What follows belongs to an exercise in optimizing a design on an open flow for small area; a production flow would make more cautious choices. Where RTL was checked, it was by simulation tests only, not by an equivalence proof against the original. Some runs may be left out. An edit can pass the tests and still lose a function that they never use. No functional check of the RTL was part of runs 2 to 6.

**Run 1: M1 wires**

The bar under the picture is 50 um long.
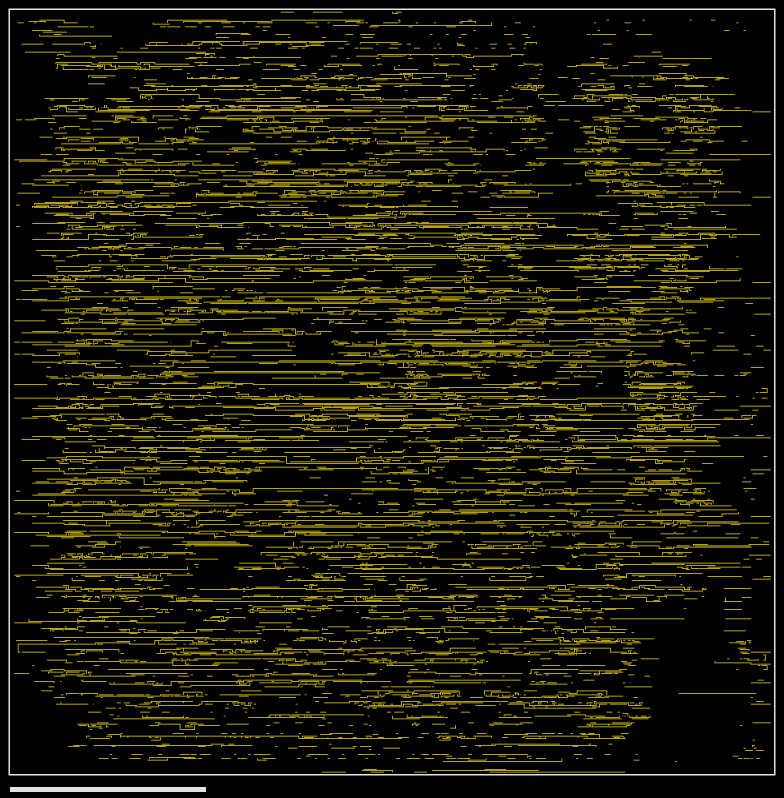
**Run 1: the metal 2 layer**

The bar under the picture is 50 um long. Cells faint in the background.
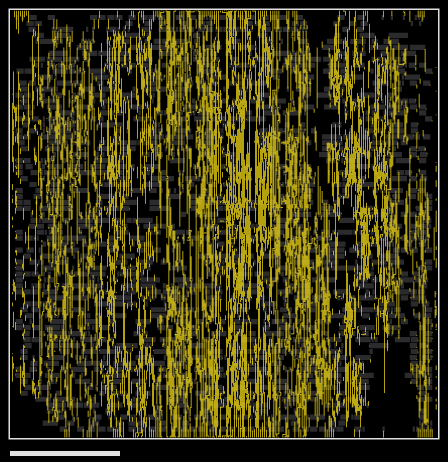
**Run 1: signal wires on met3**

Cells faint in the background.
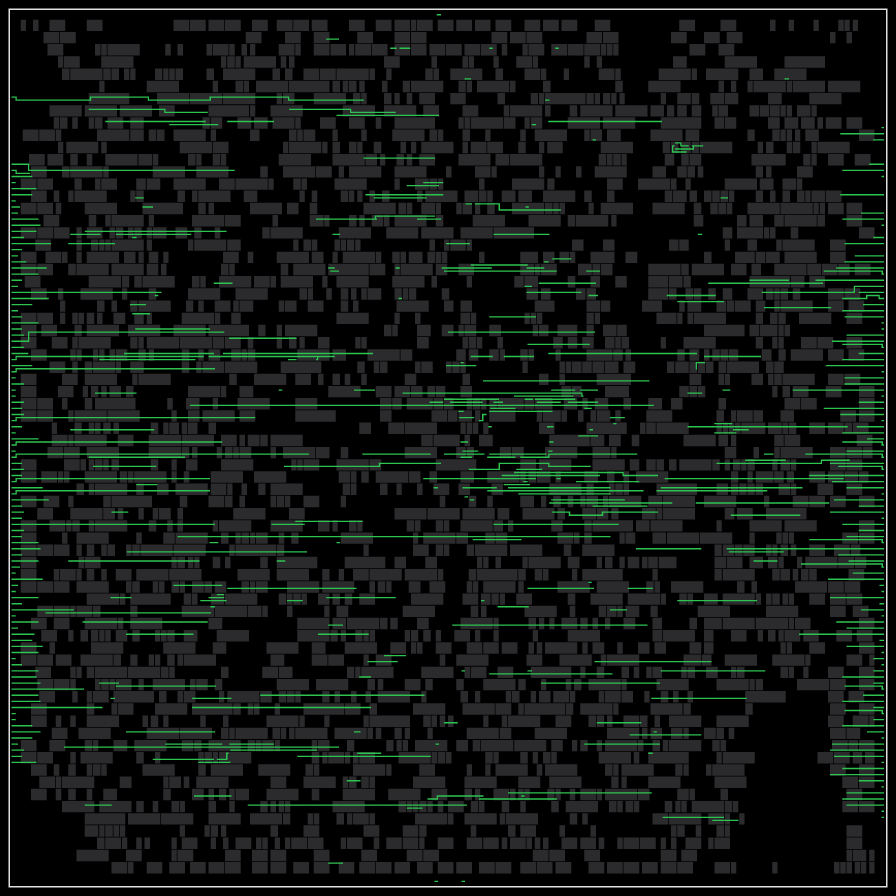
$ cat design/flow/config.mk
export PLATFORM = sky130hd
export DESIGN_NAME = framer
export DESIGN_NICKNAME = framer
export VERILOG_FILES = /design/flow/design.v
export SDC_FILE = /design/flow/constraint.sdc
export NUM_CORES = 4
export LEC_CHECK = 0
export CAP_MARGIN = 20
export CORE_MARGIN = 2
export CORE_UTILIZATION = 40
export SLEW_MARGIN = 20
$ cat design/flow/constraint.sdc
create_clock -name core_clock -period 5.0 [get_ports {aclk}]
set_input_delay 1.0000 -clock core_clock [delete_from_list [all_inputs] [get_ports {aclk}]]
set_output_delay 1.0000 -clock core_clock [all_outputs]
set_load 0.01 [all_outputs]
$ cat design/flow/design.v
`timescale 1ns / 1ps
module framer (
    input  wire        aclk,
    input  wire        aresetn,
    input  wire [255:0] s_axis_tdata,
    input  wire         s_axis_tvalid,
    output wire         s_axis_tready,
    output wire [31:0] m_axi_awaddr,
    output wire        m_axi_awvalid,
    input  wire        m_axi_awready,
    output wire [31:0] m_axi_wdata,
    output wire [3:0]  m_axi_wstrb,
    output wire        m_axi_wvalid,
    input  wire        m_axi_wready,
    input  wire [1:0]  m_axi_bresp,
    input  wire        m_axi_bvalid,
    output wire        m_axi_bready,
    output wire [31:0] m_axi_araddr,
    output wire        m_axi_arvalid,
    input  wire        m_axi_arready,
    input  wire [31:0] m_axi_rdata,
    input  wire [1:0]  m_axi_rresp,
    input  wire        m_axi_rvalid,
    output wire        m_axi_rready
);
localparam [2:0]
    STATE_INIT        = 3'd0,
    STATE_IDLE        = 3'd1,
    STATE_WRITE_FRAME = 3'd2,
    STATE_TX_FRAME    = 3'd3,
    STATE_WAIT_DONE   = 3'd4;
reg [255:0] data;
reg [255:0] data_next;
reg  [2:0] state;
reg  [2:0] state_next;
reg         tready_reg;
reg  [31:0] awaddr_reg;
reg         awvalid_reg;
reg  [31:0] wdata_reg;
reg         wvalid_reg;
reg  [31:0] araddr_reg;
reg         arvalid_reg;
reg         rready_reg;
reg         tready_next;
reg  [31:0] awaddr_next; 
reg         awvalid_next;
reg  [31:0] wdata_next;
reg         wvalid_next;
reg  [31:0] araddr_next;
reg         arvalid_next;
reg         rready_next;
always @* begin
    state_next = STATE_IDLE;
    data_next = data;
    tready_next = tready_reg;
    awaddr_next = awaddr_reg;
    awvalid_next = awvalid_reg;
    wdata_next = wdata_reg;
    wvalid_next = wvalid_reg;
    araddr_next = araddr_reg;
    arvalid_next = arvalid_reg;
    rready_next = rready_reg;
    case (state)
        STATE_INIT: begin
            awaddr_next = 32'h40E0_07f4;
            wdata_next = 32'h0062;
            if (m_axi_awready) begin
                if (m_axi_awvalid) begin
                    awvalid_next = 1'b0;
                    wvalid_next = 1'b1;
                end
            end else begin
                if (!m_axi_wvalid) awvalid_next = 1'b1;
            end
            if (m_axi_wready) begin
                if (m_axi_wvalid) begin
                    awaddr_next = 32'h40E0_0000;
                    awvalid_next = 1'b0;
                    wvalid_next = 1'b0;
                    wdata_next = 32'b0;
                    state_next = STATE_IDLE;
                end else begin
                    state_next = STATE_INIT;
                end
            end else begin
                state_next = STATE_INIT;
            end
        end
        STATE_IDLE: begin
            if (s_axis_tready & s_axis_tvalid) begin
                data_next = s_axis_tdata;
                tready_next = 1'b0;
                awaddr_next = 32'h40E0_0000;
                awvalid_next = 1'b1;
                rready_next = 1'b0;
                state_next = STATE_WRITE_FRAME;
            end else begin
                tready_next = 1'b1;
                rready_next = 1'b1;
                state_next = STATE_IDLE;
            end
        end
        STATE_WRITE_FRAME: begin
            state_next = STATE_WRITE_FRAME;
            case (m_axi_awaddr[12:0])
                13'h00: wdata_next = 32'hFFFFFFFF;
                13'h04: wdata_next = 32'h1800FFFF;
                13'h08: wdata_next = 32'h6b4d023e;
                13'h0c: wdata_next = 32'h00450008;
                13'h10: wdata_next = 32'h00005400;
                13'h14: wdata_next = 32'h11ff0000;
                13'h18: wdata_next = 32'h0000eff0;
                13'h1c: wdata_next = 32'ha8c00000;
                13'h20: wdata_next = 32'hc507010a;
                13'h24: wdata_next = 32'h4000c507;
                13'h28: wdata_next = 32'h722f0000;
                13'h2c: wdata_next = 32'h6f696461;
                13'h30: wdata_next = 32'h6d757264;
                13'h34: wdata_next = 32'h692c0000;
                13'h38: wdata_next = 32'h69696969;
                13'h3c: wdata_next = 32'h00696969;
                13'h40: wdata_next = {data[23:16], data[31:24], 16'h0000};
                13'h44: wdata_next = {data[55:48], data[63:56], data[7:0], data[15:8]};
                13'h48: wdata_next = {data[87:80], data[95:88], data[39:32], data[47:40]};
                13'h4c: wdata_next = {data[119:112], data[127:120], data[71:64], data[79:72]};
                13'h50: wdata_next = {data[151:144], data[159:152], data[103:96], data[111:104]};
                13'h54: wdata_next = {data[183:176], data[191:184], data[135:128], data[143:136]};
                13'h58: wdata_next = {data[215:208], data[223:216], data[167:160], data[175:168]};
                13'h5c: wdata_next = {data[247:240], data[255:248], data[199:192], data[207:200]};
                13'h60: wdata_next = {16'h0000, data[231:224], data[239:232]};
            endcase
            if (m_axi_awready) begin
                if (m_axi_awvalid) begin
                    awvalid_next = 1'b0;
                    wvalid_next = 1'b1;
                end
            end
            if (m_axi_wready) begin
                if (m_axi_awaddr <= 32'h40E0_0060) begin
                    awaddr_next = awaddr_reg + 32'h4;
                    awvalid_next = 1'b1;
                    wvalid_next = 1'b0;
                end else begin
                    awaddr_next = 32'h40E0_07fc;
                    awvalid_next = 1'b1;
                    wvalid_next = 1'b0;
                    state_next = STATE_TX_FRAME;
                end
            end else begin
                wvalid_next = 1'b1;
            end
        end
        STATE_TX_FRAME: begin
            wdata_next = 32'h0009;
            if (m_axi_awready) begin
                if (m_axi_awvalid) begin
                    awvalid_next = 1'b0;
                    wvalid_next = 1'b1;
                end
            end else begin
                if (!m_axi_wvalid) awvalid_next = 1'b1;
            end
            if (m_axi_wready) begin
                if (m_axi_wvalid) begin
                    awaddr_next = 32'h40E0_0000;
                    awvalid_next = 1'b0;
                    wvalid_next = 1'b0;
                    wdata_next = 32'b0;
                    state_next = STATE_WAIT_DONE;
                end else begin
                    state_next = STATE_TX_FRAME;
                end
            end else begin
                state_next = STATE_TX_FRAME;
            end
        end
        STATE_WAIT_DONE: begin
            if (m_axi_rvalid) begin
                if (m_axi_rdata == 32'h08) begin
                    arvalid_next = 1'b0;
                    state_next = STATE_IDLE;
                end else begin
                    state_next = STATE_WAIT_DONE;
                end
            end else begin
                araddr_next = 32'h40E0_07fc;
                arvalid_next = 1'b1;
                rready_next = 1'b1;
                state_next = STATE_WAIT_DONE;
            end
        end
    endcase
end
always @(posedge aclk) begin
    if (~aresetn) begin
        state <= STATE_INIT;
        data <= 64'b0;
        tready_reg <= 1'b0;
        awaddr_reg <= 32'b0;
        awvalid_reg <= 1'b0;
        wdata_reg <= 32'b0;
        wvalid_reg <= 1'b0;
        araddr_reg <= 32'b0;
        arvalid_reg <= 1'b0;
        rready_reg <= 1'b0;
    end else begin
        state <= state_next;
        data <= data_next;
        tready_reg <= tready_next;
        awaddr_reg <= awaddr_next;
        awvalid_reg <= awvalid_next;
        wdata_reg <= wdata_next;
        wvalid_reg <= wvalid_next;
        araddr_reg <= araddr_next;
        arvalid_reg <= arvalid_next;
        rready_reg <= rready_next;
    end
end
assign s_axis_tready = tready_reg;
assign m_axi_awaddr = awaddr_reg;
assign m_axi_awvalid = awvalid_reg;
assign m_axi_wdata = wdata_reg;
assign m_axi_wvalid = wvalid_reg;
assign m_axi_wstrb = 4'hF;
assign m_axi_bready = 1'b1;
assign m_axi_araddr = araddr_reg; 
assign m_axi_arvalid = arvalid_reg;
assign m_axi_rready = rready_reg;
endmodule
$ cat design/flow/run.sh
#!/bin/bash
# synth_recipe.tcl (not shown) runs the flow's synth.tcl, then flattens the netlist and writes it again
# the make line also repeats each setting of config.mk as NAME=value (left out here)
make -C /OpenROAD-flow-scripts/flow DESIGN_CONFIG=/design/flow/config.mk WORK_HOME=/design/flow/orfs CLKGATE_MAP_FILE= SYNTH_SCRIPT=/design/flow/synth_recipe.tcl finish
==> reports/qor.yml, run 1 <==
start_kind: "flop"
tns_ns: 0
vias_per_cell: 5.52
grt_pass1_wl_mm: 82.2
synth-edff-count: 0
root_buffer: "clkbuf_16"
cts.sinks: 327
core_um2: 36300
place_area_um2: 18500
hold_viol: 0
synth-xor-area-share: 0.0120
synthCells: 1905
synth_top_family_by_area: "simple AND/OR/NAND/NOR gates"
area_growth_pct: 34.5
grt_pass1_vias: 14200
required_ns: 5.45
start_util: 0.403
status: "complete, no violations"
timing.hold.ws_ns: 0.454
synth_compound_area_frac: 0.224
grt_start_max_net_pins: 115
num_io_pins: 406
synthSimpleGateAreaFrac: 0.247
io_buffers: 373
synth.mux.area_fraction: 0.000770
About 'M1 wires':
longest straight run	63.9 um
share of all routed wire	42%
wire length on this layer	22.9 mm

About 'the metal 2 layer':
nets with wire on the layer	2048
main direction	vertical
wire length on this layer	25.1 mm
share of all routed wire	46%

About 'signal wires on met3':
main direction	horizontal
longest straight run	103 um
nets with wire on the layer	342
share of all routed wire	8.5%
Total Routed Length: 54.7 mm
total number of vias: 14800

run 1: area by class of cell:
| cell class | count | area, um2 |
|---|---|---|
| diodes | 3 | 7.51 |
| clock buffers | 47 | 1030 |
| clock inverters | 12 | 77.6 |
| fillers | 3584 | 16600 |
| inverters | 15 | 63.8 |
| multi-input cells | 1405 | 7260 |
| flip-flops and latches | 327 | 6550 |
| well taps | 468 | 586 |
| repair buffers | 414 | 4090 |
run 1: routing by layer:
metal,vias up,wire (um)
li1,7140,-
met1,6952,22900
met2,637,25100
met3,114,4670
met4,6,2040
met5,-,41
run 1: cells in the final DEF (no fill, tap or decap), types with 8 or more instances in the layout:
master,instances
buf_4,37
and3_1,14
xnor2_1,12
o2bb2ai_1,15
nor4_1,8
conb_1,26
xor2_1,8
dfxtp_1,327
nand4_1,23
a22oi_1,54
o21ai_0,21
nand2b_1,11
a221oi_1,13
a222oi_1,24
nor3_1,20
a21oi_1,306
nand2_1,597
clkinv_2,9
nor2_1,68
a22o_1,15
clkdlybuf4s50_1,373
clkbuf_16,38
a211oi_1,11
inv_1,14
nor2b_1,10
nand3_1,28
run 1: per-stage QoR:
step            util  setup slack, ns
2_1_floorplan      -             2.24
3_3_place_gp   0.511             1.29
3_5_place_dp   0.511             1.28
4_1_cts        0.542             1.54
5_1_grt        0.542             1.36
6_report       0.542             1.52
run 1: worst max-delay path by stage:
| stage | from | to | slack (ns) | cells after the start |
|---|---|---|---|---|
| floorplan | m_axi_wready | awaddr_reg[26] | 2.24 | 8 |
| global placement | m_axi_wready | awaddr_reg[26] | 1.29 | 8 |
| detailed placement | m_axi_wready | awaddr_reg[26] | 1.28 | 8 |
| CTS | awaddr_reg[4] | wdata_reg[0] | 1.54 | 9 |
| global route | awaddr_reg[7] | wdata_reg[19] | 1.36 | 9 |
| finish | awaddr_reg[4] | wdata_reg[0] | 1.52 | 9 |
run 1: critical path, stage by stage (launching register included):
cell       delay (ns)
dfxtp_1          0.70
buf_4            0.31
nand4bb_1        0.40
nor3_4           0.70
buf_4            0.40
a22o_1           0.32
a211oi_1         0.11
nand4_1          0.21
o22ai_1          0.10
nor3_1           0.15
run 1: logic make-up (layout without fill, tap and decap cells):
logic type,after synthesis,after routing
AOI/OAI and AO/OA,523,523
xor gates and xnor gates,20,20
adders and majority gates,4,4
buffers and inverters,197,488
DFF,327,327
muxes,1,1
other,2,29
and+or+nand+nor,831,831
==> run 2: a larger rewrite; changed files in full <==
==> design/flow/design.v <==
`timescale 1ns / 1ps
module framer (
    input  wire        aclk,
    input  wire        aresetn,
    input  wire [255:0] s_axis_tdata,
    input  wire         s_axis_tvalid,
    output wire         s_axis_tready,
    output wire [31:0] m_axi_awaddr,
    output wire        m_axi_awvalid,
    input  wire        m_axi_awready,
    output wire [31:0] m_axi_wdata,
    output wire [3:0]  m_axi_wstrb,
    output wire        m_axi_wvalid,
    input  wire        m_axi_wready,
    input  wire [1:0]  m_axi_bresp,
    input  wire        m_axi_bvalid,
    output wire        m_axi_bready,
    output wire [31:0] m_axi_araddr,
    output wire        m_axi_arvalid,
    input  wire        m_axi_arready,
    input  wire [31:0] m_axi_rdata,
    input  wire [1:0]  m_axi_rresp,
    input  wire        m_axi_rvalid,
    output wire        m_axi_rready
);
localparam [2:0]
    S_INIT0 = 3'd0,
    S_INIT  = 3'd1,
    S_IDLE  = 3'd2,
    S_WRITE = 3'd3,
    S_TX    = 3'd4,
    S_WAIT  = 3'd5;
localparam [4:0]
    W_ZERO = 5'd31,
    W_C62  = 5'd29,
    W_C9   = 5'd30;
reg [255:0] data;         
reg   [2:0] state;
reg   [4:0] idx;          
reg   [4:0] wsel;         
reg         tready_reg;
reg         awvalid_reg;
reg         wvalid_reg;
reg         rready_reg;
reg         ar_set;       
wire in_init0 = (state == S_INIT0);
wire in_init  = (state == S_INIT);
wire in_idle  = (state == S_IDLE);
wire in_write = (state == S_WRITE);
wire in_tx    = (state == S_TX);
wire in_wait  = (state == S_WAIT);
wire last_word = (idx == 5'd25);
wire hs_exit   = m_axi_wready & wvalid_reg;       
wire accept    = tready_reg & s_axis_tvalid;      
wire done      = m_axi_rvalid & (m_axi_rdata == 32'h8);
reg   [2:0] state_next;
reg   [4:0] idx_next;
reg   [4:0] wsel_next;
reg         awvalid_next;
reg         wvalid_next;
reg         rready_next;
always @* begin
    state_next   = state;
    idx_next     = 5'd0;
    wsel_next    = W_ZERO;
    awvalid_next = awvalid_reg;
    wvalid_next  = wvalid_reg;
    rready_next  = rready_reg;
    case (state)
        S_INIT0, S_INIT, S_TX: begin
            state_next = (state == S_INIT0) ? S_INIT : state;
            wsel_next  = (state == S_TX) ? W_C9 : W_C62;
            if (m_axi_awready) begin
                awvalid_next = 1'b0;
                if (awvalid_reg) wvalid_next = 1'b1;
            end else if (!wvalid_reg) begin
                awvalid_next = 1'b1;
            end
            if (hs_exit) begin
                awvalid_next = 1'b0;
                wvalid_next  = 1'b0;
                wsel_next    = W_ZERO;
                state_next   = (state == S_TX) ? S_WAIT : S_IDLE;
            end
        end
        S_IDLE: begin
            rready_next = ~accept;
            if (accept) begin
                awvalid_next = 1'b1;
                state_next   = S_WRITE;
            end
        end
        S_WRITE: begin
            wsel_next = {idx[4:1], idx[0] & ~last_word};
            if (m_axi_wready) begin
                awvalid_next = 1'b1;
                wvalid_next  = 1'b0;
                if (last_word) state_next = S_TX;
                else           idx_next   = idx + 5'd1;
            end else begin
                idx_next    = idx;
                wvalid_next = 1'b1;
                if (m_axi_awready) awvalid_next = 1'b0;
            end
        end
        S_WAIT: begin
            if (!m_axi_rvalid) rready_next = 1'b1;
            if (done) state_next = S_IDLE;
        end
        default: ;
    endcase
end
always @(posedge aclk) begin
    if (tready_reg) data <= s_axis_tdata;
end
always @(posedge aclk) begin
    if (~aresetn) begin
        state       <= S_INIT0;
        idx         <= 5'd0;
        wsel        <= W_ZERO;
        tready_reg  <= 1'b0;
        awvalid_reg <= 1'b0;
        wvalid_reg  <= 1'b0;
        rready_reg  <= 1'b0;
        ar_set      <= 1'b0;
    end else begin
        state       <= state_next;
        idx         <= idx_next;
        wsel        <= wsel_next;
        tready_reg  <= in_idle & ~accept;
        awvalid_reg <= awvalid_next;
        wvalid_reg  <= wvalid_next;
        rready_reg  <= rready_next;
        if (in_wait & ~m_axi_rvalid) ar_set <= 1'b1;
    end
end
reg [31:0] wdata;
always @* begin
    case (wsel)
        5'd0:  wdata = 32'hFFFFFFFF;
        5'd1:  wdata = 32'h1800FFFF;
        5'd2:  wdata = 32'h6b4d023e;
        5'd3:  wdata = 32'h00450008;
        5'd4:  wdata = 32'h00005400;
        5'd5:  wdata = 32'h11ff0000;
        5'd6:  wdata = 32'h0000eff0;
        5'd7:  wdata = 32'ha8c00000;
        5'd8:  wdata = 32'hc507010a;
        5'd9:  wdata = 32'h4000c507;
        5'd10: wdata = 32'h722f0000;
        5'd11: wdata = 32'h6f696461;
        5'd12: wdata = 32'h6d757264;
        5'd13: wdata = 32'h692c0000;
        5'd14: wdata = 32'h69696969;
        5'd15: wdata = 32'h00696969;
        5'd16: wdata = {data[23:16], data[31:24], 16'h0000};
        5'd17: wdata = {data[55:48], data[63:56], data[7:0], data[15:8]};
        5'd18: wdata = {data[87:80], data[95:88], data[39:32], data[47:40]};
        5'd19: wdata = {data[119:112], data[127:120], data[71:64], data[79:72]};
        5'd20: wdata = {data[151:144], data[159:152], data[103:96], data[111:104]};
        5'd21: wdata = {data[183:176], data[191:184], data[135:128], data[143:136]};
        5'd22: wdata = {data[215:208], data[223:216], data[167:160], data[175:168]};
        5'd23: wdata = {data[247:240], data[255:248], data[199:192], data[207:200]};
        5'd24: wdata = {16'h0000, data[231:224], data[239:232]};
        W_C62: wdata = 32'h00000062;
        W_C9:  wdata = 32'h00000009;
        default: wdata = 32'h00000000;
    endcase
end
wire base    = ~in_init0;
wire hi_addr = in_init | in_tx;
assign s_axis_tready = tready_reg;
assign m_axi_awaddr  = {1'b0, base, 6'b0, base, base, base, 10'b0,
                        {4{hi_addr}}, idx | {hi_addr, hi_addr, hi_addr, in_tx, hi_addr}, 2'b00};
assign m_axi_awvalid = awvalid_reg;
assign m_axi_wdata   = wdata;
assign m_axi_wvalid  = wvalid_reg;
assign m_axi_wstrb   = 4'hF;
assign m_axi_bready  = 1'b1;
assign m_axi_araddr  = {1'b0, ar_set, 6'b0, ar_set, ar_set, ar_set, 10'b0,
                        {9{ar_set}}, 2'b00};
assign m_axi_arvalid = rready_reg & in_wait;
assign m_axi_rready  = rready_reg;
endmodule
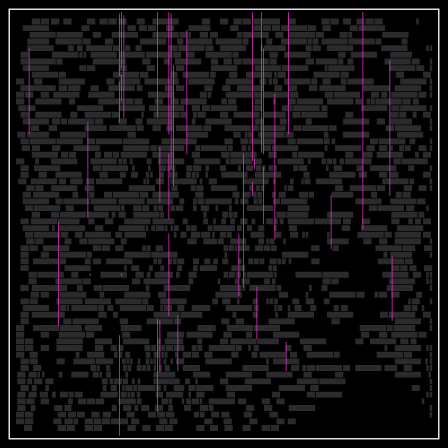
**Above:** run 2 (met4 routing).
Cells faint in the background.
longest straight run	88.4 um
wire length on this layer	1300 um
nets with wire on the layer	23

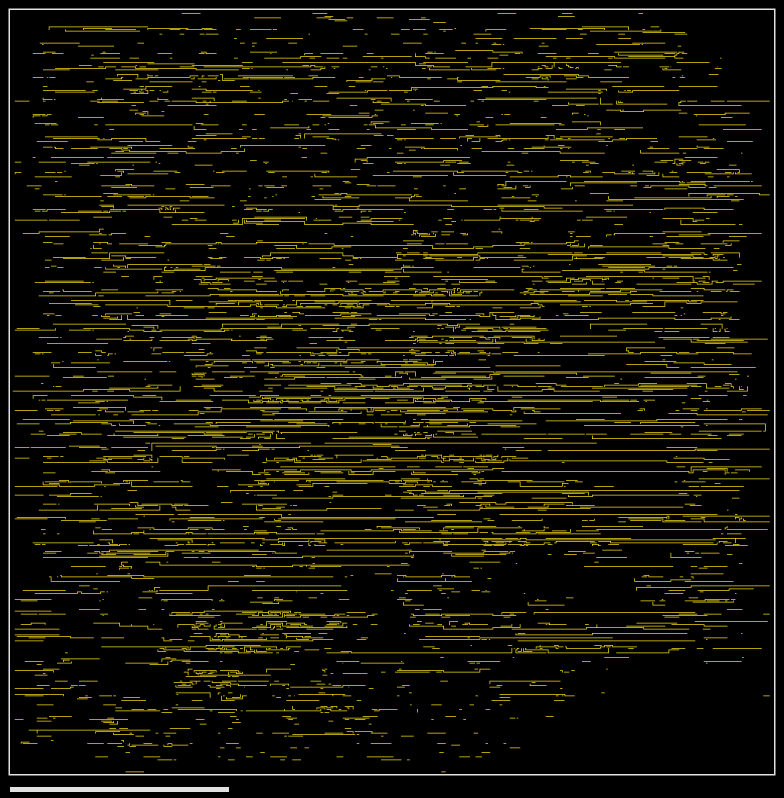
**Above:** run 2 (M1 wires).
The bar under the picture is 50 um long.
share of all routed wire	41%
nets with wire on the layer	1286
longest straight run	74.5 um
wire length on this layer	15100 um
main direction	horizontal
Total Routed Length: 37.1 mm
M1 GR Usage: 0.316
total number of vias: 8508

==> run 2 against run 1 <==
Effect of this change:
- routed wire length is 32% lower
- global-route usage is 4.4 points lower
- largest cell class is now registers
- setup slack worse by 1.2 ns
- fmax is 25% lower
- worst hold slack better by 0.11 ns
- final cell count is 42% lower
- sequential share of layout area is 16 points higher
- clock-buffer cell count is 12 lower
==> reports/qor.yml, run 2 <==
synthArstFlopShare: 0
required_ns: 4.00
drtAntennaViolNets: 0
core_um2: 28700
synthDominantCellAreaShare: 0.660
period_share: 0.926
worstMarginPinSlew_ns: 1.00
htreeDepth: 1
synth.area.top_cells: "edfxtp_1 66%, buf_4 4.5%, a22oi_1 3.5%, dfxtp_1 3.1%, a21oi_1 1.5%"
relSlewSlack: 0.329
antenna_found_initial: 8
grt_start_max_net_pins: 129
crit_slowest_cell: "nor2_4"
yosysSeqAreaShare: 0.691
synth-edff-count: 256
layout_commonest_cell: "clkdlybuf4s50_1"
grt_use_total: 0.235
dp_hpwl_mm: 26.3
root_buffer: "clkbuf_16"
clk_latency_ns: 0.56
grt_pass1_wl_mm: 52.9
slew_viol_final: 0
num_io_pins: 406
critPathKind: "reg2out"
synthCells: 825
status: "complete, no violations"
cp_common_cell: "buf_4"
area_growth_pct: 39.7
cts_resized: 0
die_w_um: 175
cts.sinks: 274
clock-skew-final_ns: 0.00893
max_stage_delay_ns: 0.67
hold_viol: 0
vias_per_cell: 5.41
layout_common_cells: "356 x clkdlybuf4s50_1, 256 x edfxtp_1, 54 x a22oi_1, 43 x conb_1"
routedWlPerCell_um: 23.6
cp_data_arrival_time_ns: 3.63
clk_path_buf_depth: 3
start_kind: "flop"
cts_tree: "built"
tns_ns: 0
fin_ws_ns: 0.371
initialDrtViolationCount: 964
io_buffers: 356
grt_pass1_vias: 8383
crit_chain: "buf_4 -> nand3b_1 -> nor2_4 -> buf_4 -> a22o_1 -> a221oi_1 -> nand4_1 -> clkdlybuf4s50_1"
start_util: 0.406
clk_pin_slew_ns: 0.06
place_ws_ns: 0.958
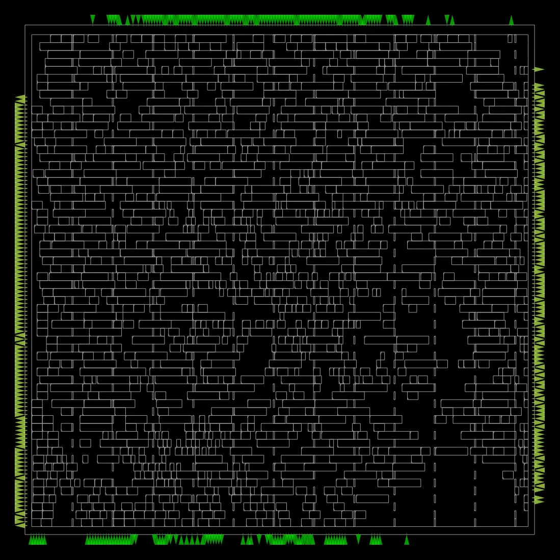
**Above:** run 2 (cell placement).
FILL cells: 2391
number of core rows: 62

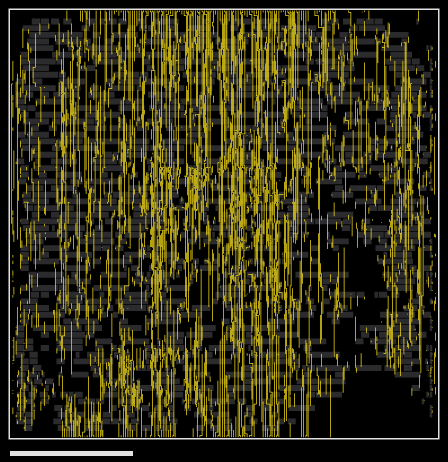
**Above:** run 2 (the metal 2 layer).
The bar under the picture is 50 um long. Cells faint in the background.
nets with wire on the layer	1255
share of all routed wire	47%
wire length on this layer	17500 um

[run 2: changes by cell type after synthesis, sizes merged, moves of 17 or more]
cell | previous run | this run
clkbuf | 101 | 12
nand2 | 598 | 37
dfxtp | 327 | 18
nor3 | 29 | 12
a21oi | 307 | 36
buf | 81 | 102
nor2 | 70 | 41
edfxtp | 0 | 256
a222oi | 24 | 4
[run 2: cell type report]
type	count	area (um2)
multi-input cells	470	2990
flip-flops and latches	274	8060
fillers	2391	12400
clock inverters	17	174
well taps	384	480
clock buffers	35	791
diodes	6	15.0
inverters	8	30.0
repair buffers	379	3750
[run 2: metrics by stage]
step	util	instances	hold slack, ns	cell area [um2]
after CTS	0.567	1567	0.574	16300
after global routing	0.567	1573	0.614	16300
after detailed placement	0.533	1515	0.566	15300
after floorplan	-	866	0.428	11800
final	0.567	1573	0.566	16300
after global placement	0.533	1515	0.561	15300
[run 2: critical path, delay by kind of cell, from the launching register on]
| family | cells | cell delay [ns] |
|---|---|---|
| DFF | 1 | 0.51 |
| AOI/OAI and AO/OA | 2 | 0.24 |
| and+or+nand+nor | 3 | 1.04 |
| buffers and inverters | 3 | 1.26 |
[run 2: worst paths after layout]
kind / startpoint / slack, ns / cells after the start / endpoint
max: wsel[0] / 0.37 / 8 / m_axi_wdata[7]
min: rready_reg / 0.57 / 2 / rready_reg
max reg2reg: tready_reg / 2.54 / 2 / data[65]
min reg2reg: rready_reg / 0.57 / 2 / rready_reg
[run 2: logic make-up (layout without fill, tap and decap cells)]
logic type      Yosys count  after routing  share of synthesized area
flops                   274            274                      0.691
compound gates          215            215                      0.136
simple gates            199            199                     0.0928
buf+inv                 122            439                     0.0688
xor+xnor                  7              7                    0.00526
mux                       4              4                    0.00354
fa+ha+maj                 2              2                    0.00215
other cells               2             49                   0.000644
[run 2: per-layer routing]
layer,share of wire,up-vias,global-route usage
met5,0.00032,-,0
met4,0.035,2,0.0823
met3,0.089,79,0.0509
met2,0.47,490,0.377
met1,0.41,4101,0.316
li1,-,3836,-
==> run 3, diff against run 2 <==
==> design/flow/flow/run.sh (new file) <==
#!/bin/bash
# Standard layout, with every I/O port buffered by a minimum-size buffer.
set -euo pipefail
bash standard.sh BUFFER_PORTS_ARGS="-buffer_cell sky130_fd_sc_hd__buf_1" finish > standard_flow.log 2>&1
==> design/flow/standard.sh (new file) <==
#!/bin/bash
# synth_recipe.tcl (not shown) runs the flow's synth.tcl, then flattens the netlist and writes it again
# the make line also repeats each setting of config.mk as NAME=value (left out here)
make -C /OpenROAD-flow-scripts/flow DESIGN_CONFIG=/design/flow/config.mk WORK_HOME=/design/flow/orfs CLKGATE_MAP_FILE= SYNTH_SCRIPT=/design/flow/synth_recipe.tcl "${@:-finish}"
--- a/design/flow/config.mk
+++ b/design/flow/config.mk
@@ -10,2 +10,3 @@
 export CORE_UTILIZATION = 40
+export CTS_BUF_LIST = sky130_fd_sc_hd__clkbuf_4
 export SLEW_MARGIN = 20
removed: design/flow/run.sh
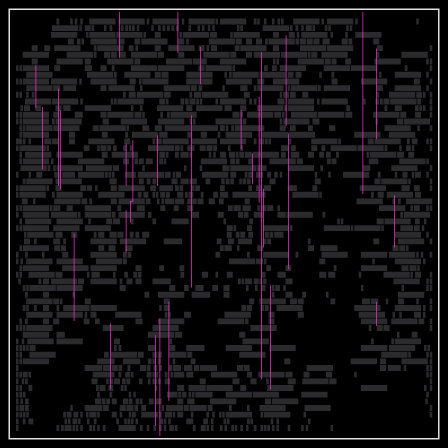
**Above:** run 3 (met4 routing).
Cells faint in the background.
wire length on this layer	1010 um
nets with wire on the layer	20
Total Routed Length: 36.4 mm
total number of vias: 8685

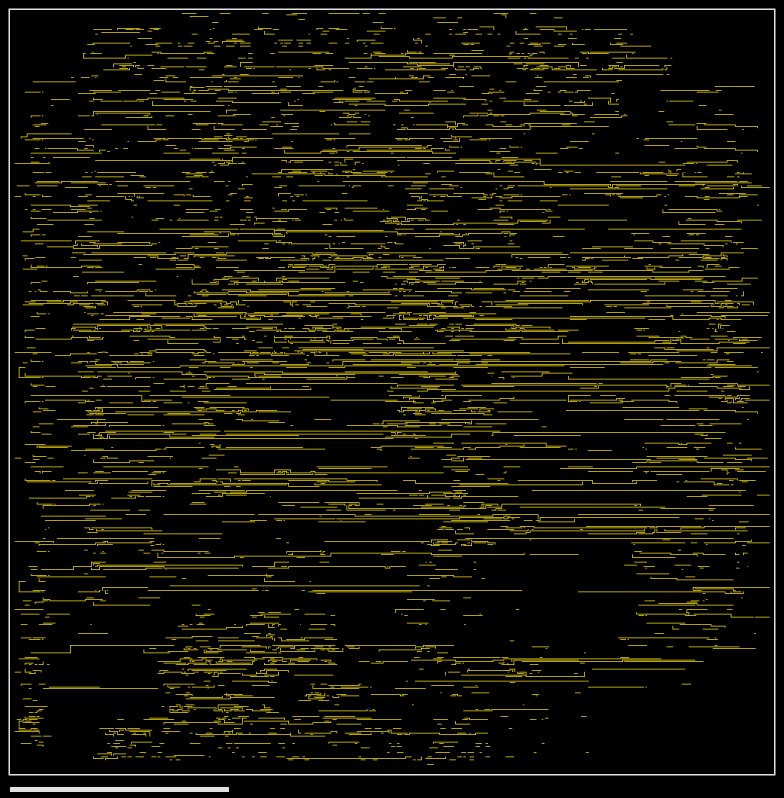
**Above:** run 3 (M1 wires).
The bar under the picture is 50 um long.
nets with wire on the layer	1303
longest straight run	70.4 um
wire length on this layer	14800 um
share of all routed wire	41%
M1 GR Usage: 0.299

==> run 3 against run 2 <==
Effect of this change:
- still clean on timing, DRC and antenna
- setup slack improved by 0.15 ns
- clock-buffer cell count increased by 73
- final cell count increased by 4.5%
- sequential share of layout area up 8.0 points
- routed wire length is 2.1% lower
- final area decreased by 14%
- area after synthesis did not move
- global-route usage is 0.22 points lower
- via count grew 2.1%
- critical path type unchanged
==> reports/qor.yml, run 3 <==
status: "complete, no violations"
slew_viol_final: 0
synth_area_um2: 11700
required_ns: 4.00
layout_commonest_cell: "buf_1"
antenna_found_initial: 3
htreeDepth: 3
synthDominantCellAreaShare: 0.660
layout_common_cells: "356 x buf_1, 256 x edfxtp_1, 108 x clkbuf_4, 54 x a22oi_1, 43 x conb_1"
synthCells: 825
timing.hold.ws_ns: 0.467
rrSetupSlack_ns: 3.21
clk_pin_slew_ns: 0.07
start_kind: "flop"
critPathKind: "reg2out"
clk_latency_ns: 0.69
synth-edff-count: 256
grt_use_total: 0.233
cts.sinks: 274
grt_pass1_vias: 8640
clock-skew-final_ns: 0.0393
dp_hpwl_mm: 25.0
die_h_um: 175
synthArstFlopShare: 0
initialDrtViolationCount: 708
area_growth_pct: 20.2
cts_tree: "built"
num_io_pins: 406
largest-register: "data"
post-route-util: 0.488
routedWlPerCell_um: 22.1
worstReg2RegEnd: "data[15]"
min_to: "data[6]"
die_w_um: 175
period_share: 0.895
cts_resized: 0
whs_path_depth: 1
yosysSeqAreaShare: 0.691
start_util: 0.406
grt_start_max_net_pins: 136
rows: 62
root_buffer: "clkbuf_4"
relSlewSlack: 0.248
vias_per_cell: 5.29
r2r-start: "tready_reg"
fmax_mhz: 223
drtAntennaViolNets: 0
hold_viol: 0
synth.area.top_cells: "edfxtp_1 66%, buf_4 4.5%, a22oi_1 3.5%, dfxtp_1 3.1%, a21oi_1 1.5%"
cp_data_arrival_time_ns: 3.47
ff2ff_path_depth: 1
hold_start: "s_axis_tdata[6]"
grt_pass1_wl_mm: 52.3
io_buffers: 356
clk_path_buf_depth: 3
tns_ns: 0
rsz0062_at_grt: "false"
worstMarginPinSlew_ns: 1.13
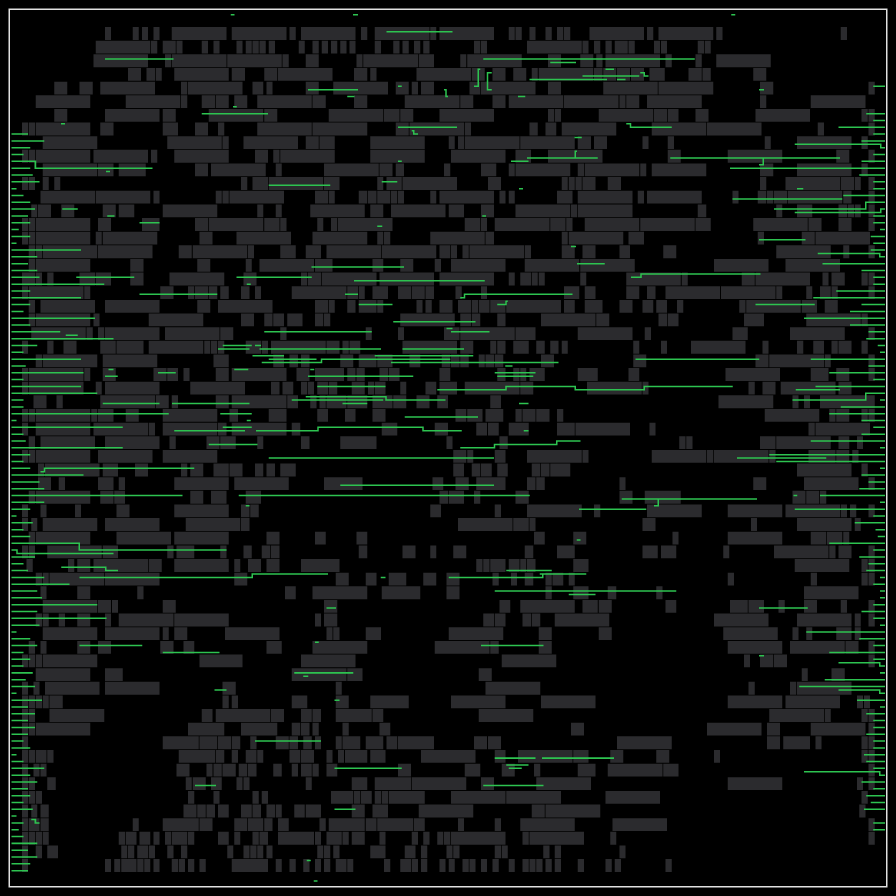
**Above:** run 3 (signal wires on met3).
Cells faint in the background.
wire length on this layer	2840 um
share of all routed wire	7.8%

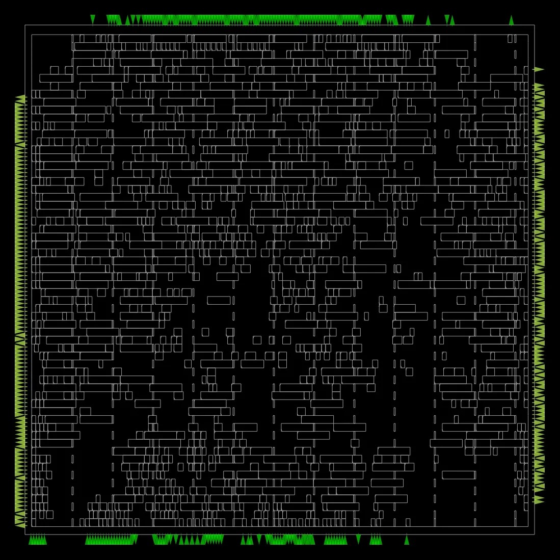
**Above:** run 3 (cell placement).
Core Area: 28700 um2
Seq/total area: 0.575

[run 3: cell count changes in the layout (fill, tap and decap cells not counted), moves of 4 or more]
cell	before	now
buf_4	22	16
inv_6	0	4
clkinv_2	4	0
clkdlybuf4s50_1	356	0
clkbuf_4	0	108
clkbuf_16	31	0
clkbuf_1	4	0
buf_1	0	356
[run 3: worst max-delay path by stage]
stage | end | cells past startpoint | slack [ns] | startpoint
after global placement | m_axi_wdata[15] | 6 | 1.01 | wsel[3]
after detailed placement | m_axi_wdata[15] | 7 | 1.14 | wsel[3]
after floorplan | s_axis_tready | 0 | 0.70 | tready_reg
final | m_axi_wdata[31] | 8 | 0.53 | wsel[3]
after CTS | m_axi_wdata[15] | 7 | 0.36 | wsel[3]
after global routing | m_axi_wdata[31] | 8 | 0.25 | wsel[3]
[run 3: critical path: stages, from the launching register on]
cell	delay, ns
dfxtp_1	0.55
nand2b_1	0.44
nor3_4	0.62
buf_4	0.38
buf_4	0.25
o2bb2ai_1	0.14
a221oi_1	0.08
nand3_1	0.13
buf_1	0.16
[run 3: cell type report]
class / count / area, um2
fill: 2674 / 14700
clock buffer: 108 / 811
tap: 384 / 480
multi-input combinational: 470 / 2990
inverter: 8 / 30.0
sequential: 274 / 8060
antenna: 5 / 12.5
clock inverter: 19 / 126
timing repair buffer: 375 / 1510
[run 3: per-stage QoR]
step	setup slack (ns)	instances	area, um2
CTS	0.364	1637	14000
detailed placement	1.14	1510	13000
global route	0.255	1642	14000
finish	0.525	1643	14000
floorplan	0.699	866	11800
global placement	1.01	1509	13000
[run 3: cell families (layout without fill, tap and decap cells)]
| logic type | Yosys count | in the layout | share of synthesized area |
|---|---|---|---|
| adders and majority gates | 2 | 2 | 0.00215 |
| AOI/OAI and AO/OA | 215 | 215 | 0.136 |
| and+or+nand+nor | 199 | 199 | 0.0928 |
| xor gates and xnor gates | 7 | 7 | 0.00526 |
| other | 2 | 48 | 0.000644 |
| muxes | 4 | 4 | 0.00354 |
| buffers and inverters | 122 | 510 | 0.0688 |
| DFF | 274 | 274 | 0.691 |
[run 3: per-layer routing]
metal  GRT usage  part of all wire  vias to the layer above
met4      0.0972             0.028                        0
met5           0                 0                        -
met3      0.0516             0.078                       71
li1            -                 -                     3968
met1       0.299              0.41                     4186
met2       0.381              0.49                      460
==> run 4, diff against run 3 <==
--- a/design/flow/config.mk
+++ b/design/flow/config.mk
@@ -9,4 +9,4 @@
 export CORE_MARGIN = 2
-export CORE_UTILIZATION = 40
-export CTS_BUF_LIST = sky130_fd_sc_hd__clkbuf_4
+export CORE_UTILIZATION = 60
+export CTS_BUF_LIST = sky130_fd_sc_hd__clkbuf_8
 export SLEW_MARGIN = 20
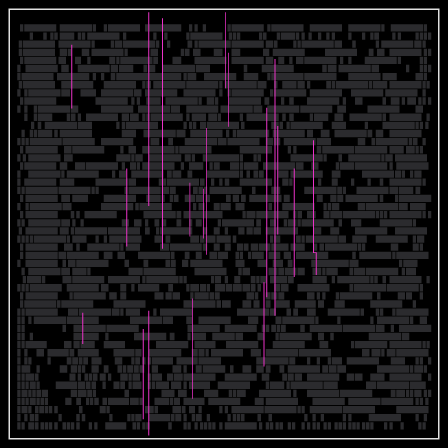
**Above:** run 4 (met4 routing).
Cells faint in the background.
share of all routed wire	2.2%
wire length on this layer	724 um
nets with wire on the layer	16
longest straight run	85.7 um
main direction	vertical
total number of vias: 8394
Total Routed Length: 32.2 mm

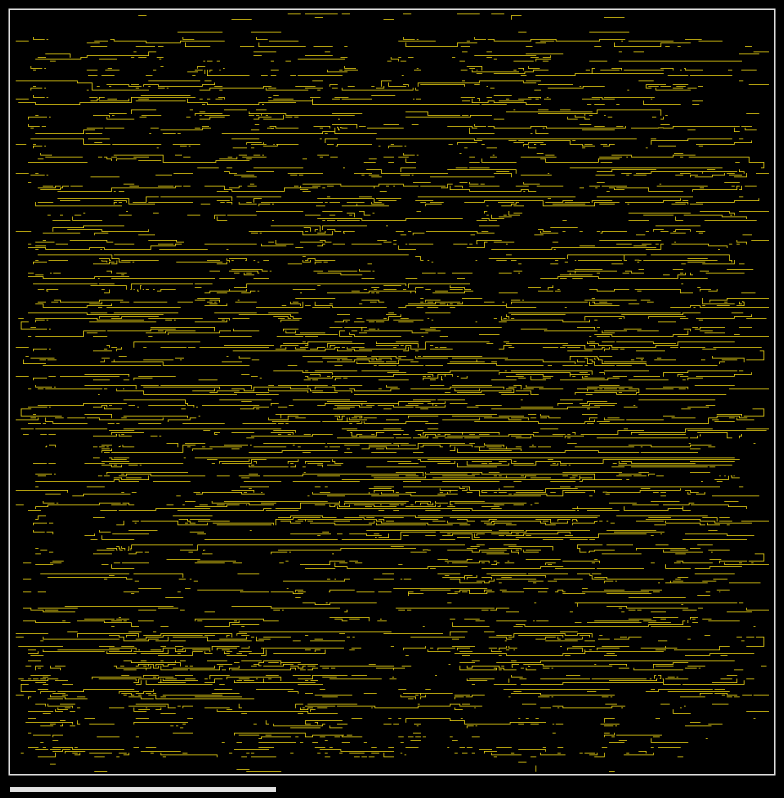
**Above:** run 4 (M1 wires).
The bar under the picture is 50 um long.
nets with wire on the layer	1265
share of all routed wire	37%
main direction	horizontal
wire length on this layer	11900 um
longest straight run	101 um
M1 GR Usage: 0.386

==> run 4 against run 3 <==
Effect of this change:
- non-clock buffer count shrank 6
- utilization rose by 24 points
- clock-buffer cell count down 62
- routed wire length is 11% lower
- area after synthesis is the same
- sequential cell count stayed put
- global-route usage up 7.0 points
- synthesized cell count stayed put
- highest routed layer unchanged
==> reports/qor.yml, run 4 <==
synth_compound_area_frac: 0.136
status: "complete, no violations"
die_h_um: 143
routedWlPerCell_um: 22.0
vias_per_cell: 5.73
clk_pin_slew_ns: 0.06
clk_path_buf_depth: 3
tns_ns: 0
place_inst: 1381
period_share: 0.909
cp_data_arrival_time_ns: 3.55
layout_common_cells: "356 x buf_1, 256 x edfxtp_1, 54 x a22oi_1, 46 x clkbuf_8, 43 x conb_1"
yosysSeqAreaShare: 0.691
clk_latency_ns: 0.55
clock-skew-final_ns: 0.0200
synthDominantCellAreaShare: 0.660
fin_ws_ns: 0.454
synth-edff-count: 256
critPathKind: "reg2out"
num-fill-cells: 1403
synth-xor-area-share: 0.00526
worstReg2RegEnd: "data[59]"
start_util: 0.617
synth.area.top_cells: "edfxtp_1 66%, buf_4 4.5%, a22oi_1 3.5%, dfxtp_1 3.1%, a21oi_1 1.5%"
htreeDepth: 2
synthCells: 825
hold_viol: 0
hold_start: "idx[4]"
area_growth_pct: 17.5
crit_chain: "nand2b_1 -> nor3_2 -> buf_4 -> a22oi_1 -> and3_1 -> nand3_1 -> buf_1"
crit_slowest_cell: "dfxtp_1"
max_stage_delay_ns: 0.95
relSlewSlack: 0.168
whs_path_depth: 1
synth_top_family_by_area: "compound AO/OA/AOI/OAI gates"
antenna_found_initial: 1
synthAdderAreaFrac: 0.00215
root_buffer: "clkbuf_8"
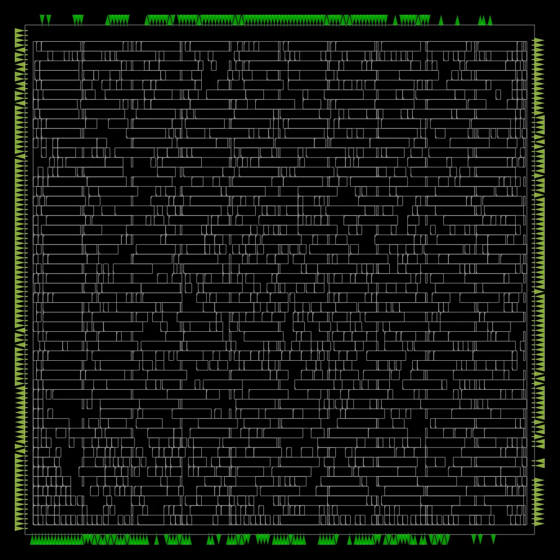
**Above:** run 4 (cell placement).
number of core rows: 50
Layout Utilization: 0.725
Tapcells: 260

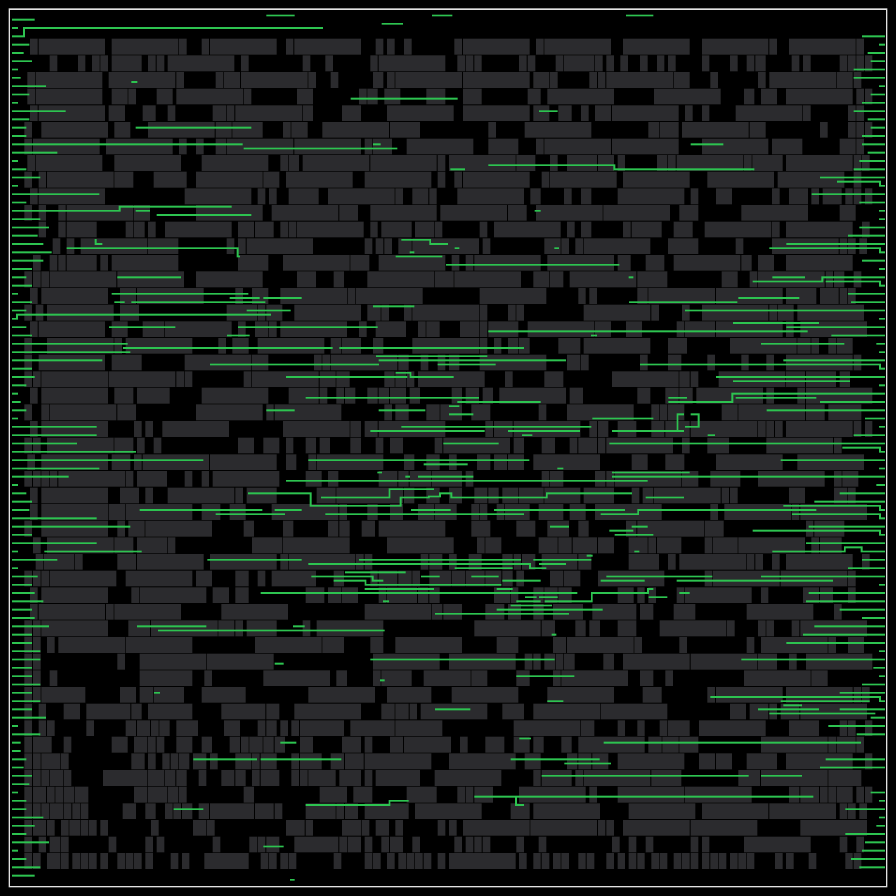
**Above:** run 4 (signal wires on met3).
Cells faint in the background.
main direction	horizontal
longest straight run	58.9 um
nets with wire on the layer	288
wire length on this layer	3440 um
share of all routed wire	11%

-- run 4: final cells by class --
| cell class | instances | area, um2 | area share |
|---|---|---|---|
| timing repair buffer | 369 | 1460 | 0.107 |
| clock inverter | 36 | 200 | 0.0146 |
| inverter | 8 | 30.0 | 0.00219 |
| multi-input combinational | 470 | 2990 | 0.218 |
| tap | 260 | 325 | 0.0238 |
| clock buffer | 46 | 633 | 0.0462 |
| sequential | 274 | 8060 | 0.588 |
| antenna | 1 | 2.50 | 0.000183 |
-- run 4: cells by family after synthesis --
group,Yosys count
other,2
adders and majority gates,2
AOI/OAI and AO/OA,215
buffers and inverters,122
and+or+nand+nor,199
xor gates and xnor gates,7
DFF,274
muxes,4
-- run 4: through the flow --
step	cell area (um2)	hold slack, ns
2_1_floorplan	11800	0.428
3_3_place_gp	12900	0.541
4_1_cts	13700	0.568
6_report	13700	0.563
3_5_place_dp	12900	0.556
5_1_grt	13700	0.591
-- run 4: per-layer routing --
metal | wire (um) | vias to the layer above | share of wire | GRT usage
li1 | - | 3842 | - | -
met1 | 11900 | 4015 | 0.37 | 0.386
met2 | 16200 | 495 | 0.50 | 0.513
met3 | 3440 | 42 | 0.11 | 0.0750
met4 | 723 | 0 | 0.022 | 0.0965
met5 | 0 | - | 0 | 0
-- run 4: worst max path at each step --
stage / slack [ns] / startpoint / depth (start not counted) / end
2_1_floorplan: 0.70 / tready_reg / 0 / s_axis_tready
3_3_place_gp: 1.12 / wsel[0] / 7 / m_axi_wdata[7]
3_5_place_dp: 1.14 / wsel[0] / 7 / m_axi_wdata[14]
4_1_cts: 0.55 / wsel[0] / 7 / m_axi_wdata[14]
5_1_grt: 0.30 / wsel[0] / 7 / m_axi_wdata[14]
6_report: 0.45 / wsel[0] / 7 / m_axi_wdata[14]
==> run 5, diff against run 4 <==
==> design/flow/flow/run.sh (replaced) <==
#!/bin/bash
# Standard layout, with every I/O port buffered by a minimum-size buffer and
# larger clock-sink clusters without dummy loads.
set -euo pipefail
bash standard.sh BUFFER_PORTS_ARGS="-buffer_cell sky130_fd_sc_hd__buf_1" \
  CTS_ARGS="-sink_clustering_enable -repair_clock_nets -buf_list sky130_fd_sc_hd__clkbuf_8 -sink_clustering_size 20 -sink_clustering_max_diameter 100 -dont_use_dummy_load" \
  finish > standard_flow.log 2>&1
--- a/design/flow/config.mk
+++ b/design/flow/config.mk
@@ -10,3 +10,2 @@
 export CORE_UTILIZATION = 60
-export CTS_BUF_LIST = sky130_fd_sc_hd__clkbuf_8
 export SLEW_MARGIN = 20
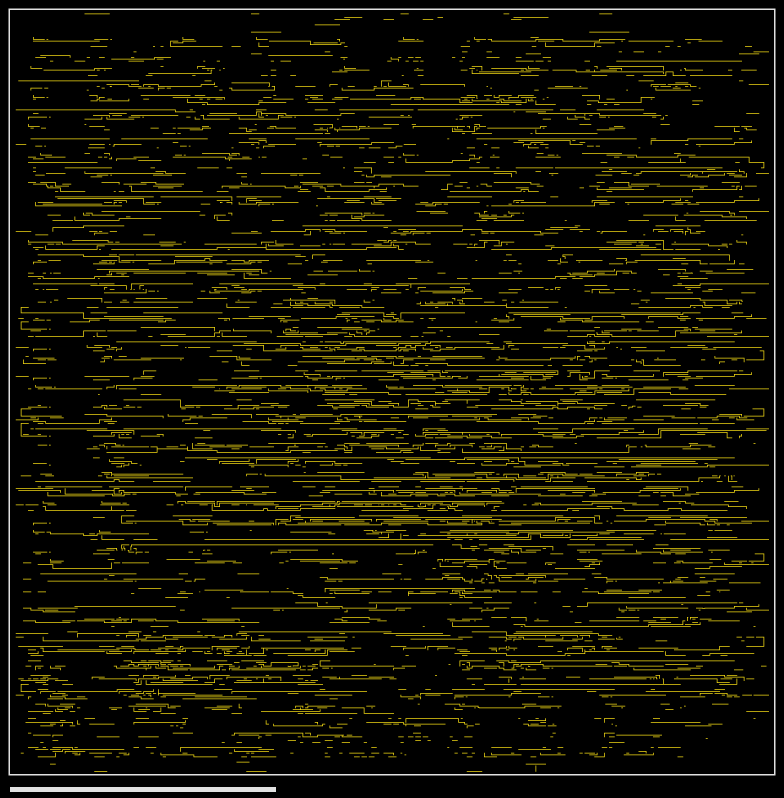
**Above:** run 5 (M1 wires).
The bar under the picture is 50 um long.
wire length on this layer	11700 um
longest straight run	56.6 um
nets with wire on the layer	1243
share of all routed wire	37%
main direction	horizontal

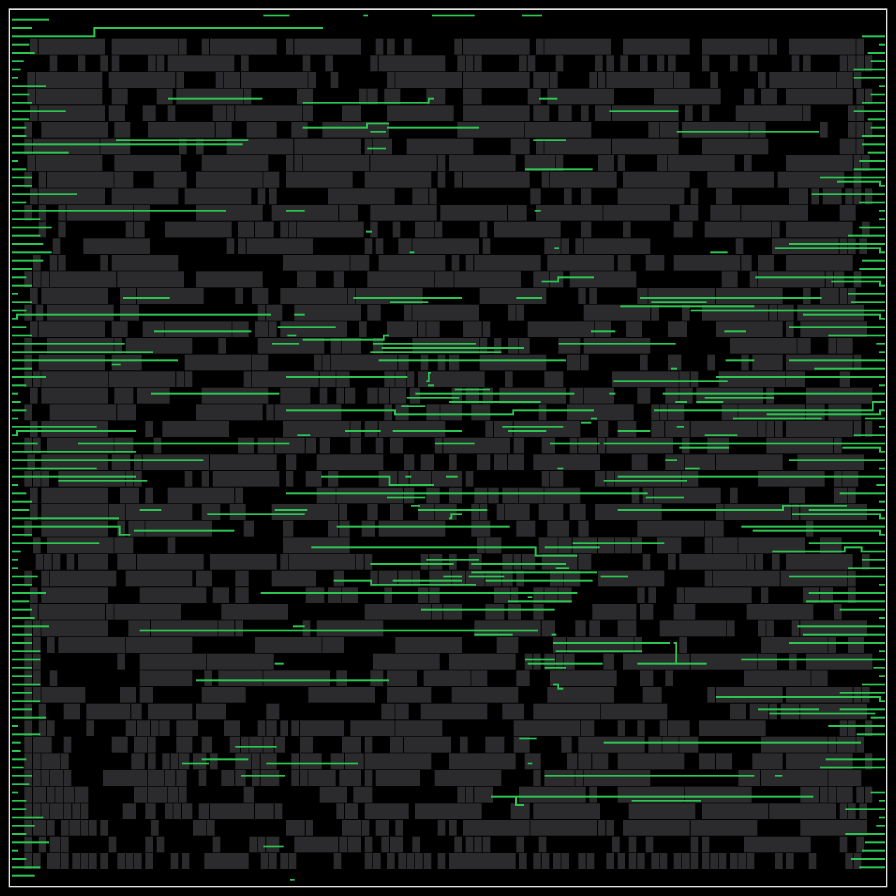
**Above:** run 5 (signal wires on met3).
Cells faint in the background.
share of all routed wire	10%
nets with wire on the layer	281
longest straight run	64.9 um
main direction	horizontal
Total Routed Length: 31.6 mm
GRT met3 Usage: 0.0610
total number of vias: 8204

==> run 5 against run 4 <==
Effect of this change:
- synthesized cell count is the same
- non-clock buffer count is the same
- worst hold slack gained 0.015 ns
- area after synthesis is the same
- critical path type unchanged
- sequential share of layout area grew 2.7 points
- die area is the same
- fmax shrank 0.48%
- via count shrank 2.3%
==> reports/qor.yml, run 5 <==
rows: 50
cts.sinks: 274
multiInputGateArea_um2: 2990
stdcell_count: 1401
start_kind: "flop"
worstReg2RegEnd: "data[123]"
largest-register: "data"
tns_ns: 0
status: "complete, no violations"
period_share: 0.914
critPathKind: "reg2out"
cts_resized: 0
cp_data_arrival_time_ns: 3.57
initialDrtViolationCount: 1001
grt_pass1_vias: 7748
fmax_mhz: 219
root_buffer: "clkbuf_8"
r2r-start: "tready_reg"
hold_start: "idx[4]"
relSlewSlack: 0.207
synth.area.top_cells: "edfxtp_1 66%, buf_4 4.5%, a22oi_1 3.5%, dfxtp_1 3.1%, a21oi_1 1.5%"
cts_tree: "built"
clock-skew-final_ns: 0.0200
hold_viol: 0
routedWlPerCell_um: 22.6
grt_use_total: 0.294
layout_common_cells: "356 x buf_1, 256 x edfxtp_1, 54 x a22oi_1, 43 x conb_1"
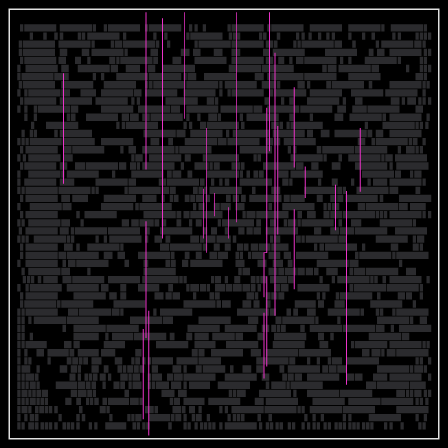
**Above:** run 5 (met4 routing).
Cells faint in the background.
nets with wire on the layer	20
wire length on this layer	903 um

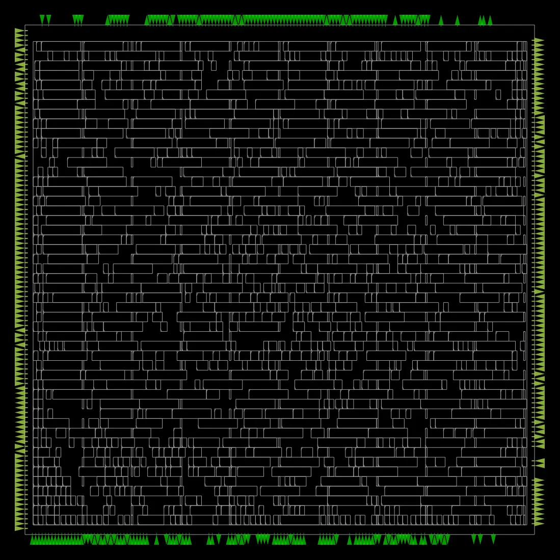
**Above:** run 5 (cell placement).
FILL cells: 1446
Layout Utilization: 0.693
Seq/total area: 0.615
Core Area: 18900 um2
Seq cells: 274

run 5: cell count changes in the layout (fill, tap and decap cells not counted), sizes merged:
cell / change
clkinv: -20
clkbuf: -29
bufinv: -2
inv: -14
diode: +2
run 5: how the worst max path moves through the flow:
stage	start	endpoint	slack, ns	cells past startpoint
detailed placement	wsel[0]	m_axi_wdata[14]	1.14	7
global placement	wsel[0]	m_axi_wdata[7]	1.12	7
global route	wsel[0]	m_axi_wdata[14]	0.28	7
CTS	wsel[0]	m_axi_wdata[14]	0.53	7
floorplan	tready_reg	s_axis_tready	0.70	0
finish	wsel[0]	m_axi_wdata[14]	0.43	7
run 5: layout make-up:
type	count	share of cell area
Sequential cell	274	0.615
Inverter	8	0.00229
Antenna cell	3	0.000573
Tap cell	260	0.0248
Clock buffer	17	0.0179
Timing Repair Buffer	369	0.111
Multi-Input combinational cell	470	0.228
run 5: cells by family (layout without fill, tap and decap cells):
| group | Yosys count | in the layout | share of synthesized area |
|---|---|---|---|
| multiplexers | 4 | 4 | 0.00354 |
| adder cells (fa/ha/maj) | 2 | 2 | 0.00215 |
| buffers and inverters | 122 | 394 | 0.0688 |
| XOR/XNOR | 7 | 7 | 0.00526 |
| AO/OA/AOI/OAI | 215 | 215 | 0.136 |
| other | 2 | 46 | 0.000644 |
| AND/OR/NAND/NOR | 199 | 199 | 0.0928 |
| flip-flops | 274 | 274 | 0.691 |
run 5: layer usage:
metal  share of wire  track usage  vias to the layer above
met5               0            0                        -
met4           0.029       0.0903                        0
met3            0.10       0.0610                       52
met2            0.50        0.500                      463
met1            0.37        0.385                     3929
li1                -            -                     3760
run 5: through the flow:
stage / setup WS, ns / hold WS [ns] / instance area [um2]
2_1_floorplan: 0.699 / 0.428 / 11800
6_report: 0.432 / 0.577 / 13100
3_3_place_gp: 1.12 / 0.541 / 12900
4_1_cts: 0.528 / 0.583 / 13100
5_1_grt: 0.284 / 0.600 / 13100
3_5_place_dp: 1.14 / 0.556 / 12900
==> run 6, diff against run 5 <==
==> design/flow/flow/run.sh (replaced) <==
#!/bin/bash
# Standard layout, with every I/O port buffered by a minimum-size buffer and
# larger clock-sink clusters without dummy loads.
set -euo pipefail
bash standard.sh BUFFER_PORTS_ARGS="-buffer_cell sky130_fd_sc_hd__buf_1" \
  CTS_ARGS="-sink_clustering_enable -repair_clock_nets -buf_list sky130_fd_sc_hd__clkbuf_16 -sink_clustering_size 32 -sink_clustering_max_diameter 120 -dont_use_dummy_load" \
  finish > standard_flow.log 2>&1
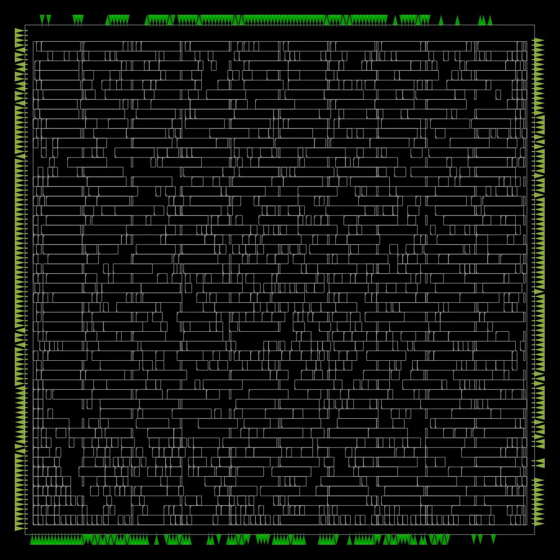
**Above:** run 6 (cell placement).
FILL cells: 1429
final std cells w/o fill: 1395

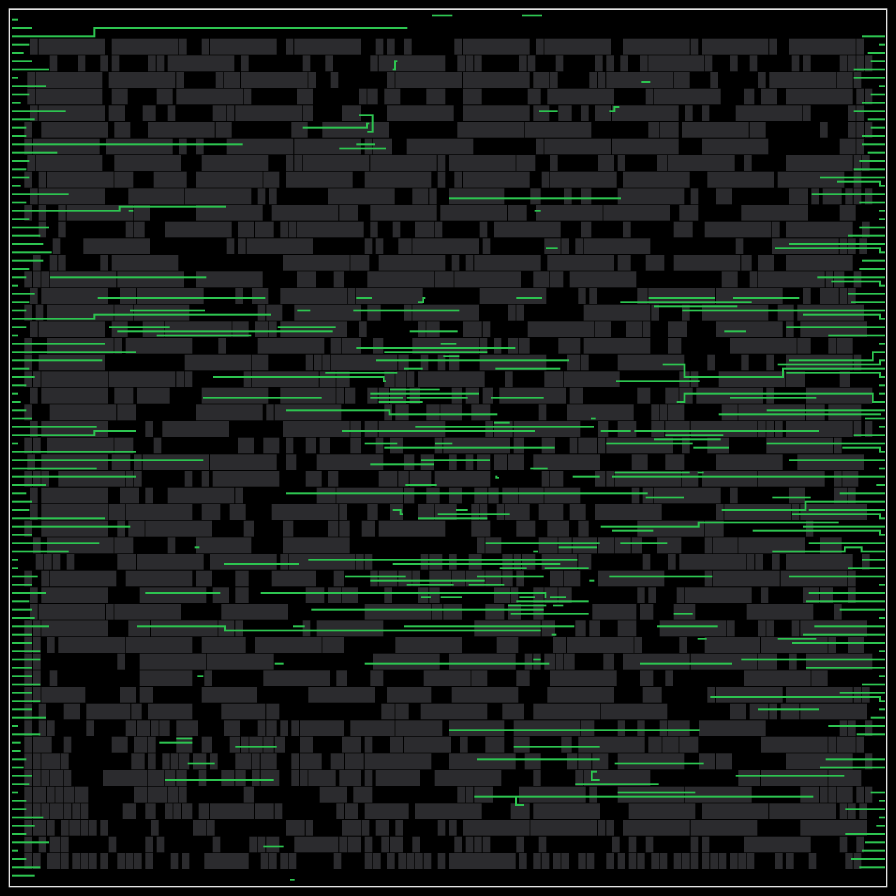
**Above:** run 6 (signal wires on met3).
Cells faint in the background.
nets with wire on the layer	287
longest straight run	58.9 um
main direction	horizontal
wire length on this layer	3210 um
share of all routed wire	10%
total number of vias: 8198
GRT met3 Usage: 0.0606

==> run 6 against run 5 <==
Effect of this change:
- critical path type unchanged
- setup slack improved by 0.10 ns
- utilization rose by 0.34 points
- largest cell class unchanged
==> reports/qor.yml, run 6 <==
cp_data_arrival_time_ns: 3.47
crit_slowest_cell: "dfxtp_1"
fmax_mhz: 224
clk_path_buf_depth: 3
synth_top_family_by_area: "compound AO/OA/AOI/OAI gates"
ff2ff_path_depth: 1
layout_commonest_cell: "buf_1"
slew_viol_final: 0
vias_per_cell: 5.88
synthCells: 825
htreeDepth: 1
grt_use_total: 0.294
die_w_um: 143
yosysSeqAreaShare: 0.691
grt_pass1_wl_mm: 44.4
grt-busiest-layer: "met2"
max_stage_delay_ns: 0.97
rsz0062_at_grt: "false"
antenna_found_initial: 2
io_buffers: 356
die_h_um: 143
routedWlPerCell_um: 22.7
critPathKind: "reg2out"
cts_resized: 0
root_buffer: "clkbuf_16"
num_io_pins: 406
synthSimpleGateAreaFrac: 0.0928
cts.sinks: 274
core_um2: 18900
initialDrtViolationCount: 887
grt_pass1_vias: 7708
synth.area.top_cells: "edfxtp_1 66%, buf_4 4.5%, a22oi_1 3.5%, dfxtp_1 3.1%, a21oi_1 1.5%"
grtUsageMet2: 0.503
synth_compound_area_frac: 0.136
status: "complete, no violations"
required_ns: 4.00
start_kind: "flop"
tns_ns: 0
clk_pin_slew_ns: 0.12
relSlewSlack: 0.261
synth.mux.area_fraction: 0.00354
worstMarginPinSlew_ns: 1.11
cts_tree: "built"
synthDominantCellAreaShare: 0.660
synth-edff-count: 256
grt_start_max_net_pins: 187
period_share: 0.893
drtAntennaViolNets: 0
hold_viol: 0
synthArstFlopShare: 0
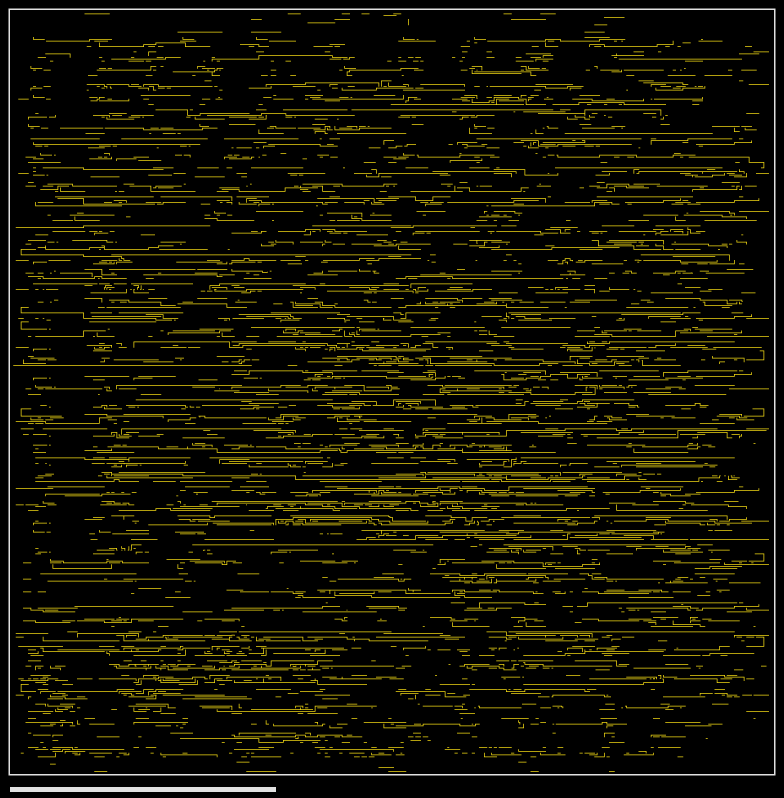
**Above:** run 6 (M1 wires).
The bar under the picture is 50 um long.
M1 GR Usage: 0.387

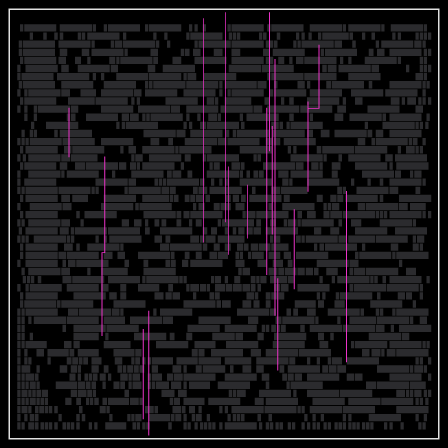
**Above:** run 6 (met4 routing).
Cells faint in the background.

==> run 6: changes by cell type in the layout (fill, tap and decap cells not counted) <==
cell,before,now
diode_2,3,2
clkbuf_8,17,0
clkbuf_16,0,12
==> run 6: logic make-up after synthesis <==
family	after synthesis
and+or+nand+nor	199
AOI/OAI and AO/OA	215
adders and majority gates	2
muxes	4
DFF	274
other	2
buffers and inverters	122
xor gates and xnor gates	7
==> run 6: worst max-delay path, delay by kind of cell (launching register included) <==
kind / cells / cell delay (ns)
flip-flops: 1 / 0.97
buffers and inverters: 2 / 0.58
AND/OR/NAND/NOR: 4 / 1.31
AO/OA/AOI/OAI: 1 / 0.11
==> run 6: through the flow <==
step / hold slack, ns / setup WS [ns] / instances / util / instance area (um2)
after floorplan: 0.428 / 0.699 / 866 / - / 11800
after global placement: 0.541 / 1.12 / 1381 / 0.681 / 12900
after detailed placement: 0.556 / 1.14 / 1381 / 0.681 / 12900
after CTS: 0.547 / 0.617 / 1393 / 0.696 / 13200
after global routing: 0.591 / 0.346 / 1395 / 0.697 / 13200
final: 0.553 / 0.533 / 1395 / 0.697 / 13200
==> run 6: area by class of cell <==
type | count | area [um2]
tap | 260 | 325
timing repair buffer | 369 | 1460
sequential | 274 | 8060
fill | 1429 | 5730
multi-input combinational | 470 | 2990
clock buffer | 12 | 300
inverter | 8 | 30.0
antenna | 2 | 5.00
==> run 6: path summary, 6_finish.rpt <==
check,start,end,slack (ns)
setup / recovery,wsel[0],m_axi_wdata[14],0.53
hold / removal,idx[2],wsel[2],0.55
setup reg to reg,tready_reg,data[75],2.72
hold reg to reg,idx[2],wsel[2],0.55
==> run 6: layer usage <==
| layer | part of all wire | vias to the layer above |
|---|---|---|
| li1 | - | 3749 |
| met1 | 0.37 | 3940 |
| met2 | 0.51 | 471 |
| met3 | 0.10 | 38 |
| met4 | 0.023 | 0 |
| met5 | 0 | - |
==> run 7, diff against run 6 <==
--- a/design/flow/design.v
+++ b/design/flow/design.v
@@ -136,34 +136,38 @@
 end
+wire [31:0] hdr =
+    ({32{wsel == 5'd0}} & 32'hFFFFFFFF) |
+    ({32{wsel == 5'd1}} & 32'h1800FFFF) |
+    ({32{wsel == 5'd2}} & 32'h6b4d023e) |
+    ({32{wsel == 5'd3}} & 32'h00450008) |
+    ({32{wsel == 5'd4}} & 32'h00005400) |
+    ({32{wsel == 5'd5}} & 32'h11ff0000) |
+    ({32{wsel == 5'd6}} & 32'h0000eff0) |
+    ({32{wsel == 5'd7}} & 32'ha8c00000) |
+    ({32{wsel == 5'd8}} & 32'hc507010a) |
+    ({32{wsel == 5'd9}} & 32'h4000c507) |
+    ({32{wsel == 5'd10}} & 32'h722f0000) |
+    ({32{wsel == 5'd11}} & 32'h6f696461) |
+    ({32{wsel == 5'd12}} & 32'h6d757264) |
+    ({32{wsel == 5'd13}} & 32'h692c0000) |
+    ({32{wsel == 5'd14}} & 32'h69696969) |
+    ({32{wsel == 5'd15}} & 32'h00696969) |
+    ({32{wsel == W_C62}} & 32'h00000062) |
+    ({32{wsel == W_C9}}  & 32'h00000009);
+wire [8:0] wsel_data;     
+genvar gk;
+generate
+    for (gk = 0; gk < 9; gk = gk + 1) begin : g_sel
+        assign wsel_data[gk] = (wsel == 5'd16 + gk);
+    end
+endgenerate
 reg [31:0] wdata;
+integer k;
 always @* begin
-    case (wsel)
-        5'd0:  wdata = 32'hFFFFFFFF;
-        5'd1:  wdata = 32'h1800FFFF;
-        5'd2:  wdata = 32'h6b4d023e;
-        5'd3:  wdata = 32'h00450008;
-        5'd4:  wdata = 32'h00005400;
-        5'd5:  wdata = 32'h11ff0000;
-        5'd6:  wdata = 32'h0000eff0;
-        5'd7:  wdata = 32'ha8c00000;
-        5'd8:  wdata = 32'hc507010a;
-        5'd9:  wdata = 32'h4000c507;
-        5'd10: wdata = 32'h722f0000;
-        5'd11: wdata = 32'h6f696461;
-        5'd12: wdata = 32'h6d757264;
-        5'd13: wdata = 32'h692c0000;
-        5'd14: wdata = 32'h69696969;
-        5'd15: wdata = 32'h00696969;
-        5'd16: wdata = {data[23:16], data[31:24], 16'h0000};
-        5'd17: wdata = {data[55:48], data[63:56], data[7:0], data[15:8]};
-        5'd18: wdata = {data[87:80], data[95:88], data[39:32], data[47:40]};
-        5'd19: wdata = {data[119:112], data[127:120], data[71:64], data[79:72]};
-        5'd20: wdata = {data[151:144], data[159:152], data[103:96], data[111:104]};
-        5'd21: wdata = {data[183:176], data[191:184], data[135:128], data[143:136]};
-        5'd22: wdata = {data[215:208], data[223:216], data[167:160], data[175:168]};
-        5'd23: wdata = {data[247:240], data[255:248], data[199:192], data[207:200]};
-        5'd24: wdata = {16'h0000, data[231:224], data[239:232]};
-        W_C62: wdata = 32'h00000062;
-        W_C9:  wdata = 32'h00000009;
-        default: wdata = 32'h00000000;
-    endcase
+    wdata = hdr;
+    for (k = 0; k < 8; k = k + 1) begin
+        wdata[31:16] = wdata[31:16] | ({16{wsel_data[k]}} &
+                       {data[32*k+23 -: 8], data[32*k+31 -: 8]});
+        wdata[15:0]  = wdata[15:0]  | ({16{wsel_data[k+1]}} &
+                       {data[32*k+7 -: 8], data[32*k+15 -: 8]});
+    end
 end
==> design/flow/flow/run.sh (replaced) <==
#!/bin/bash
# Standard layout with three changes to how it is made:
#  - synthesis maps the logic with an area-oriented ABC script (flow/abc.script);
#    the registers come out of the standard synthesis unchanged,
#  - every I/O port is buffered by a minimum-size buffer,
#  - clock sinks are clustered into larger groups, without dummy loads.
set -euo pipefail
here=$(pwd)
cat > "$here/my_synth.tcl" <<EOT
proc abc {args} {
  set i [lsearch \$args -script]
  if {\$i >= 0} { lset args [expr {\$i + 1}] {$here/flow/abc.script} }
  yosys abc {*}\$args
}
source {$here/synth_recipe.tcl}
EOT
bash standard.sh SYNTH_SCRIPT="$here/my_synth.tcl" \
  BUFFER_PORTS_ARGS="-buffer_cell sky130_fd_sc_hd__buf_1" \
  CTS_ARGS="-sink_clustering_enable -repair_clock_nets -buf_list sky130_fd_sc_hd__clkbuf_8 -sink_clustering_size 16 -sink_clustering_max_diameter 80 -dont_use_dummy_load" \
  SKIP_REPAIR_TIE_FANOUT=1 finish > standard_flow.log 2>&1
==> design/flow/flow/abc.script (new file) <==
strash
&get -n
&st
&dch
&nf -R 1000
&st
&dch
&nf -R 1000
&put
topo
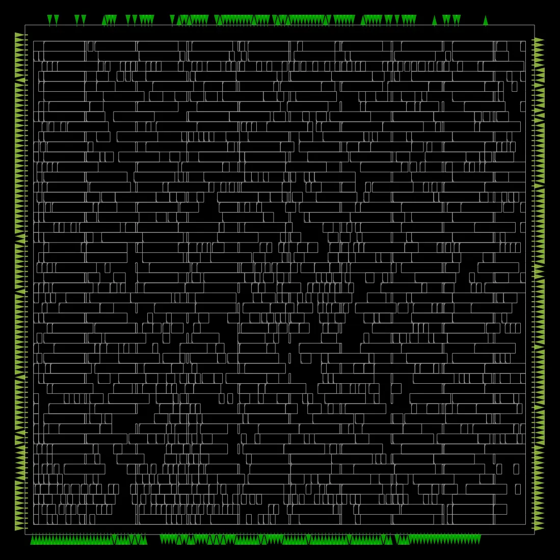
**Above:** run 7 (cell placement).
FILL cells: 1229
Tapcells: 225
Layout Utilization: 0.712
Core Area: 17400 um2
final std cells w/o fill: 1235

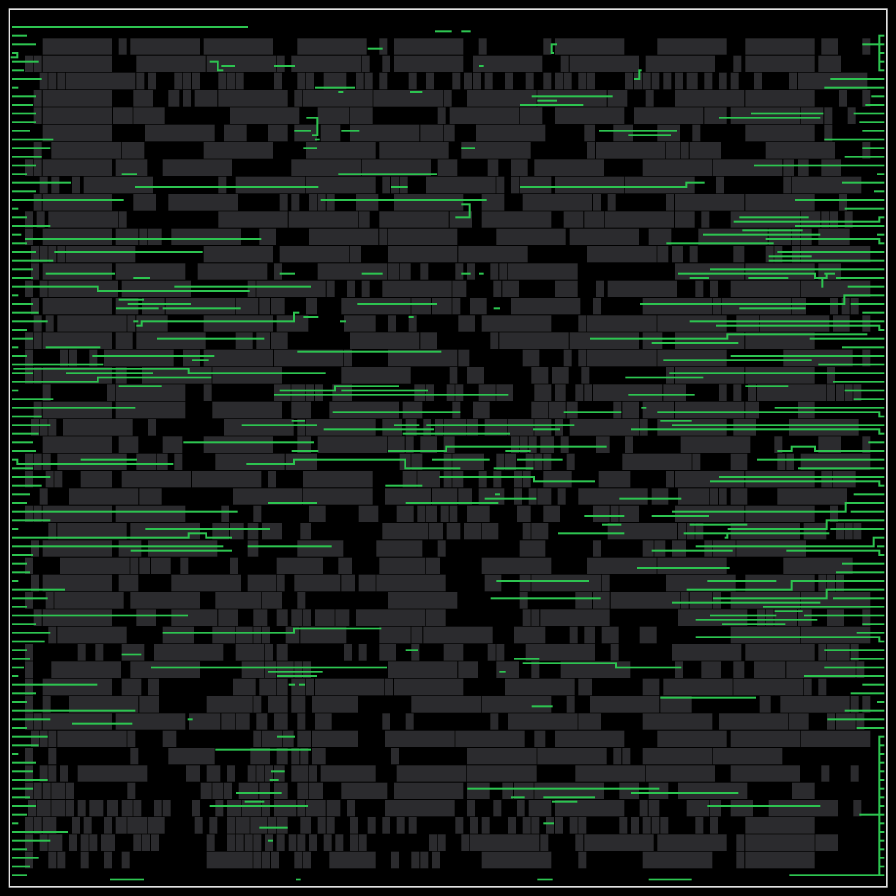
**Above:** run 7 (signal wires on met3).
Cells faint in the background.
wire length on this layer	3360 um
nets with wire on the layer	270
share of all routed wire	12%
longest straight run	38.9 um

==> run 7 against run 6 <==
Effect of this change:
- utilization rose by 1.5 points
- clock skew rose by 0.010 ns
- worst hold slack worse by 0.0041 ns
- critical path type unchanged
- highest routed layer unchanged
==> reports/qor.yml, run 7 <==
grt_start_max_net_pins: 84
rows: 48
routedWlPerCell_um: 22.7
status: "complete, no violations"
start_kind: "flop"
synth-edff-count: 256
antenna_found_initial: 0
clock-skew-final_ns: 0.0660
relSlewSlack: 0.230
critPathKind: "reg2out"
root_buffer: "clkbuf_8"
numCtsBuffers: 21
vias_per_cell: 6.04
synth_area_um2: 10700
htreeDepth: 1
cts.sinks: 274
largest-register: "data"
num_io_pins: 406
drtAntennaViolNets: 0
clk_pin_slew_ns: 0.10
die_w_um: 138
rsz0062_at_grt: "false"
dp_hpwl_mm: 20.2
tns_ns: 0
layout_common_cells: "356 x buf_1, 256 x edfxtp_1, 44 x a222oi_1, 40 x nand2_1, 28 x nor2_1"
clk_path_buf_depth: 3
initialDrtViolationCount: 751
required_ns: 4.00
start_util: 0.618
grt_pass1_wl_mm: 40.2
yosysSeqAreaShare: 0.751
max_stage_delay_ns: 0.73
synth.area.top_cells: "edfxtp_1 72%, buf_4 4.5%, a222oi_1 4.1%, dfxtp_1 3.4%, a221oi_1 1.5%"
cts_tree: "built"
fin_area_um2: 12300
place_area_um2: 12100
io_buffers: 356
synthDominantCellAreaShare: 0.717
synthCells: 677
layout_commonest_cell: "buf_1"
grt_pass1_vias: 7376
cts_resized: 0
grt_use_total: 0.289
synthArstFlopShare: 0
cp_data_arrival_time_ns: 3.43
clk_latency_ns: 0.55
timing.hold.ws_ns: 0.549
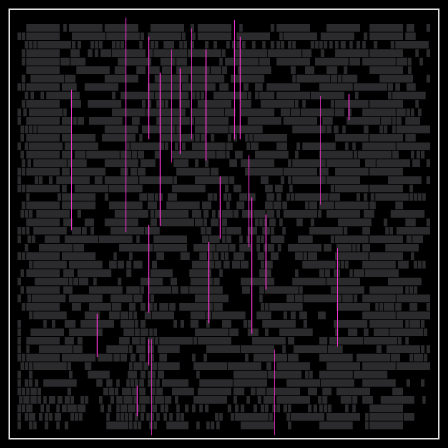
**Above:** run 7 (met4 routing).
Cells faint in the background.
longest straight run	68.7 um
wire length on this layer	733 um
nets with wire on the layer	19
Total Routed Length: 28.1 mm
total number of vias: 7457

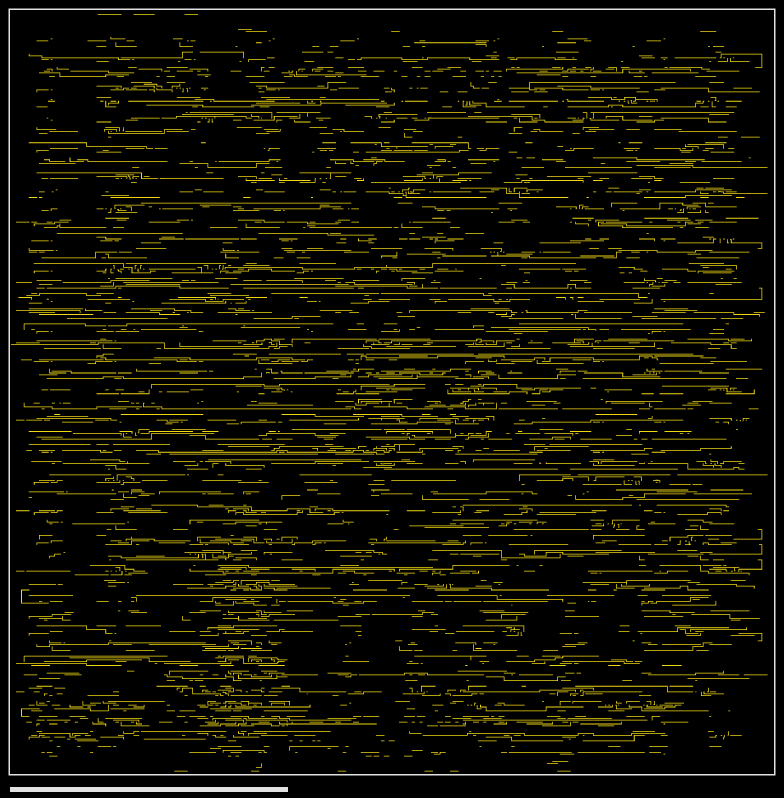
**Above:** run 7 (M1 wires).
The bar under the picture is 50 um long.
main direction	horizontal
share of all routed wire	36%

-- run 7: cell types whose count changed after synthesis, moves of 8 or more --
cell      delta
a32oi_1     -10
a222oi_1    +40
nor3_1       +8
a22oi_1     -46
clkinv_1     +9
nor2b_1     -11
buf_2       -23
or2_2       -11
o21ai_0      -9
a31oi_1     -12
a21oi_1     -18
clkbuf_1    -12
-- run 7: kinds of logic after synthesis --
family          share of synthesized area
fa+ha+maj                         0.00233
buf+inv                            0.0480
flops                               0.751
simple gates                       0.0784
compound gates                      0.117
xor+xnor                          0.00245
other cells                      0.000701
-- run 7: worst min-delay path, stage by stage, from the launching register on --
cell and delay, ns:
dfxtp_1 0.34, nor2_1 0.10, a211oi_1 0.05
-- run 7: per-stage QoR --
stage	util	worst slack, ns	cells
floorplan	-	0.145	677
global placement	0.695	1.33	1213
detailed placement	0.695	1.20	1213
CTS	0.711	0.597	1234
global route	0.711	0.328	1234
finish	0.712	0.567	1235
-- run 7: path summary, 6_finish.rpt --
| path | slack, ns | endpoint | start | depth (start not counted) |
|---|---|---|---|---|
| setup / recovery | 0.57 | m_axi_wdata[12] | wsel[0] | 9 |
| hold reg to reg | 0.55 | idx[1] | idx[1] | 2 |
| setup reg to reg | 2.80 | state[0] | tready_reg | 6 |
| hold / removal | 0.55 | idx[1] | idx[1] | 2 |
-- run 7: final cells by class --
class / count / area (um2)
Sequential cell: 274 / 8050
Fill cell: 1229 / 5010
Multi-Input combinational cell: 330 / 2210
Timing Repair Buffer: 375 / 1480
Clock buffer: 21 / 289
Tap cell: 225 / 282
Inverter: 9 / 33.8
Antenna cell: 1 / 2.50
-- run 7: per-layer routing --
layer  vias up  wire length (um)  global-route usage
li1       3384                 -                   -
met1      3546             10100               0.370
met2       474             13800               0.490
met3        53              3360              0.0688
met4         0               733              0.0911
met5         -                 0                   0
==> run 8, diff against run 7 <==
--- a/design/flow/flow/run.sh
+++ b/design/flow/flow/run.sh
@@ -19,2 +19,2 @@
   CTS_ARGS="-sink_clustering_enable -repair_clock_nets -buf_list sky130_fd_sc_hd__clkbuf_8 -sink_clustering_size 16 -sink_clustering_max_diameter 80 -dont_use_dummy_load" \
-  SKIP_REPAIR_TIE_FANOUT=1 finish > standard_flow.log 2>&1
+  finish > standard_flow.log 2>&1
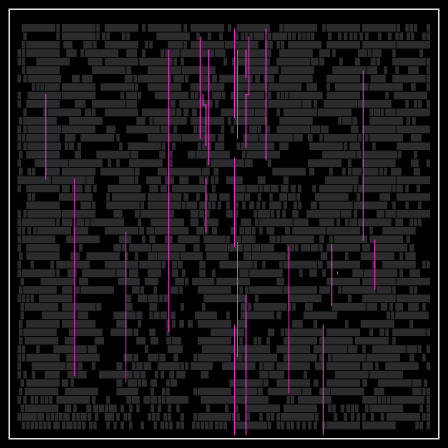
**Above:** run 8 (met4 routing).
Cells faint in the background.
main direction	vertical
longest straight run	90.4 um
nets with wire on the layer	17
share of all routed wire	2.8%

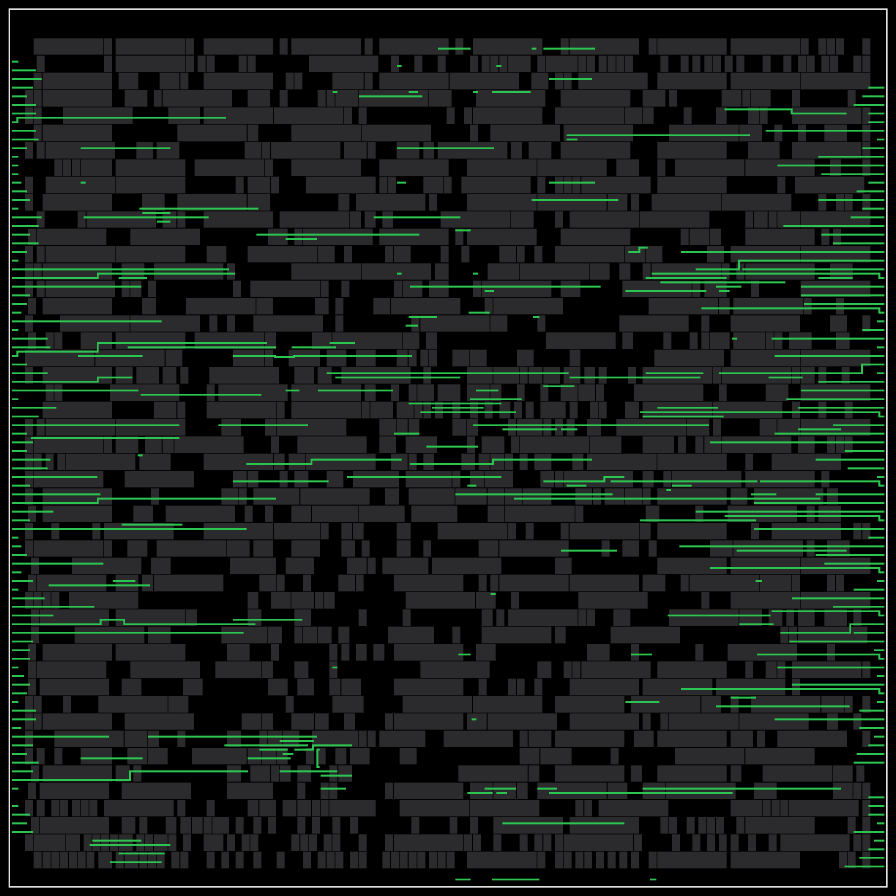
**Above:** run 8 (signal wires on met3).
Cells faint in the background.
longest straight run	47.8 um
share of all routed wire	11%
wire length on this layer	2970 um

==> run 8 against run 7 <==
Effect of this change:
- via count rose by 0.54%
- clock-buffer cell count did not move
- sequential cell count did not move
- sequential share of layout area fell by 0.78 points
- register-to-register slack improved by 0.05 ns
- global-route usage fell by 0.48 points
- final area rose by 1.2%
- final cell count rose by 3.2%
- die area did not move
- synthesized cell count did not move
- largest cell class unchanged
- highest routed layer is now met5
==> reports/qor.yml, run 8 <==
post-route-util: 0.720
largest-register: "data"
cts_tree: "built"
clk_latency_ns: 0.55
synthCells: 677
start_util: 0.618
synth_area_um2: 10700
worstMarginPinSlew_ns: 1.02
clk_pin_slew_ns: 0.10
io_buffers: 356
wl_met2_mm: 13.8
clock-skew-final_ns: 0.0540
htreeDepth: 1
cts.sinks: 274
tns_ns: 0
fmax_mhz: 231
drtAntennaViolNets: 0
slew_viol_final: 0
relSlewSlack: 0.319
status: "complete, no violations"
grt_start_max_net_pins: 85
synthArstFlopShare: 0
wl_met3_mm: 2.97
start_kind: "flop"
synth.area.top_cells: "edfxtp_1 72%, buf_4 4.5%, a222oi_1 4.1%, dfxtp_1 3.4%, a221oi_1 1.5%"
fin_area_um2: 12500
synthDominantCellAreaShare: 0.717
die_w_um: 138
top_layer: "met5"
die_h_um: 138
rsz0062_at_grt: "false"
initialDrtViolationCount: 688
place_area_um2: 12200
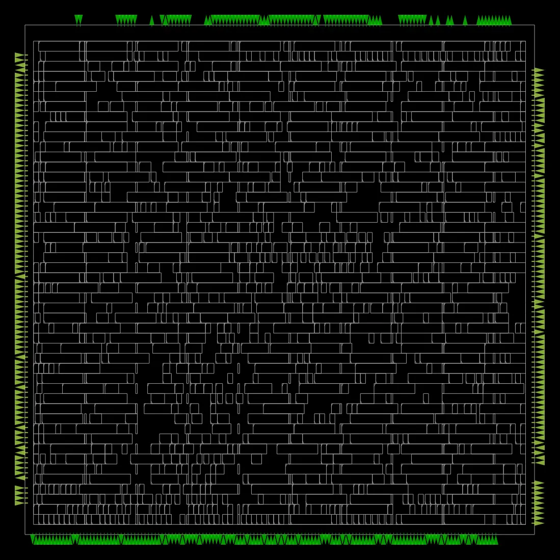
**Above:** run 8 (cell placement).
final std cells w/o fill: 1274
number of core rows: 48

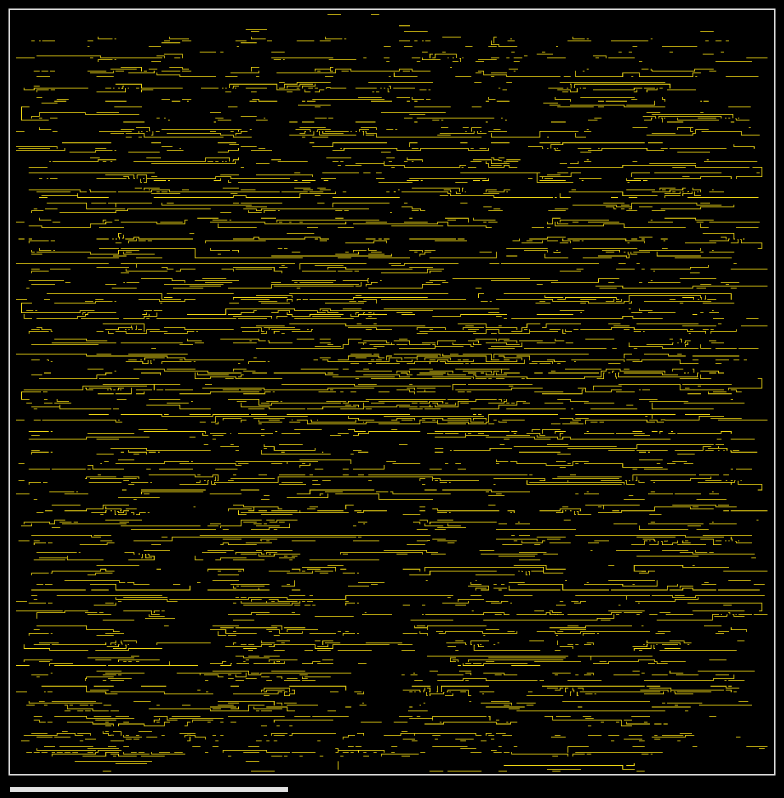
**Above:** run 8 (M1 wires).
The bar under the picture is 50 um long.
wire length on this layer	10400 um
main direction	horizontal
nets with wire on the layer	1182
share of all routed wire	37%
total number of vias: 7497
M1 GR Usage: 0.363
Total Routed Length: 28.0 mm

## run 8: cell counts after synthesis
Identical to the previous run, type by type.
## run 8: area by class of cell
| type | count | area [um2] |
|---|---|---|
| Fill cell | 1258 | 4860 |
| Sequential cell | 274 | 8050 |
| Inverter | 9 | 33.8 |
| Tap cell | 225 | 282 |
| Clock buffer | 21 | 289 |
| Timing Repair Buffer | 374 | 1470 |
| Multi-Input combinational cell | 371 | 2370 |
## run 8: metal layers
| layer | vias up | global-route usage |
|---|---|---|
| met4 | 2 | 0.0922 |
| met3 | 50 | 0.0758 |
| met1 | 3604 | 0.363 |
| li1 | 3432 | - |
| met5 | - | 0 |
| met2 | 409 | 0.475 |
## run 8: path summary, 6_finish.rpt
kind | startpoint | end | slack, ns | cells after the start
max | wsel[4] | m_axi_wdata[27] | 0.67 | 7
min reg2reg | idx[1] | idx[1] | 0.55 | 2
min | idx[1] | idx[1] | 0.55 | 2
max reg2reg | tready_reg | data[16] | 2.85 | 1
## run 8: per-stage QoR
| step | setup slack (ns) | hold WS, ns | std cells |
|---|---|---|---|
| floorplan | 0.145 | 0.469 | 718 |
| global placement | 1.41 | 0.519 | 1253 |
| detailed placement | 1.36 | 0.532 | 1253 |
| CTS | 0.755 | 0.551 | 1274 |
| global route | 0.540 | 0.587 | 1274 |
| finish | 0.673 | 0.554 | 1274 |
## run 8: worst max-delay path, stage by stage (launching register included)
cell and delay [ns]:
dfxtp_1 0.74, nand2_1 0.36, nor3_2 0.72, buf_4 0.34, a222oi_1 0.10, and3_1 0.25, nand3_1 0.08, buf_1 0.18
## run 8: cell families (layout without fill, tap and decap cells)
family	after synthesis	count (layout)	synth area share
AO/OA/AOI/OAI	153	153	0.117
XOR/XNOR	3	3	0.00245
adder cells (fa/ha/maj)	2	2	0.00233
buffers and inverters	73	404	0.0480
flip-flops	274	274	0.751
other	2	43	0.000701
AND/OR/NAND/NOR	170	170	0.0784
==> run 9, diff against run 8 <==
--- a/design/flow/flow/run.sh
+++ b/design/flow/flow/run.sh
@@ -18,3 +18,3 @@
   BUFFER_PORTS_ARGS="-buffer_cell sky130_fd_sc_hd__buf_1" \
-  CTS_ARGS="-sink_clustering_enable -repair_clock_nets -buf_list sky130_fd_sc_hd__clkbuf_8 -sink_clustering_size 16 -sink_clustering_max_diameter 80 -dont_use_dummy_load" \
+  CTS_ARGS="-sink_clustering_enable -repair_clock_nets -buf_list sky130_fd_sc_hd__clkbuf_4 -sink_clustering_size 10 -sink_clustering_max_diameter 60 -dont_use_dummy_load" \
   finish > standard_flow.log 2>&1
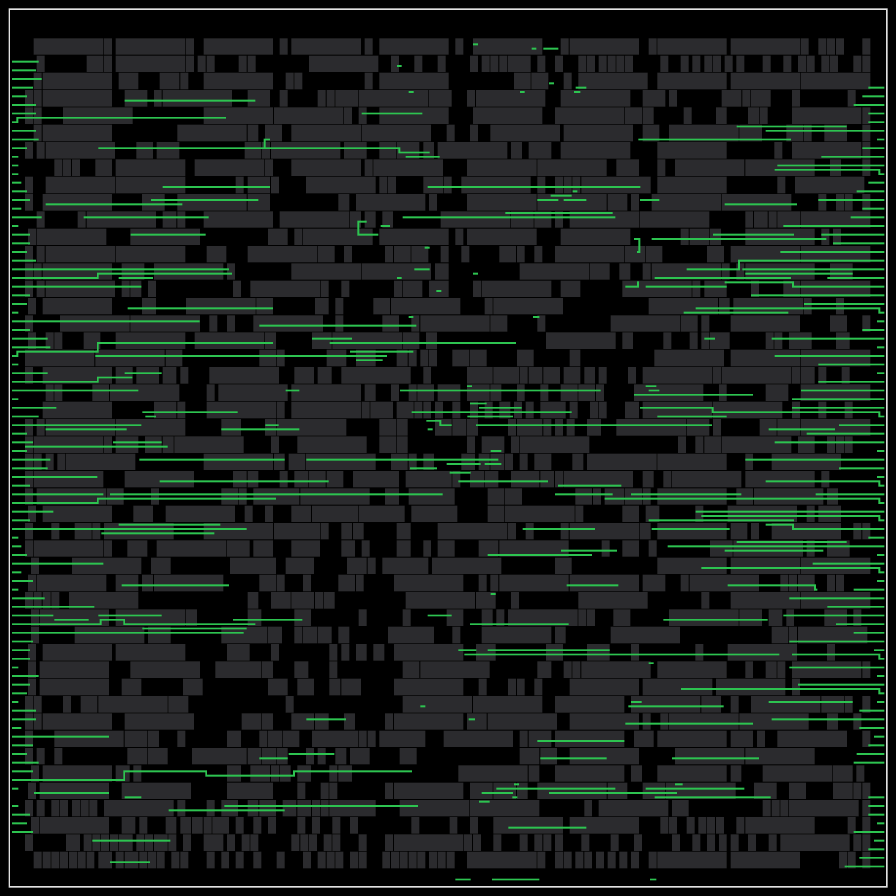
**Above:** run 9 (signal wires on met3).
Cells faint in the background.
Total Routed Length: 28.0 mm
GRT met3 Usage: 0.0754
total number of vias: 7562

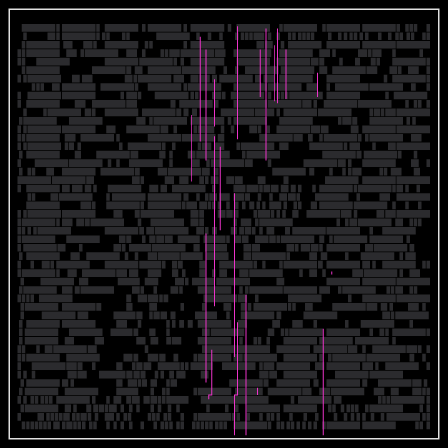
**Above:** run 9 (met4 routing).
Cells faint in the background.
wire length on this layer	579 um
share of all routed wire	2.1%

==> run 9 against run 8 <==
Effect of this change:
- largest cell class unchanged
- critical path type unchanged
- final cell count increased by 0.86%
==> reports/qor.yml, run 9 <==
initialDrtViolationCount: 694
wl_met2_mm: 14.0
yosysSeqAreaShare: 0.751
post-route-util: 0.717
grt_pass1_wl_mm: 39.4
place_inst: 1253
clk_path_buf_depth: 3
cp_data_arrival_time_ns: 3.42
synth-edff-count: 256
synthDominantCellAreaShare: 0.717
synth.area.top_cells: "edfxtp_1 72%, buf_4 4.5%, a222oi_1 4.1%, dfxtp_1 3.4%, a221oi_1 1.5%"
num_io_pins: 406
r2r-start: "tready_reg"
numCtsBuffers: 31
fin_ws_ns: 0.583
cts_tree: "built"
cts.sinks: 274
fmax_mhz: 226
drtAntennaViolNets: 0
timing.hold.ws_ns: 0.462
layout_common_cells: "356 x buf_1, 256 x edfxtp_1, 44 x a222oi_1, 43 x conb_1, 40 x nand2_1"
clock-skew-final_ns: 0.0318
htreeDepth: 1
io_buffers: 356
stdcell_count: 1285
ff2ff_path_depth: 1
crit_start: "wsel[1]"
clk_latency_ns: 0.69
grt_use_total: 0.284
period_share: 0.883
dp_hpwl_mm: 20.0
clk_pin_slew_ns: 0.11
routedWlPerCell_um: 21.8
critPathKind: "reg2out"
rows: 48
start_kind: "flop"
slew_viol_final: 0
relSlewSlack: 0.242
required_ns: 4.00
whs_path_depth: 1
grt_start_max_net_pins: 85
layout_commonest_cell: "buf_1"
die_w_um: 138
root_buffer: "clkbuf_4"
met1Wirelength_mm: 10.2
synthCells: 677
die_h_um: 138
core_um2: 17400
grt_pass1_vias: 7179
largest-register: "data"
start_util: 0.618
status: "complete, no violations"
top_layer: "met5"
yosysMostFrequentCell: "edfxtp_1"
antenna_found_initial: 2
hold_viol: 0
worstMarginPinSlew_ns: 1.13
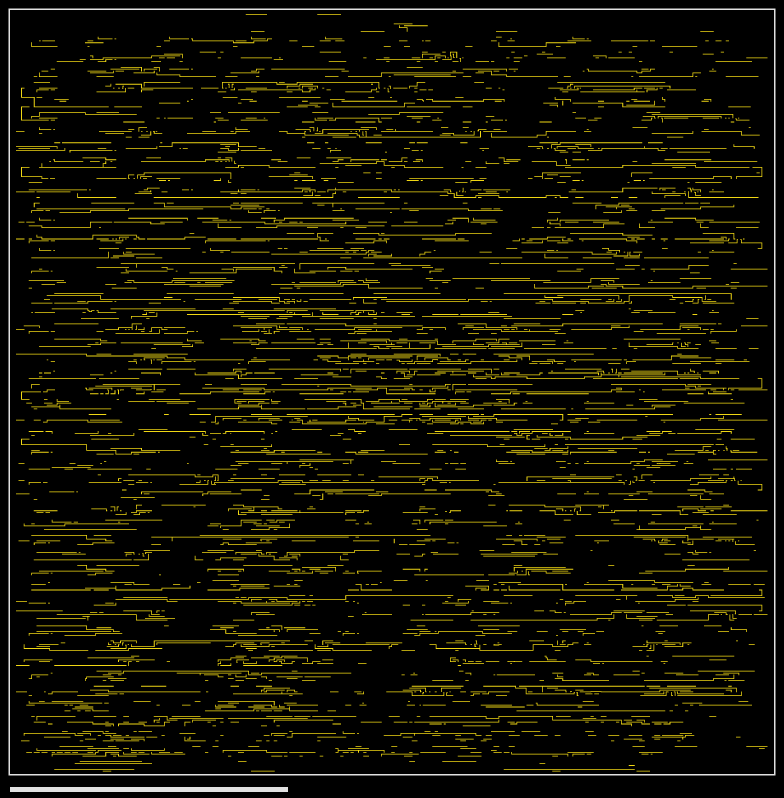
**Above:** run 9 (M1 wires).
The bar under the picture is 50 um long.
longest straight run	41.4 um
main direction	horizontal
wire length on this layer	10200 um
nets with wire on the layer	1196
M1 GR Usage: 0.363

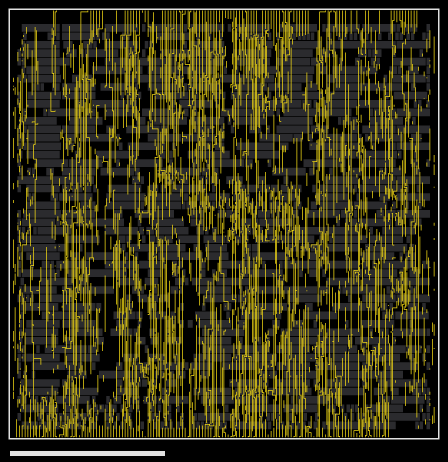
**Above:** run 9 (the metal 2 layer).
The bar under the picture is 50 um long. Cells faint in the background.
nets with wire on the layer	1166
wire length on this layer	14000 um
share of all routed wire	50%
longest straight run	87.7 um
main direction	vertical

-- run 9: cell counts after synthesis --
No cell type changed its count.
-- run 9: logic make-up after synthesis --
logic type / count (synthesis) / share of synthesized area
DFF: 274 / 0.751
and+or+nand+nor: 170 / 0.0784
AOI/OAI and AO/OA: 153 / 0.117
buffers and inverters: 73 / 0.0480
xor gates and xnor gates: 3 / 0.00245
adders and majority gates: 2 / 0.00233
other: 2 / 0.000701
-- run 9: layout make-up --
| class | count | area [um2] |
|---|---|---|
| multi-input cells | 371 | 2370 |
| fillers | 1273 | 4920 |
| well taps | 225 | 282 |
| clock buffers | 31 | 233 |
| flip-flops and latches | 274 | 8050 |
| diodes | 1 | 2.50 |
| repair buffers | 374 | 1470 |
| inverters | 9 | 33.8 |
-- run 9: final timing paths --
path,end
max,m_axi_wdata[5]
min reg2reg,rready_reg
min,data[41]
max reg2reg,data[35]
-- run 9: critical path: stages (launching register included) --
cell       delay, ns
dfxtp_1         0.74
nand2_1         0.37
nor2_4          0.68
buf_4           0.33
a22oi_1         0.09
nand2_1         0.11
a2111oi_0       0.07
nand4_1         0.13
buf_1           0.20
-- run 9: routing by layer --
metal | vias up | GRT usage
li1 | 3464 | -
met1 | 3590 | 0.363
met2 | 461 | 0.480
met3 | 45 | 0.0754
met4 | 2 | 0.0842
met5 | - | 0
==> run 10, diff against run 9 <==
--- a/design/flow/flow/run.sh
+++ b/design/flow/flow/run.sh
@@ -5,3 +5,4 @@
 #  - every I/O port is buffered by a minimum-size buffer,
-#  - clock sinks are clustered into larger groups, without dummy loads.
+#  - clock sinks are clustered by CTS without dummy loads,
+#  - each constant output value comes from a single tie cell.
 set -euo pipefail
@@ -19,2 +20,2 @@
   CTS_ARGS="-sink_clustering_enable -repair_clock_nets -buf_list sky130_fd_sc_hd__clkbuf_4 -sink_clustering_size 10 -sink_clustering_max_diameter 60 -dont_use_dummy_load" \
-  finish > standard_flow.log 2>&1
+  SKIP_REPAIR_TIE_FANOUT=1 finish > standard_flow.log 2>&1
--- a/design/flow/config.mk
+++ b/design/flow/config.mk
@@ -7,5 +7,5 @@
 export LEC_CHECK = 0
-export CAP_MARGIN = 20
+export CAP_MARGIN = 0
 export CORE_MARGIN = 2
-export CORE_UTILIZATION = 60
-export SLEW_MARGIN = 20
+export CORE_UTILIZATION = 70
+export SLEW_MARGIN = 0
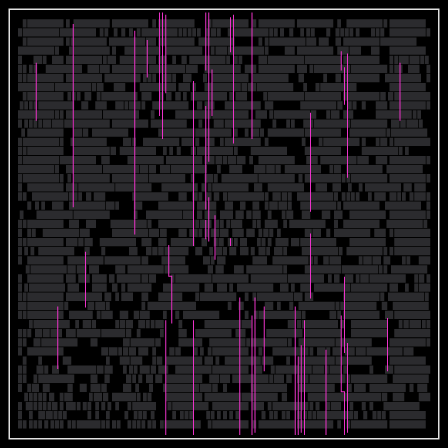
**Above:** run 10 (met4 routing).
Cells faint in the background.
nets with wire on the layer	34
longest straight run	60.5 um
share of all routed wire	4.1%
main direction	vertical
wire length on this layer	1130 um

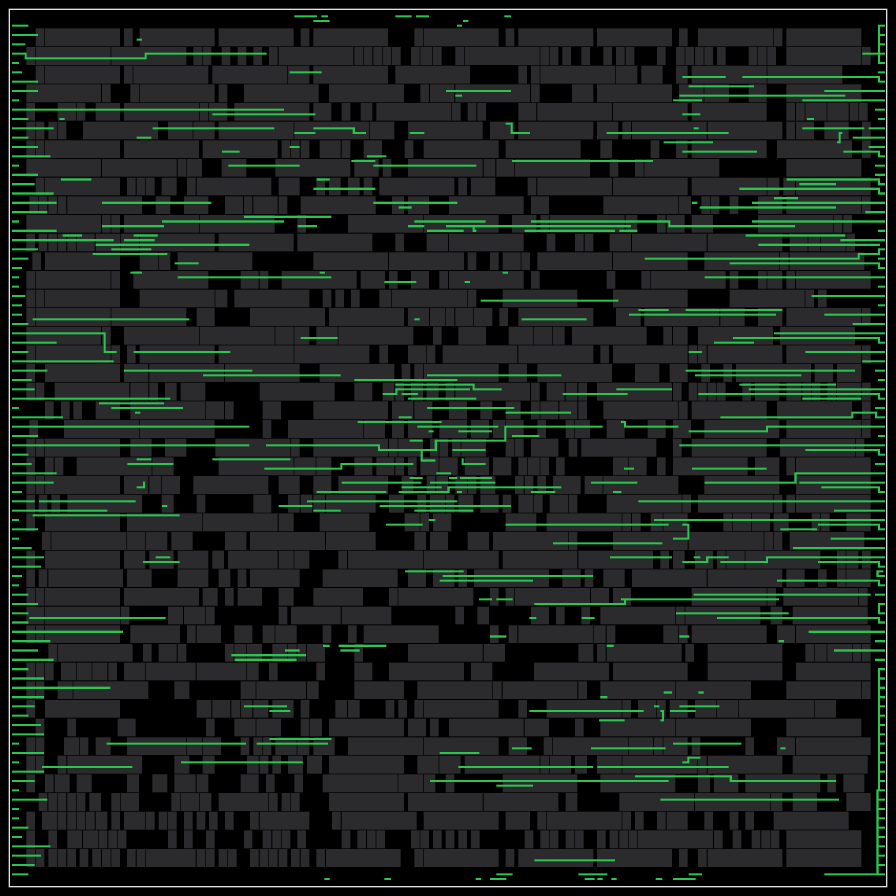
**Above:** run 10 (signal wires on met3).
Cells faint in the background.
main direction	horizontal
longest straight run	39.3 um
nets with wire on the layer	265
total number of vias: 7641
Total Routed Length: 27.8 mm
GRT met3 Usage: 0.0730

==> run 10 against run 9 <==
Effect of this change:
- setup slack got worse by 0.17 ns
- sequential cell count stayed put
- area after synthesis unchanged
- via count up 1.0%
- die area decreased by 14%
- critical path type unchanged
- worst hold slack improved by 0.0016 ns
- final area is 1.7% lower
- final cell count shrank 6.1%
==> reports/qor.yml, run 10 <==
clock-skew-final_ns: 0.0648
slew_viol_final: 0
numCtsBuffers: 31
die_h_um: 128
hold_start: "s_axis_tdata[151]"
vias_per_cell: 6.33
layout_common_cells: "356 x buf_1, 256 x edfxtp_1, 44 x a222oi_1, 40 x nand2_1, 31 x clkbuf_4"
synthAdderAreaFrac: 0.00233
synth-xor-area-share: 0.00245
start_util: 0.710
synthCells: 677
status: "complete, no violations"
largest-register: "data"
clk_path_buf_depth: 3
synthDominantCellAreaShare: 0.717
clk_latency_ns: 0.69
grt_pass1_vias: 7685
r2r-start: "tready_reg"
synthArstFlopShare: 0
rows: 45
initialDrtViolationCount: 924
critPathKind: "reg2out"
drtAntennaViolNets: 0
whs_path_depth: 1
max_stage_delay_ns: 0.73
synth_compound_area_frac: 0.117
period_share: 0.918
grt_use_total: 0.332
cts_tree: "built"
num_io_pins: 406
grt_start_max_net_pins: 101
synth.area.top_cells: "edfxtp_1 72%, buf_4 4.5%, a222oi_1 4.1%, dfxtp_1 3.4%, a221oi_1 1.5%"
io_buffers: 356
cts_resized: 0
cp_data_arrival_time_ns: 3.59
root_buffer: "clkbuf_4"
htreeDepth: 1
grt_pass1_wl_mm: 40.6
area_growth_pct: 14.1
rsz0062_at_grt: "false"
synth-edff-count: 256
antenna_found_initial: 1
path_buf_inv: 3
required_ns: 4.00
synth.mux.area_fraction: 0
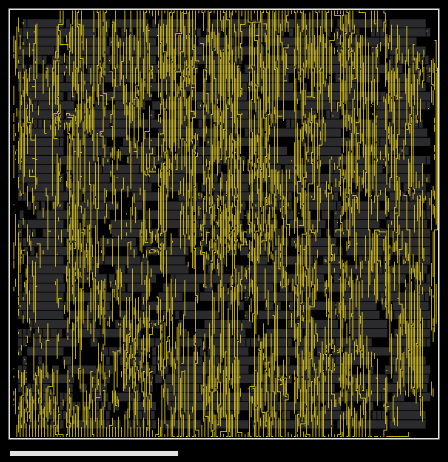
**Above:** run 10 (the metal 2 layer).
The bar under the picture is 50 um long. Cells faint in the background.
nets with wire on the layer	1147
share of all routed wire	51%
wire length on this layer	14100 um
longest straight run	55.9 um
main direction	vertical
GR Layer Usage met2: 0.576

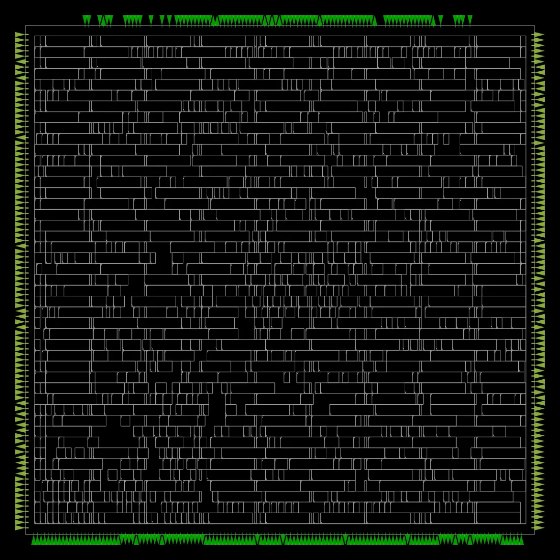
**Above:** run 10 (cell placement).
FILL cells: 908
final std cells w/o fill: 1207
Tapcells: 188
Layout Utilization: 0.810

-- run 10: cell counts after synthesis --
No cell type changed its count.
-- run 10: logic make-up (layout without fill, tap and decap cells) --
family                     Yosys count  count (layout)
other                                2               5
AOI/OAI and AO/OA                  153             153
buffers and inverters               73             412
and+or+nand+nor                    170             170
adders and majority gates            2               2
DFF                                274             274
xor gates and xnor gates             3               3
-- run 10: cell type report --
class,count,area [um2]
timing repair buffer,372,1460
fill,908,2860
multi-input combinational,330,2210
sequential,274,8050
inverter,9,33.8
antenna,3,7.51
tap,188,235
clock buffer,31,233
-- run 10: stage by stage --
step | hold slack, ns | cells | util | area [um2] | setup WS [ns]
3_3_place_gp | 0.510 | 1173 | 0.795 | 12000 | 1.33
6_report | 0.464 | 1207 | 0.810 | 12200 | 0.411
4_1_cts | 0.424 | 1204 | 0.810 | 12200 | 0.441
2_1_floorplan | 0.469 | 677 | - | 10700 | 0.145
3_5_place_dp | 0.530 | 1173 | 0.795 | 12000 | 1.20
5_1_grt | 0.427 | 1205 | 0.810 | 12200 | 0.223
-- run 10: worst max-delay path by stage --
stage / from / to / slack [ns] / depth (start not counted)
5_1_grt: wsel[0] / m_axi_wdata[1] / 0.22 / 8
3_5_place_dp: wsel[0] / m_axi_wdata[1] / 1.20 / 8
4_1_cts: wsel[0] / m_axi_wdata[1] / 0.44 / 8
6_report: wsel[0] / m_axi_wdata[1] / 0.41 / 8
2_1_floorplan: tready_reg / state[0] / 0.15 / 6
3_3_place_gp: wsel[0] / m_axi_wdata[27] / 1.33 / 9
-- run 10: metal layers --
metal | share of wire | vias to the layer above | track usage
li1 | - | 3420 | -
met3 | 0.11 | 90 | 0.0730
met5 | 0 | - | 0
met1 | 0.34 | 3580 | 0.409
met4 | 0.041 | 0 | 0.138
met2 | 0.51 | 551 | 0.576

==> layout pictures side by side <==
The metal 2 layer.
The bar under the picture is 50 um long. Cells faint in the background.
Plate I
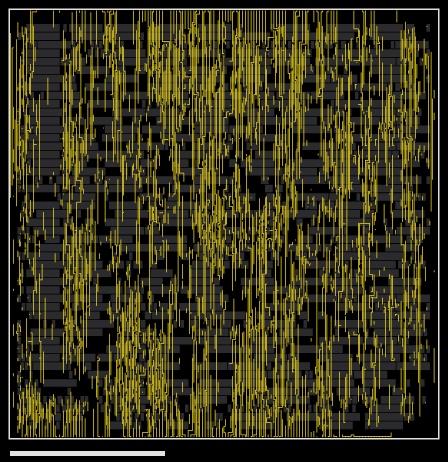
Plate II
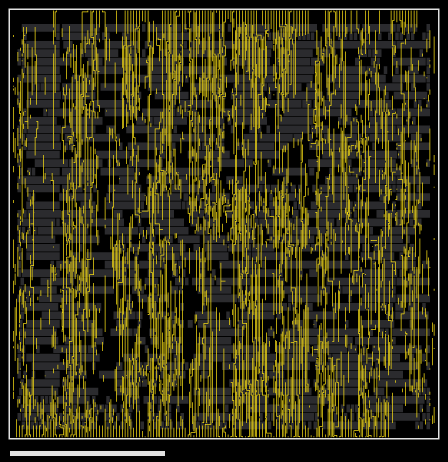
Plate III
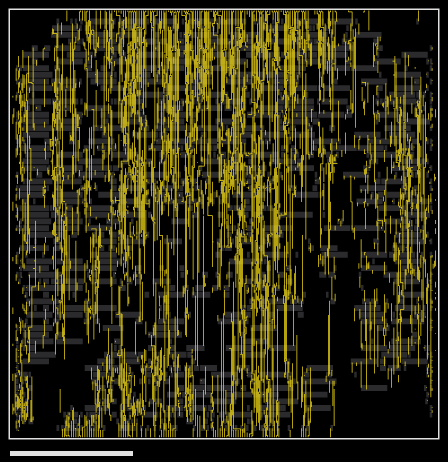
Plate IV
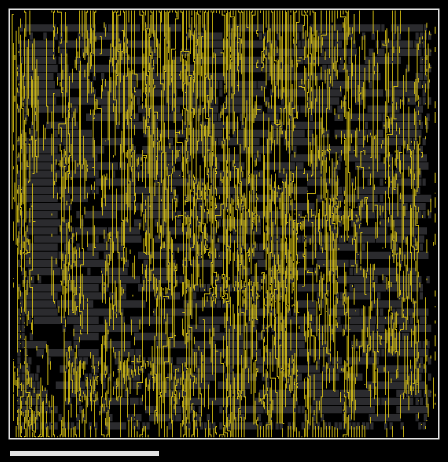
Of these, largest die: Plate III
- Plate II = run 8
- Plate III = run 3
- Plate I = run 7
- Plate IV = run 6

[port drivers added, routing unchanged]
The results above use ideal ports. As a check the final layouts listed here were re-extracted and re-timed, cells and wires unchanged.
Step 1 (the two cells are an assumption about what drives the block):
set clk [get_ports {aclk}]
set_driving_cell -lib_cell sky130_fd_sc_hd__clkbuf_16 $clk
set_driving_cell -lib_cell sky130_fd_sc_hd__buf_2 [delete_from_list [all_inputs] $clk]
Step 2 moves the port delays by t, midway between the first and last clock arrival at a register: inputs arrive t later, outputs are due t later. That takes back most of the time a late clock gives input paths.
a / b / c = ideal / step 1 / step 2; a / b = the first two.
run | t, ns | setup slack, ns | worst hold slack (ns) | worst setup path at the end | slew at the worst register clock pin (ns)
run 1 | 0.569 | 1.522 / 1.522 / 1.231 | 0.454 / 0.454 / 0.454 | input to register | 0.06 / 0.06
run 2 | 0.602 | 0.371 / 0.321 / 0.923 | 0.566 / 0.566 / 0.566 | register to output | 0.06 / 0.06
run 3 | 0.719 | 0.525 / 0.482 / 1.201 | 0.467 / 0.449 / 0.572 | register to output | 0.07 / 0.07
run 4 | 0.581 | 0.454 / 0.408 / 0.989 | 0.563 / 0.563 / 0.563 | register to output | 0.07 / 0.07
run 5 | 0.569 | 0.432 / 0.386 / 0.955 | 0.577 / 0.577 / 0.577 | register to output | 0.12 / 0.12
run 6 | 0.520 | 0.533 / 0.483 / 1.003 | 0.553 / 0.553 / 0.553 | register to output | 0.12 / 0.12
run 7 | 0.554 | 0.567 / 0.525 / 1.079 | 0.549 / 0.549 / 0.549 | register to output | 0.11 / 0.11
run 8 | 0.562 | 0.673 / 0.634 / 1.196 | 0.554 / 0.554 / 0.554 | register to output | 0.10 / 0.10
run 9 | 0.715 | 0.583 / 0.544 / 1.259 | 0.462 / 0.454 / 0.558 | register to output | 0.11 / 0.11
run 10 | 0.703 | 0.411 / 0.369 / 1.072 | 0.464 / 0.446 / 0.535 | register to output | 0.11 / 0.11
After both steps setup and hold are still met in every run listed. The setup slack of run 1, which loses most, moves by 0.000 ns with the drivers and by -0.291 ns with both steps.
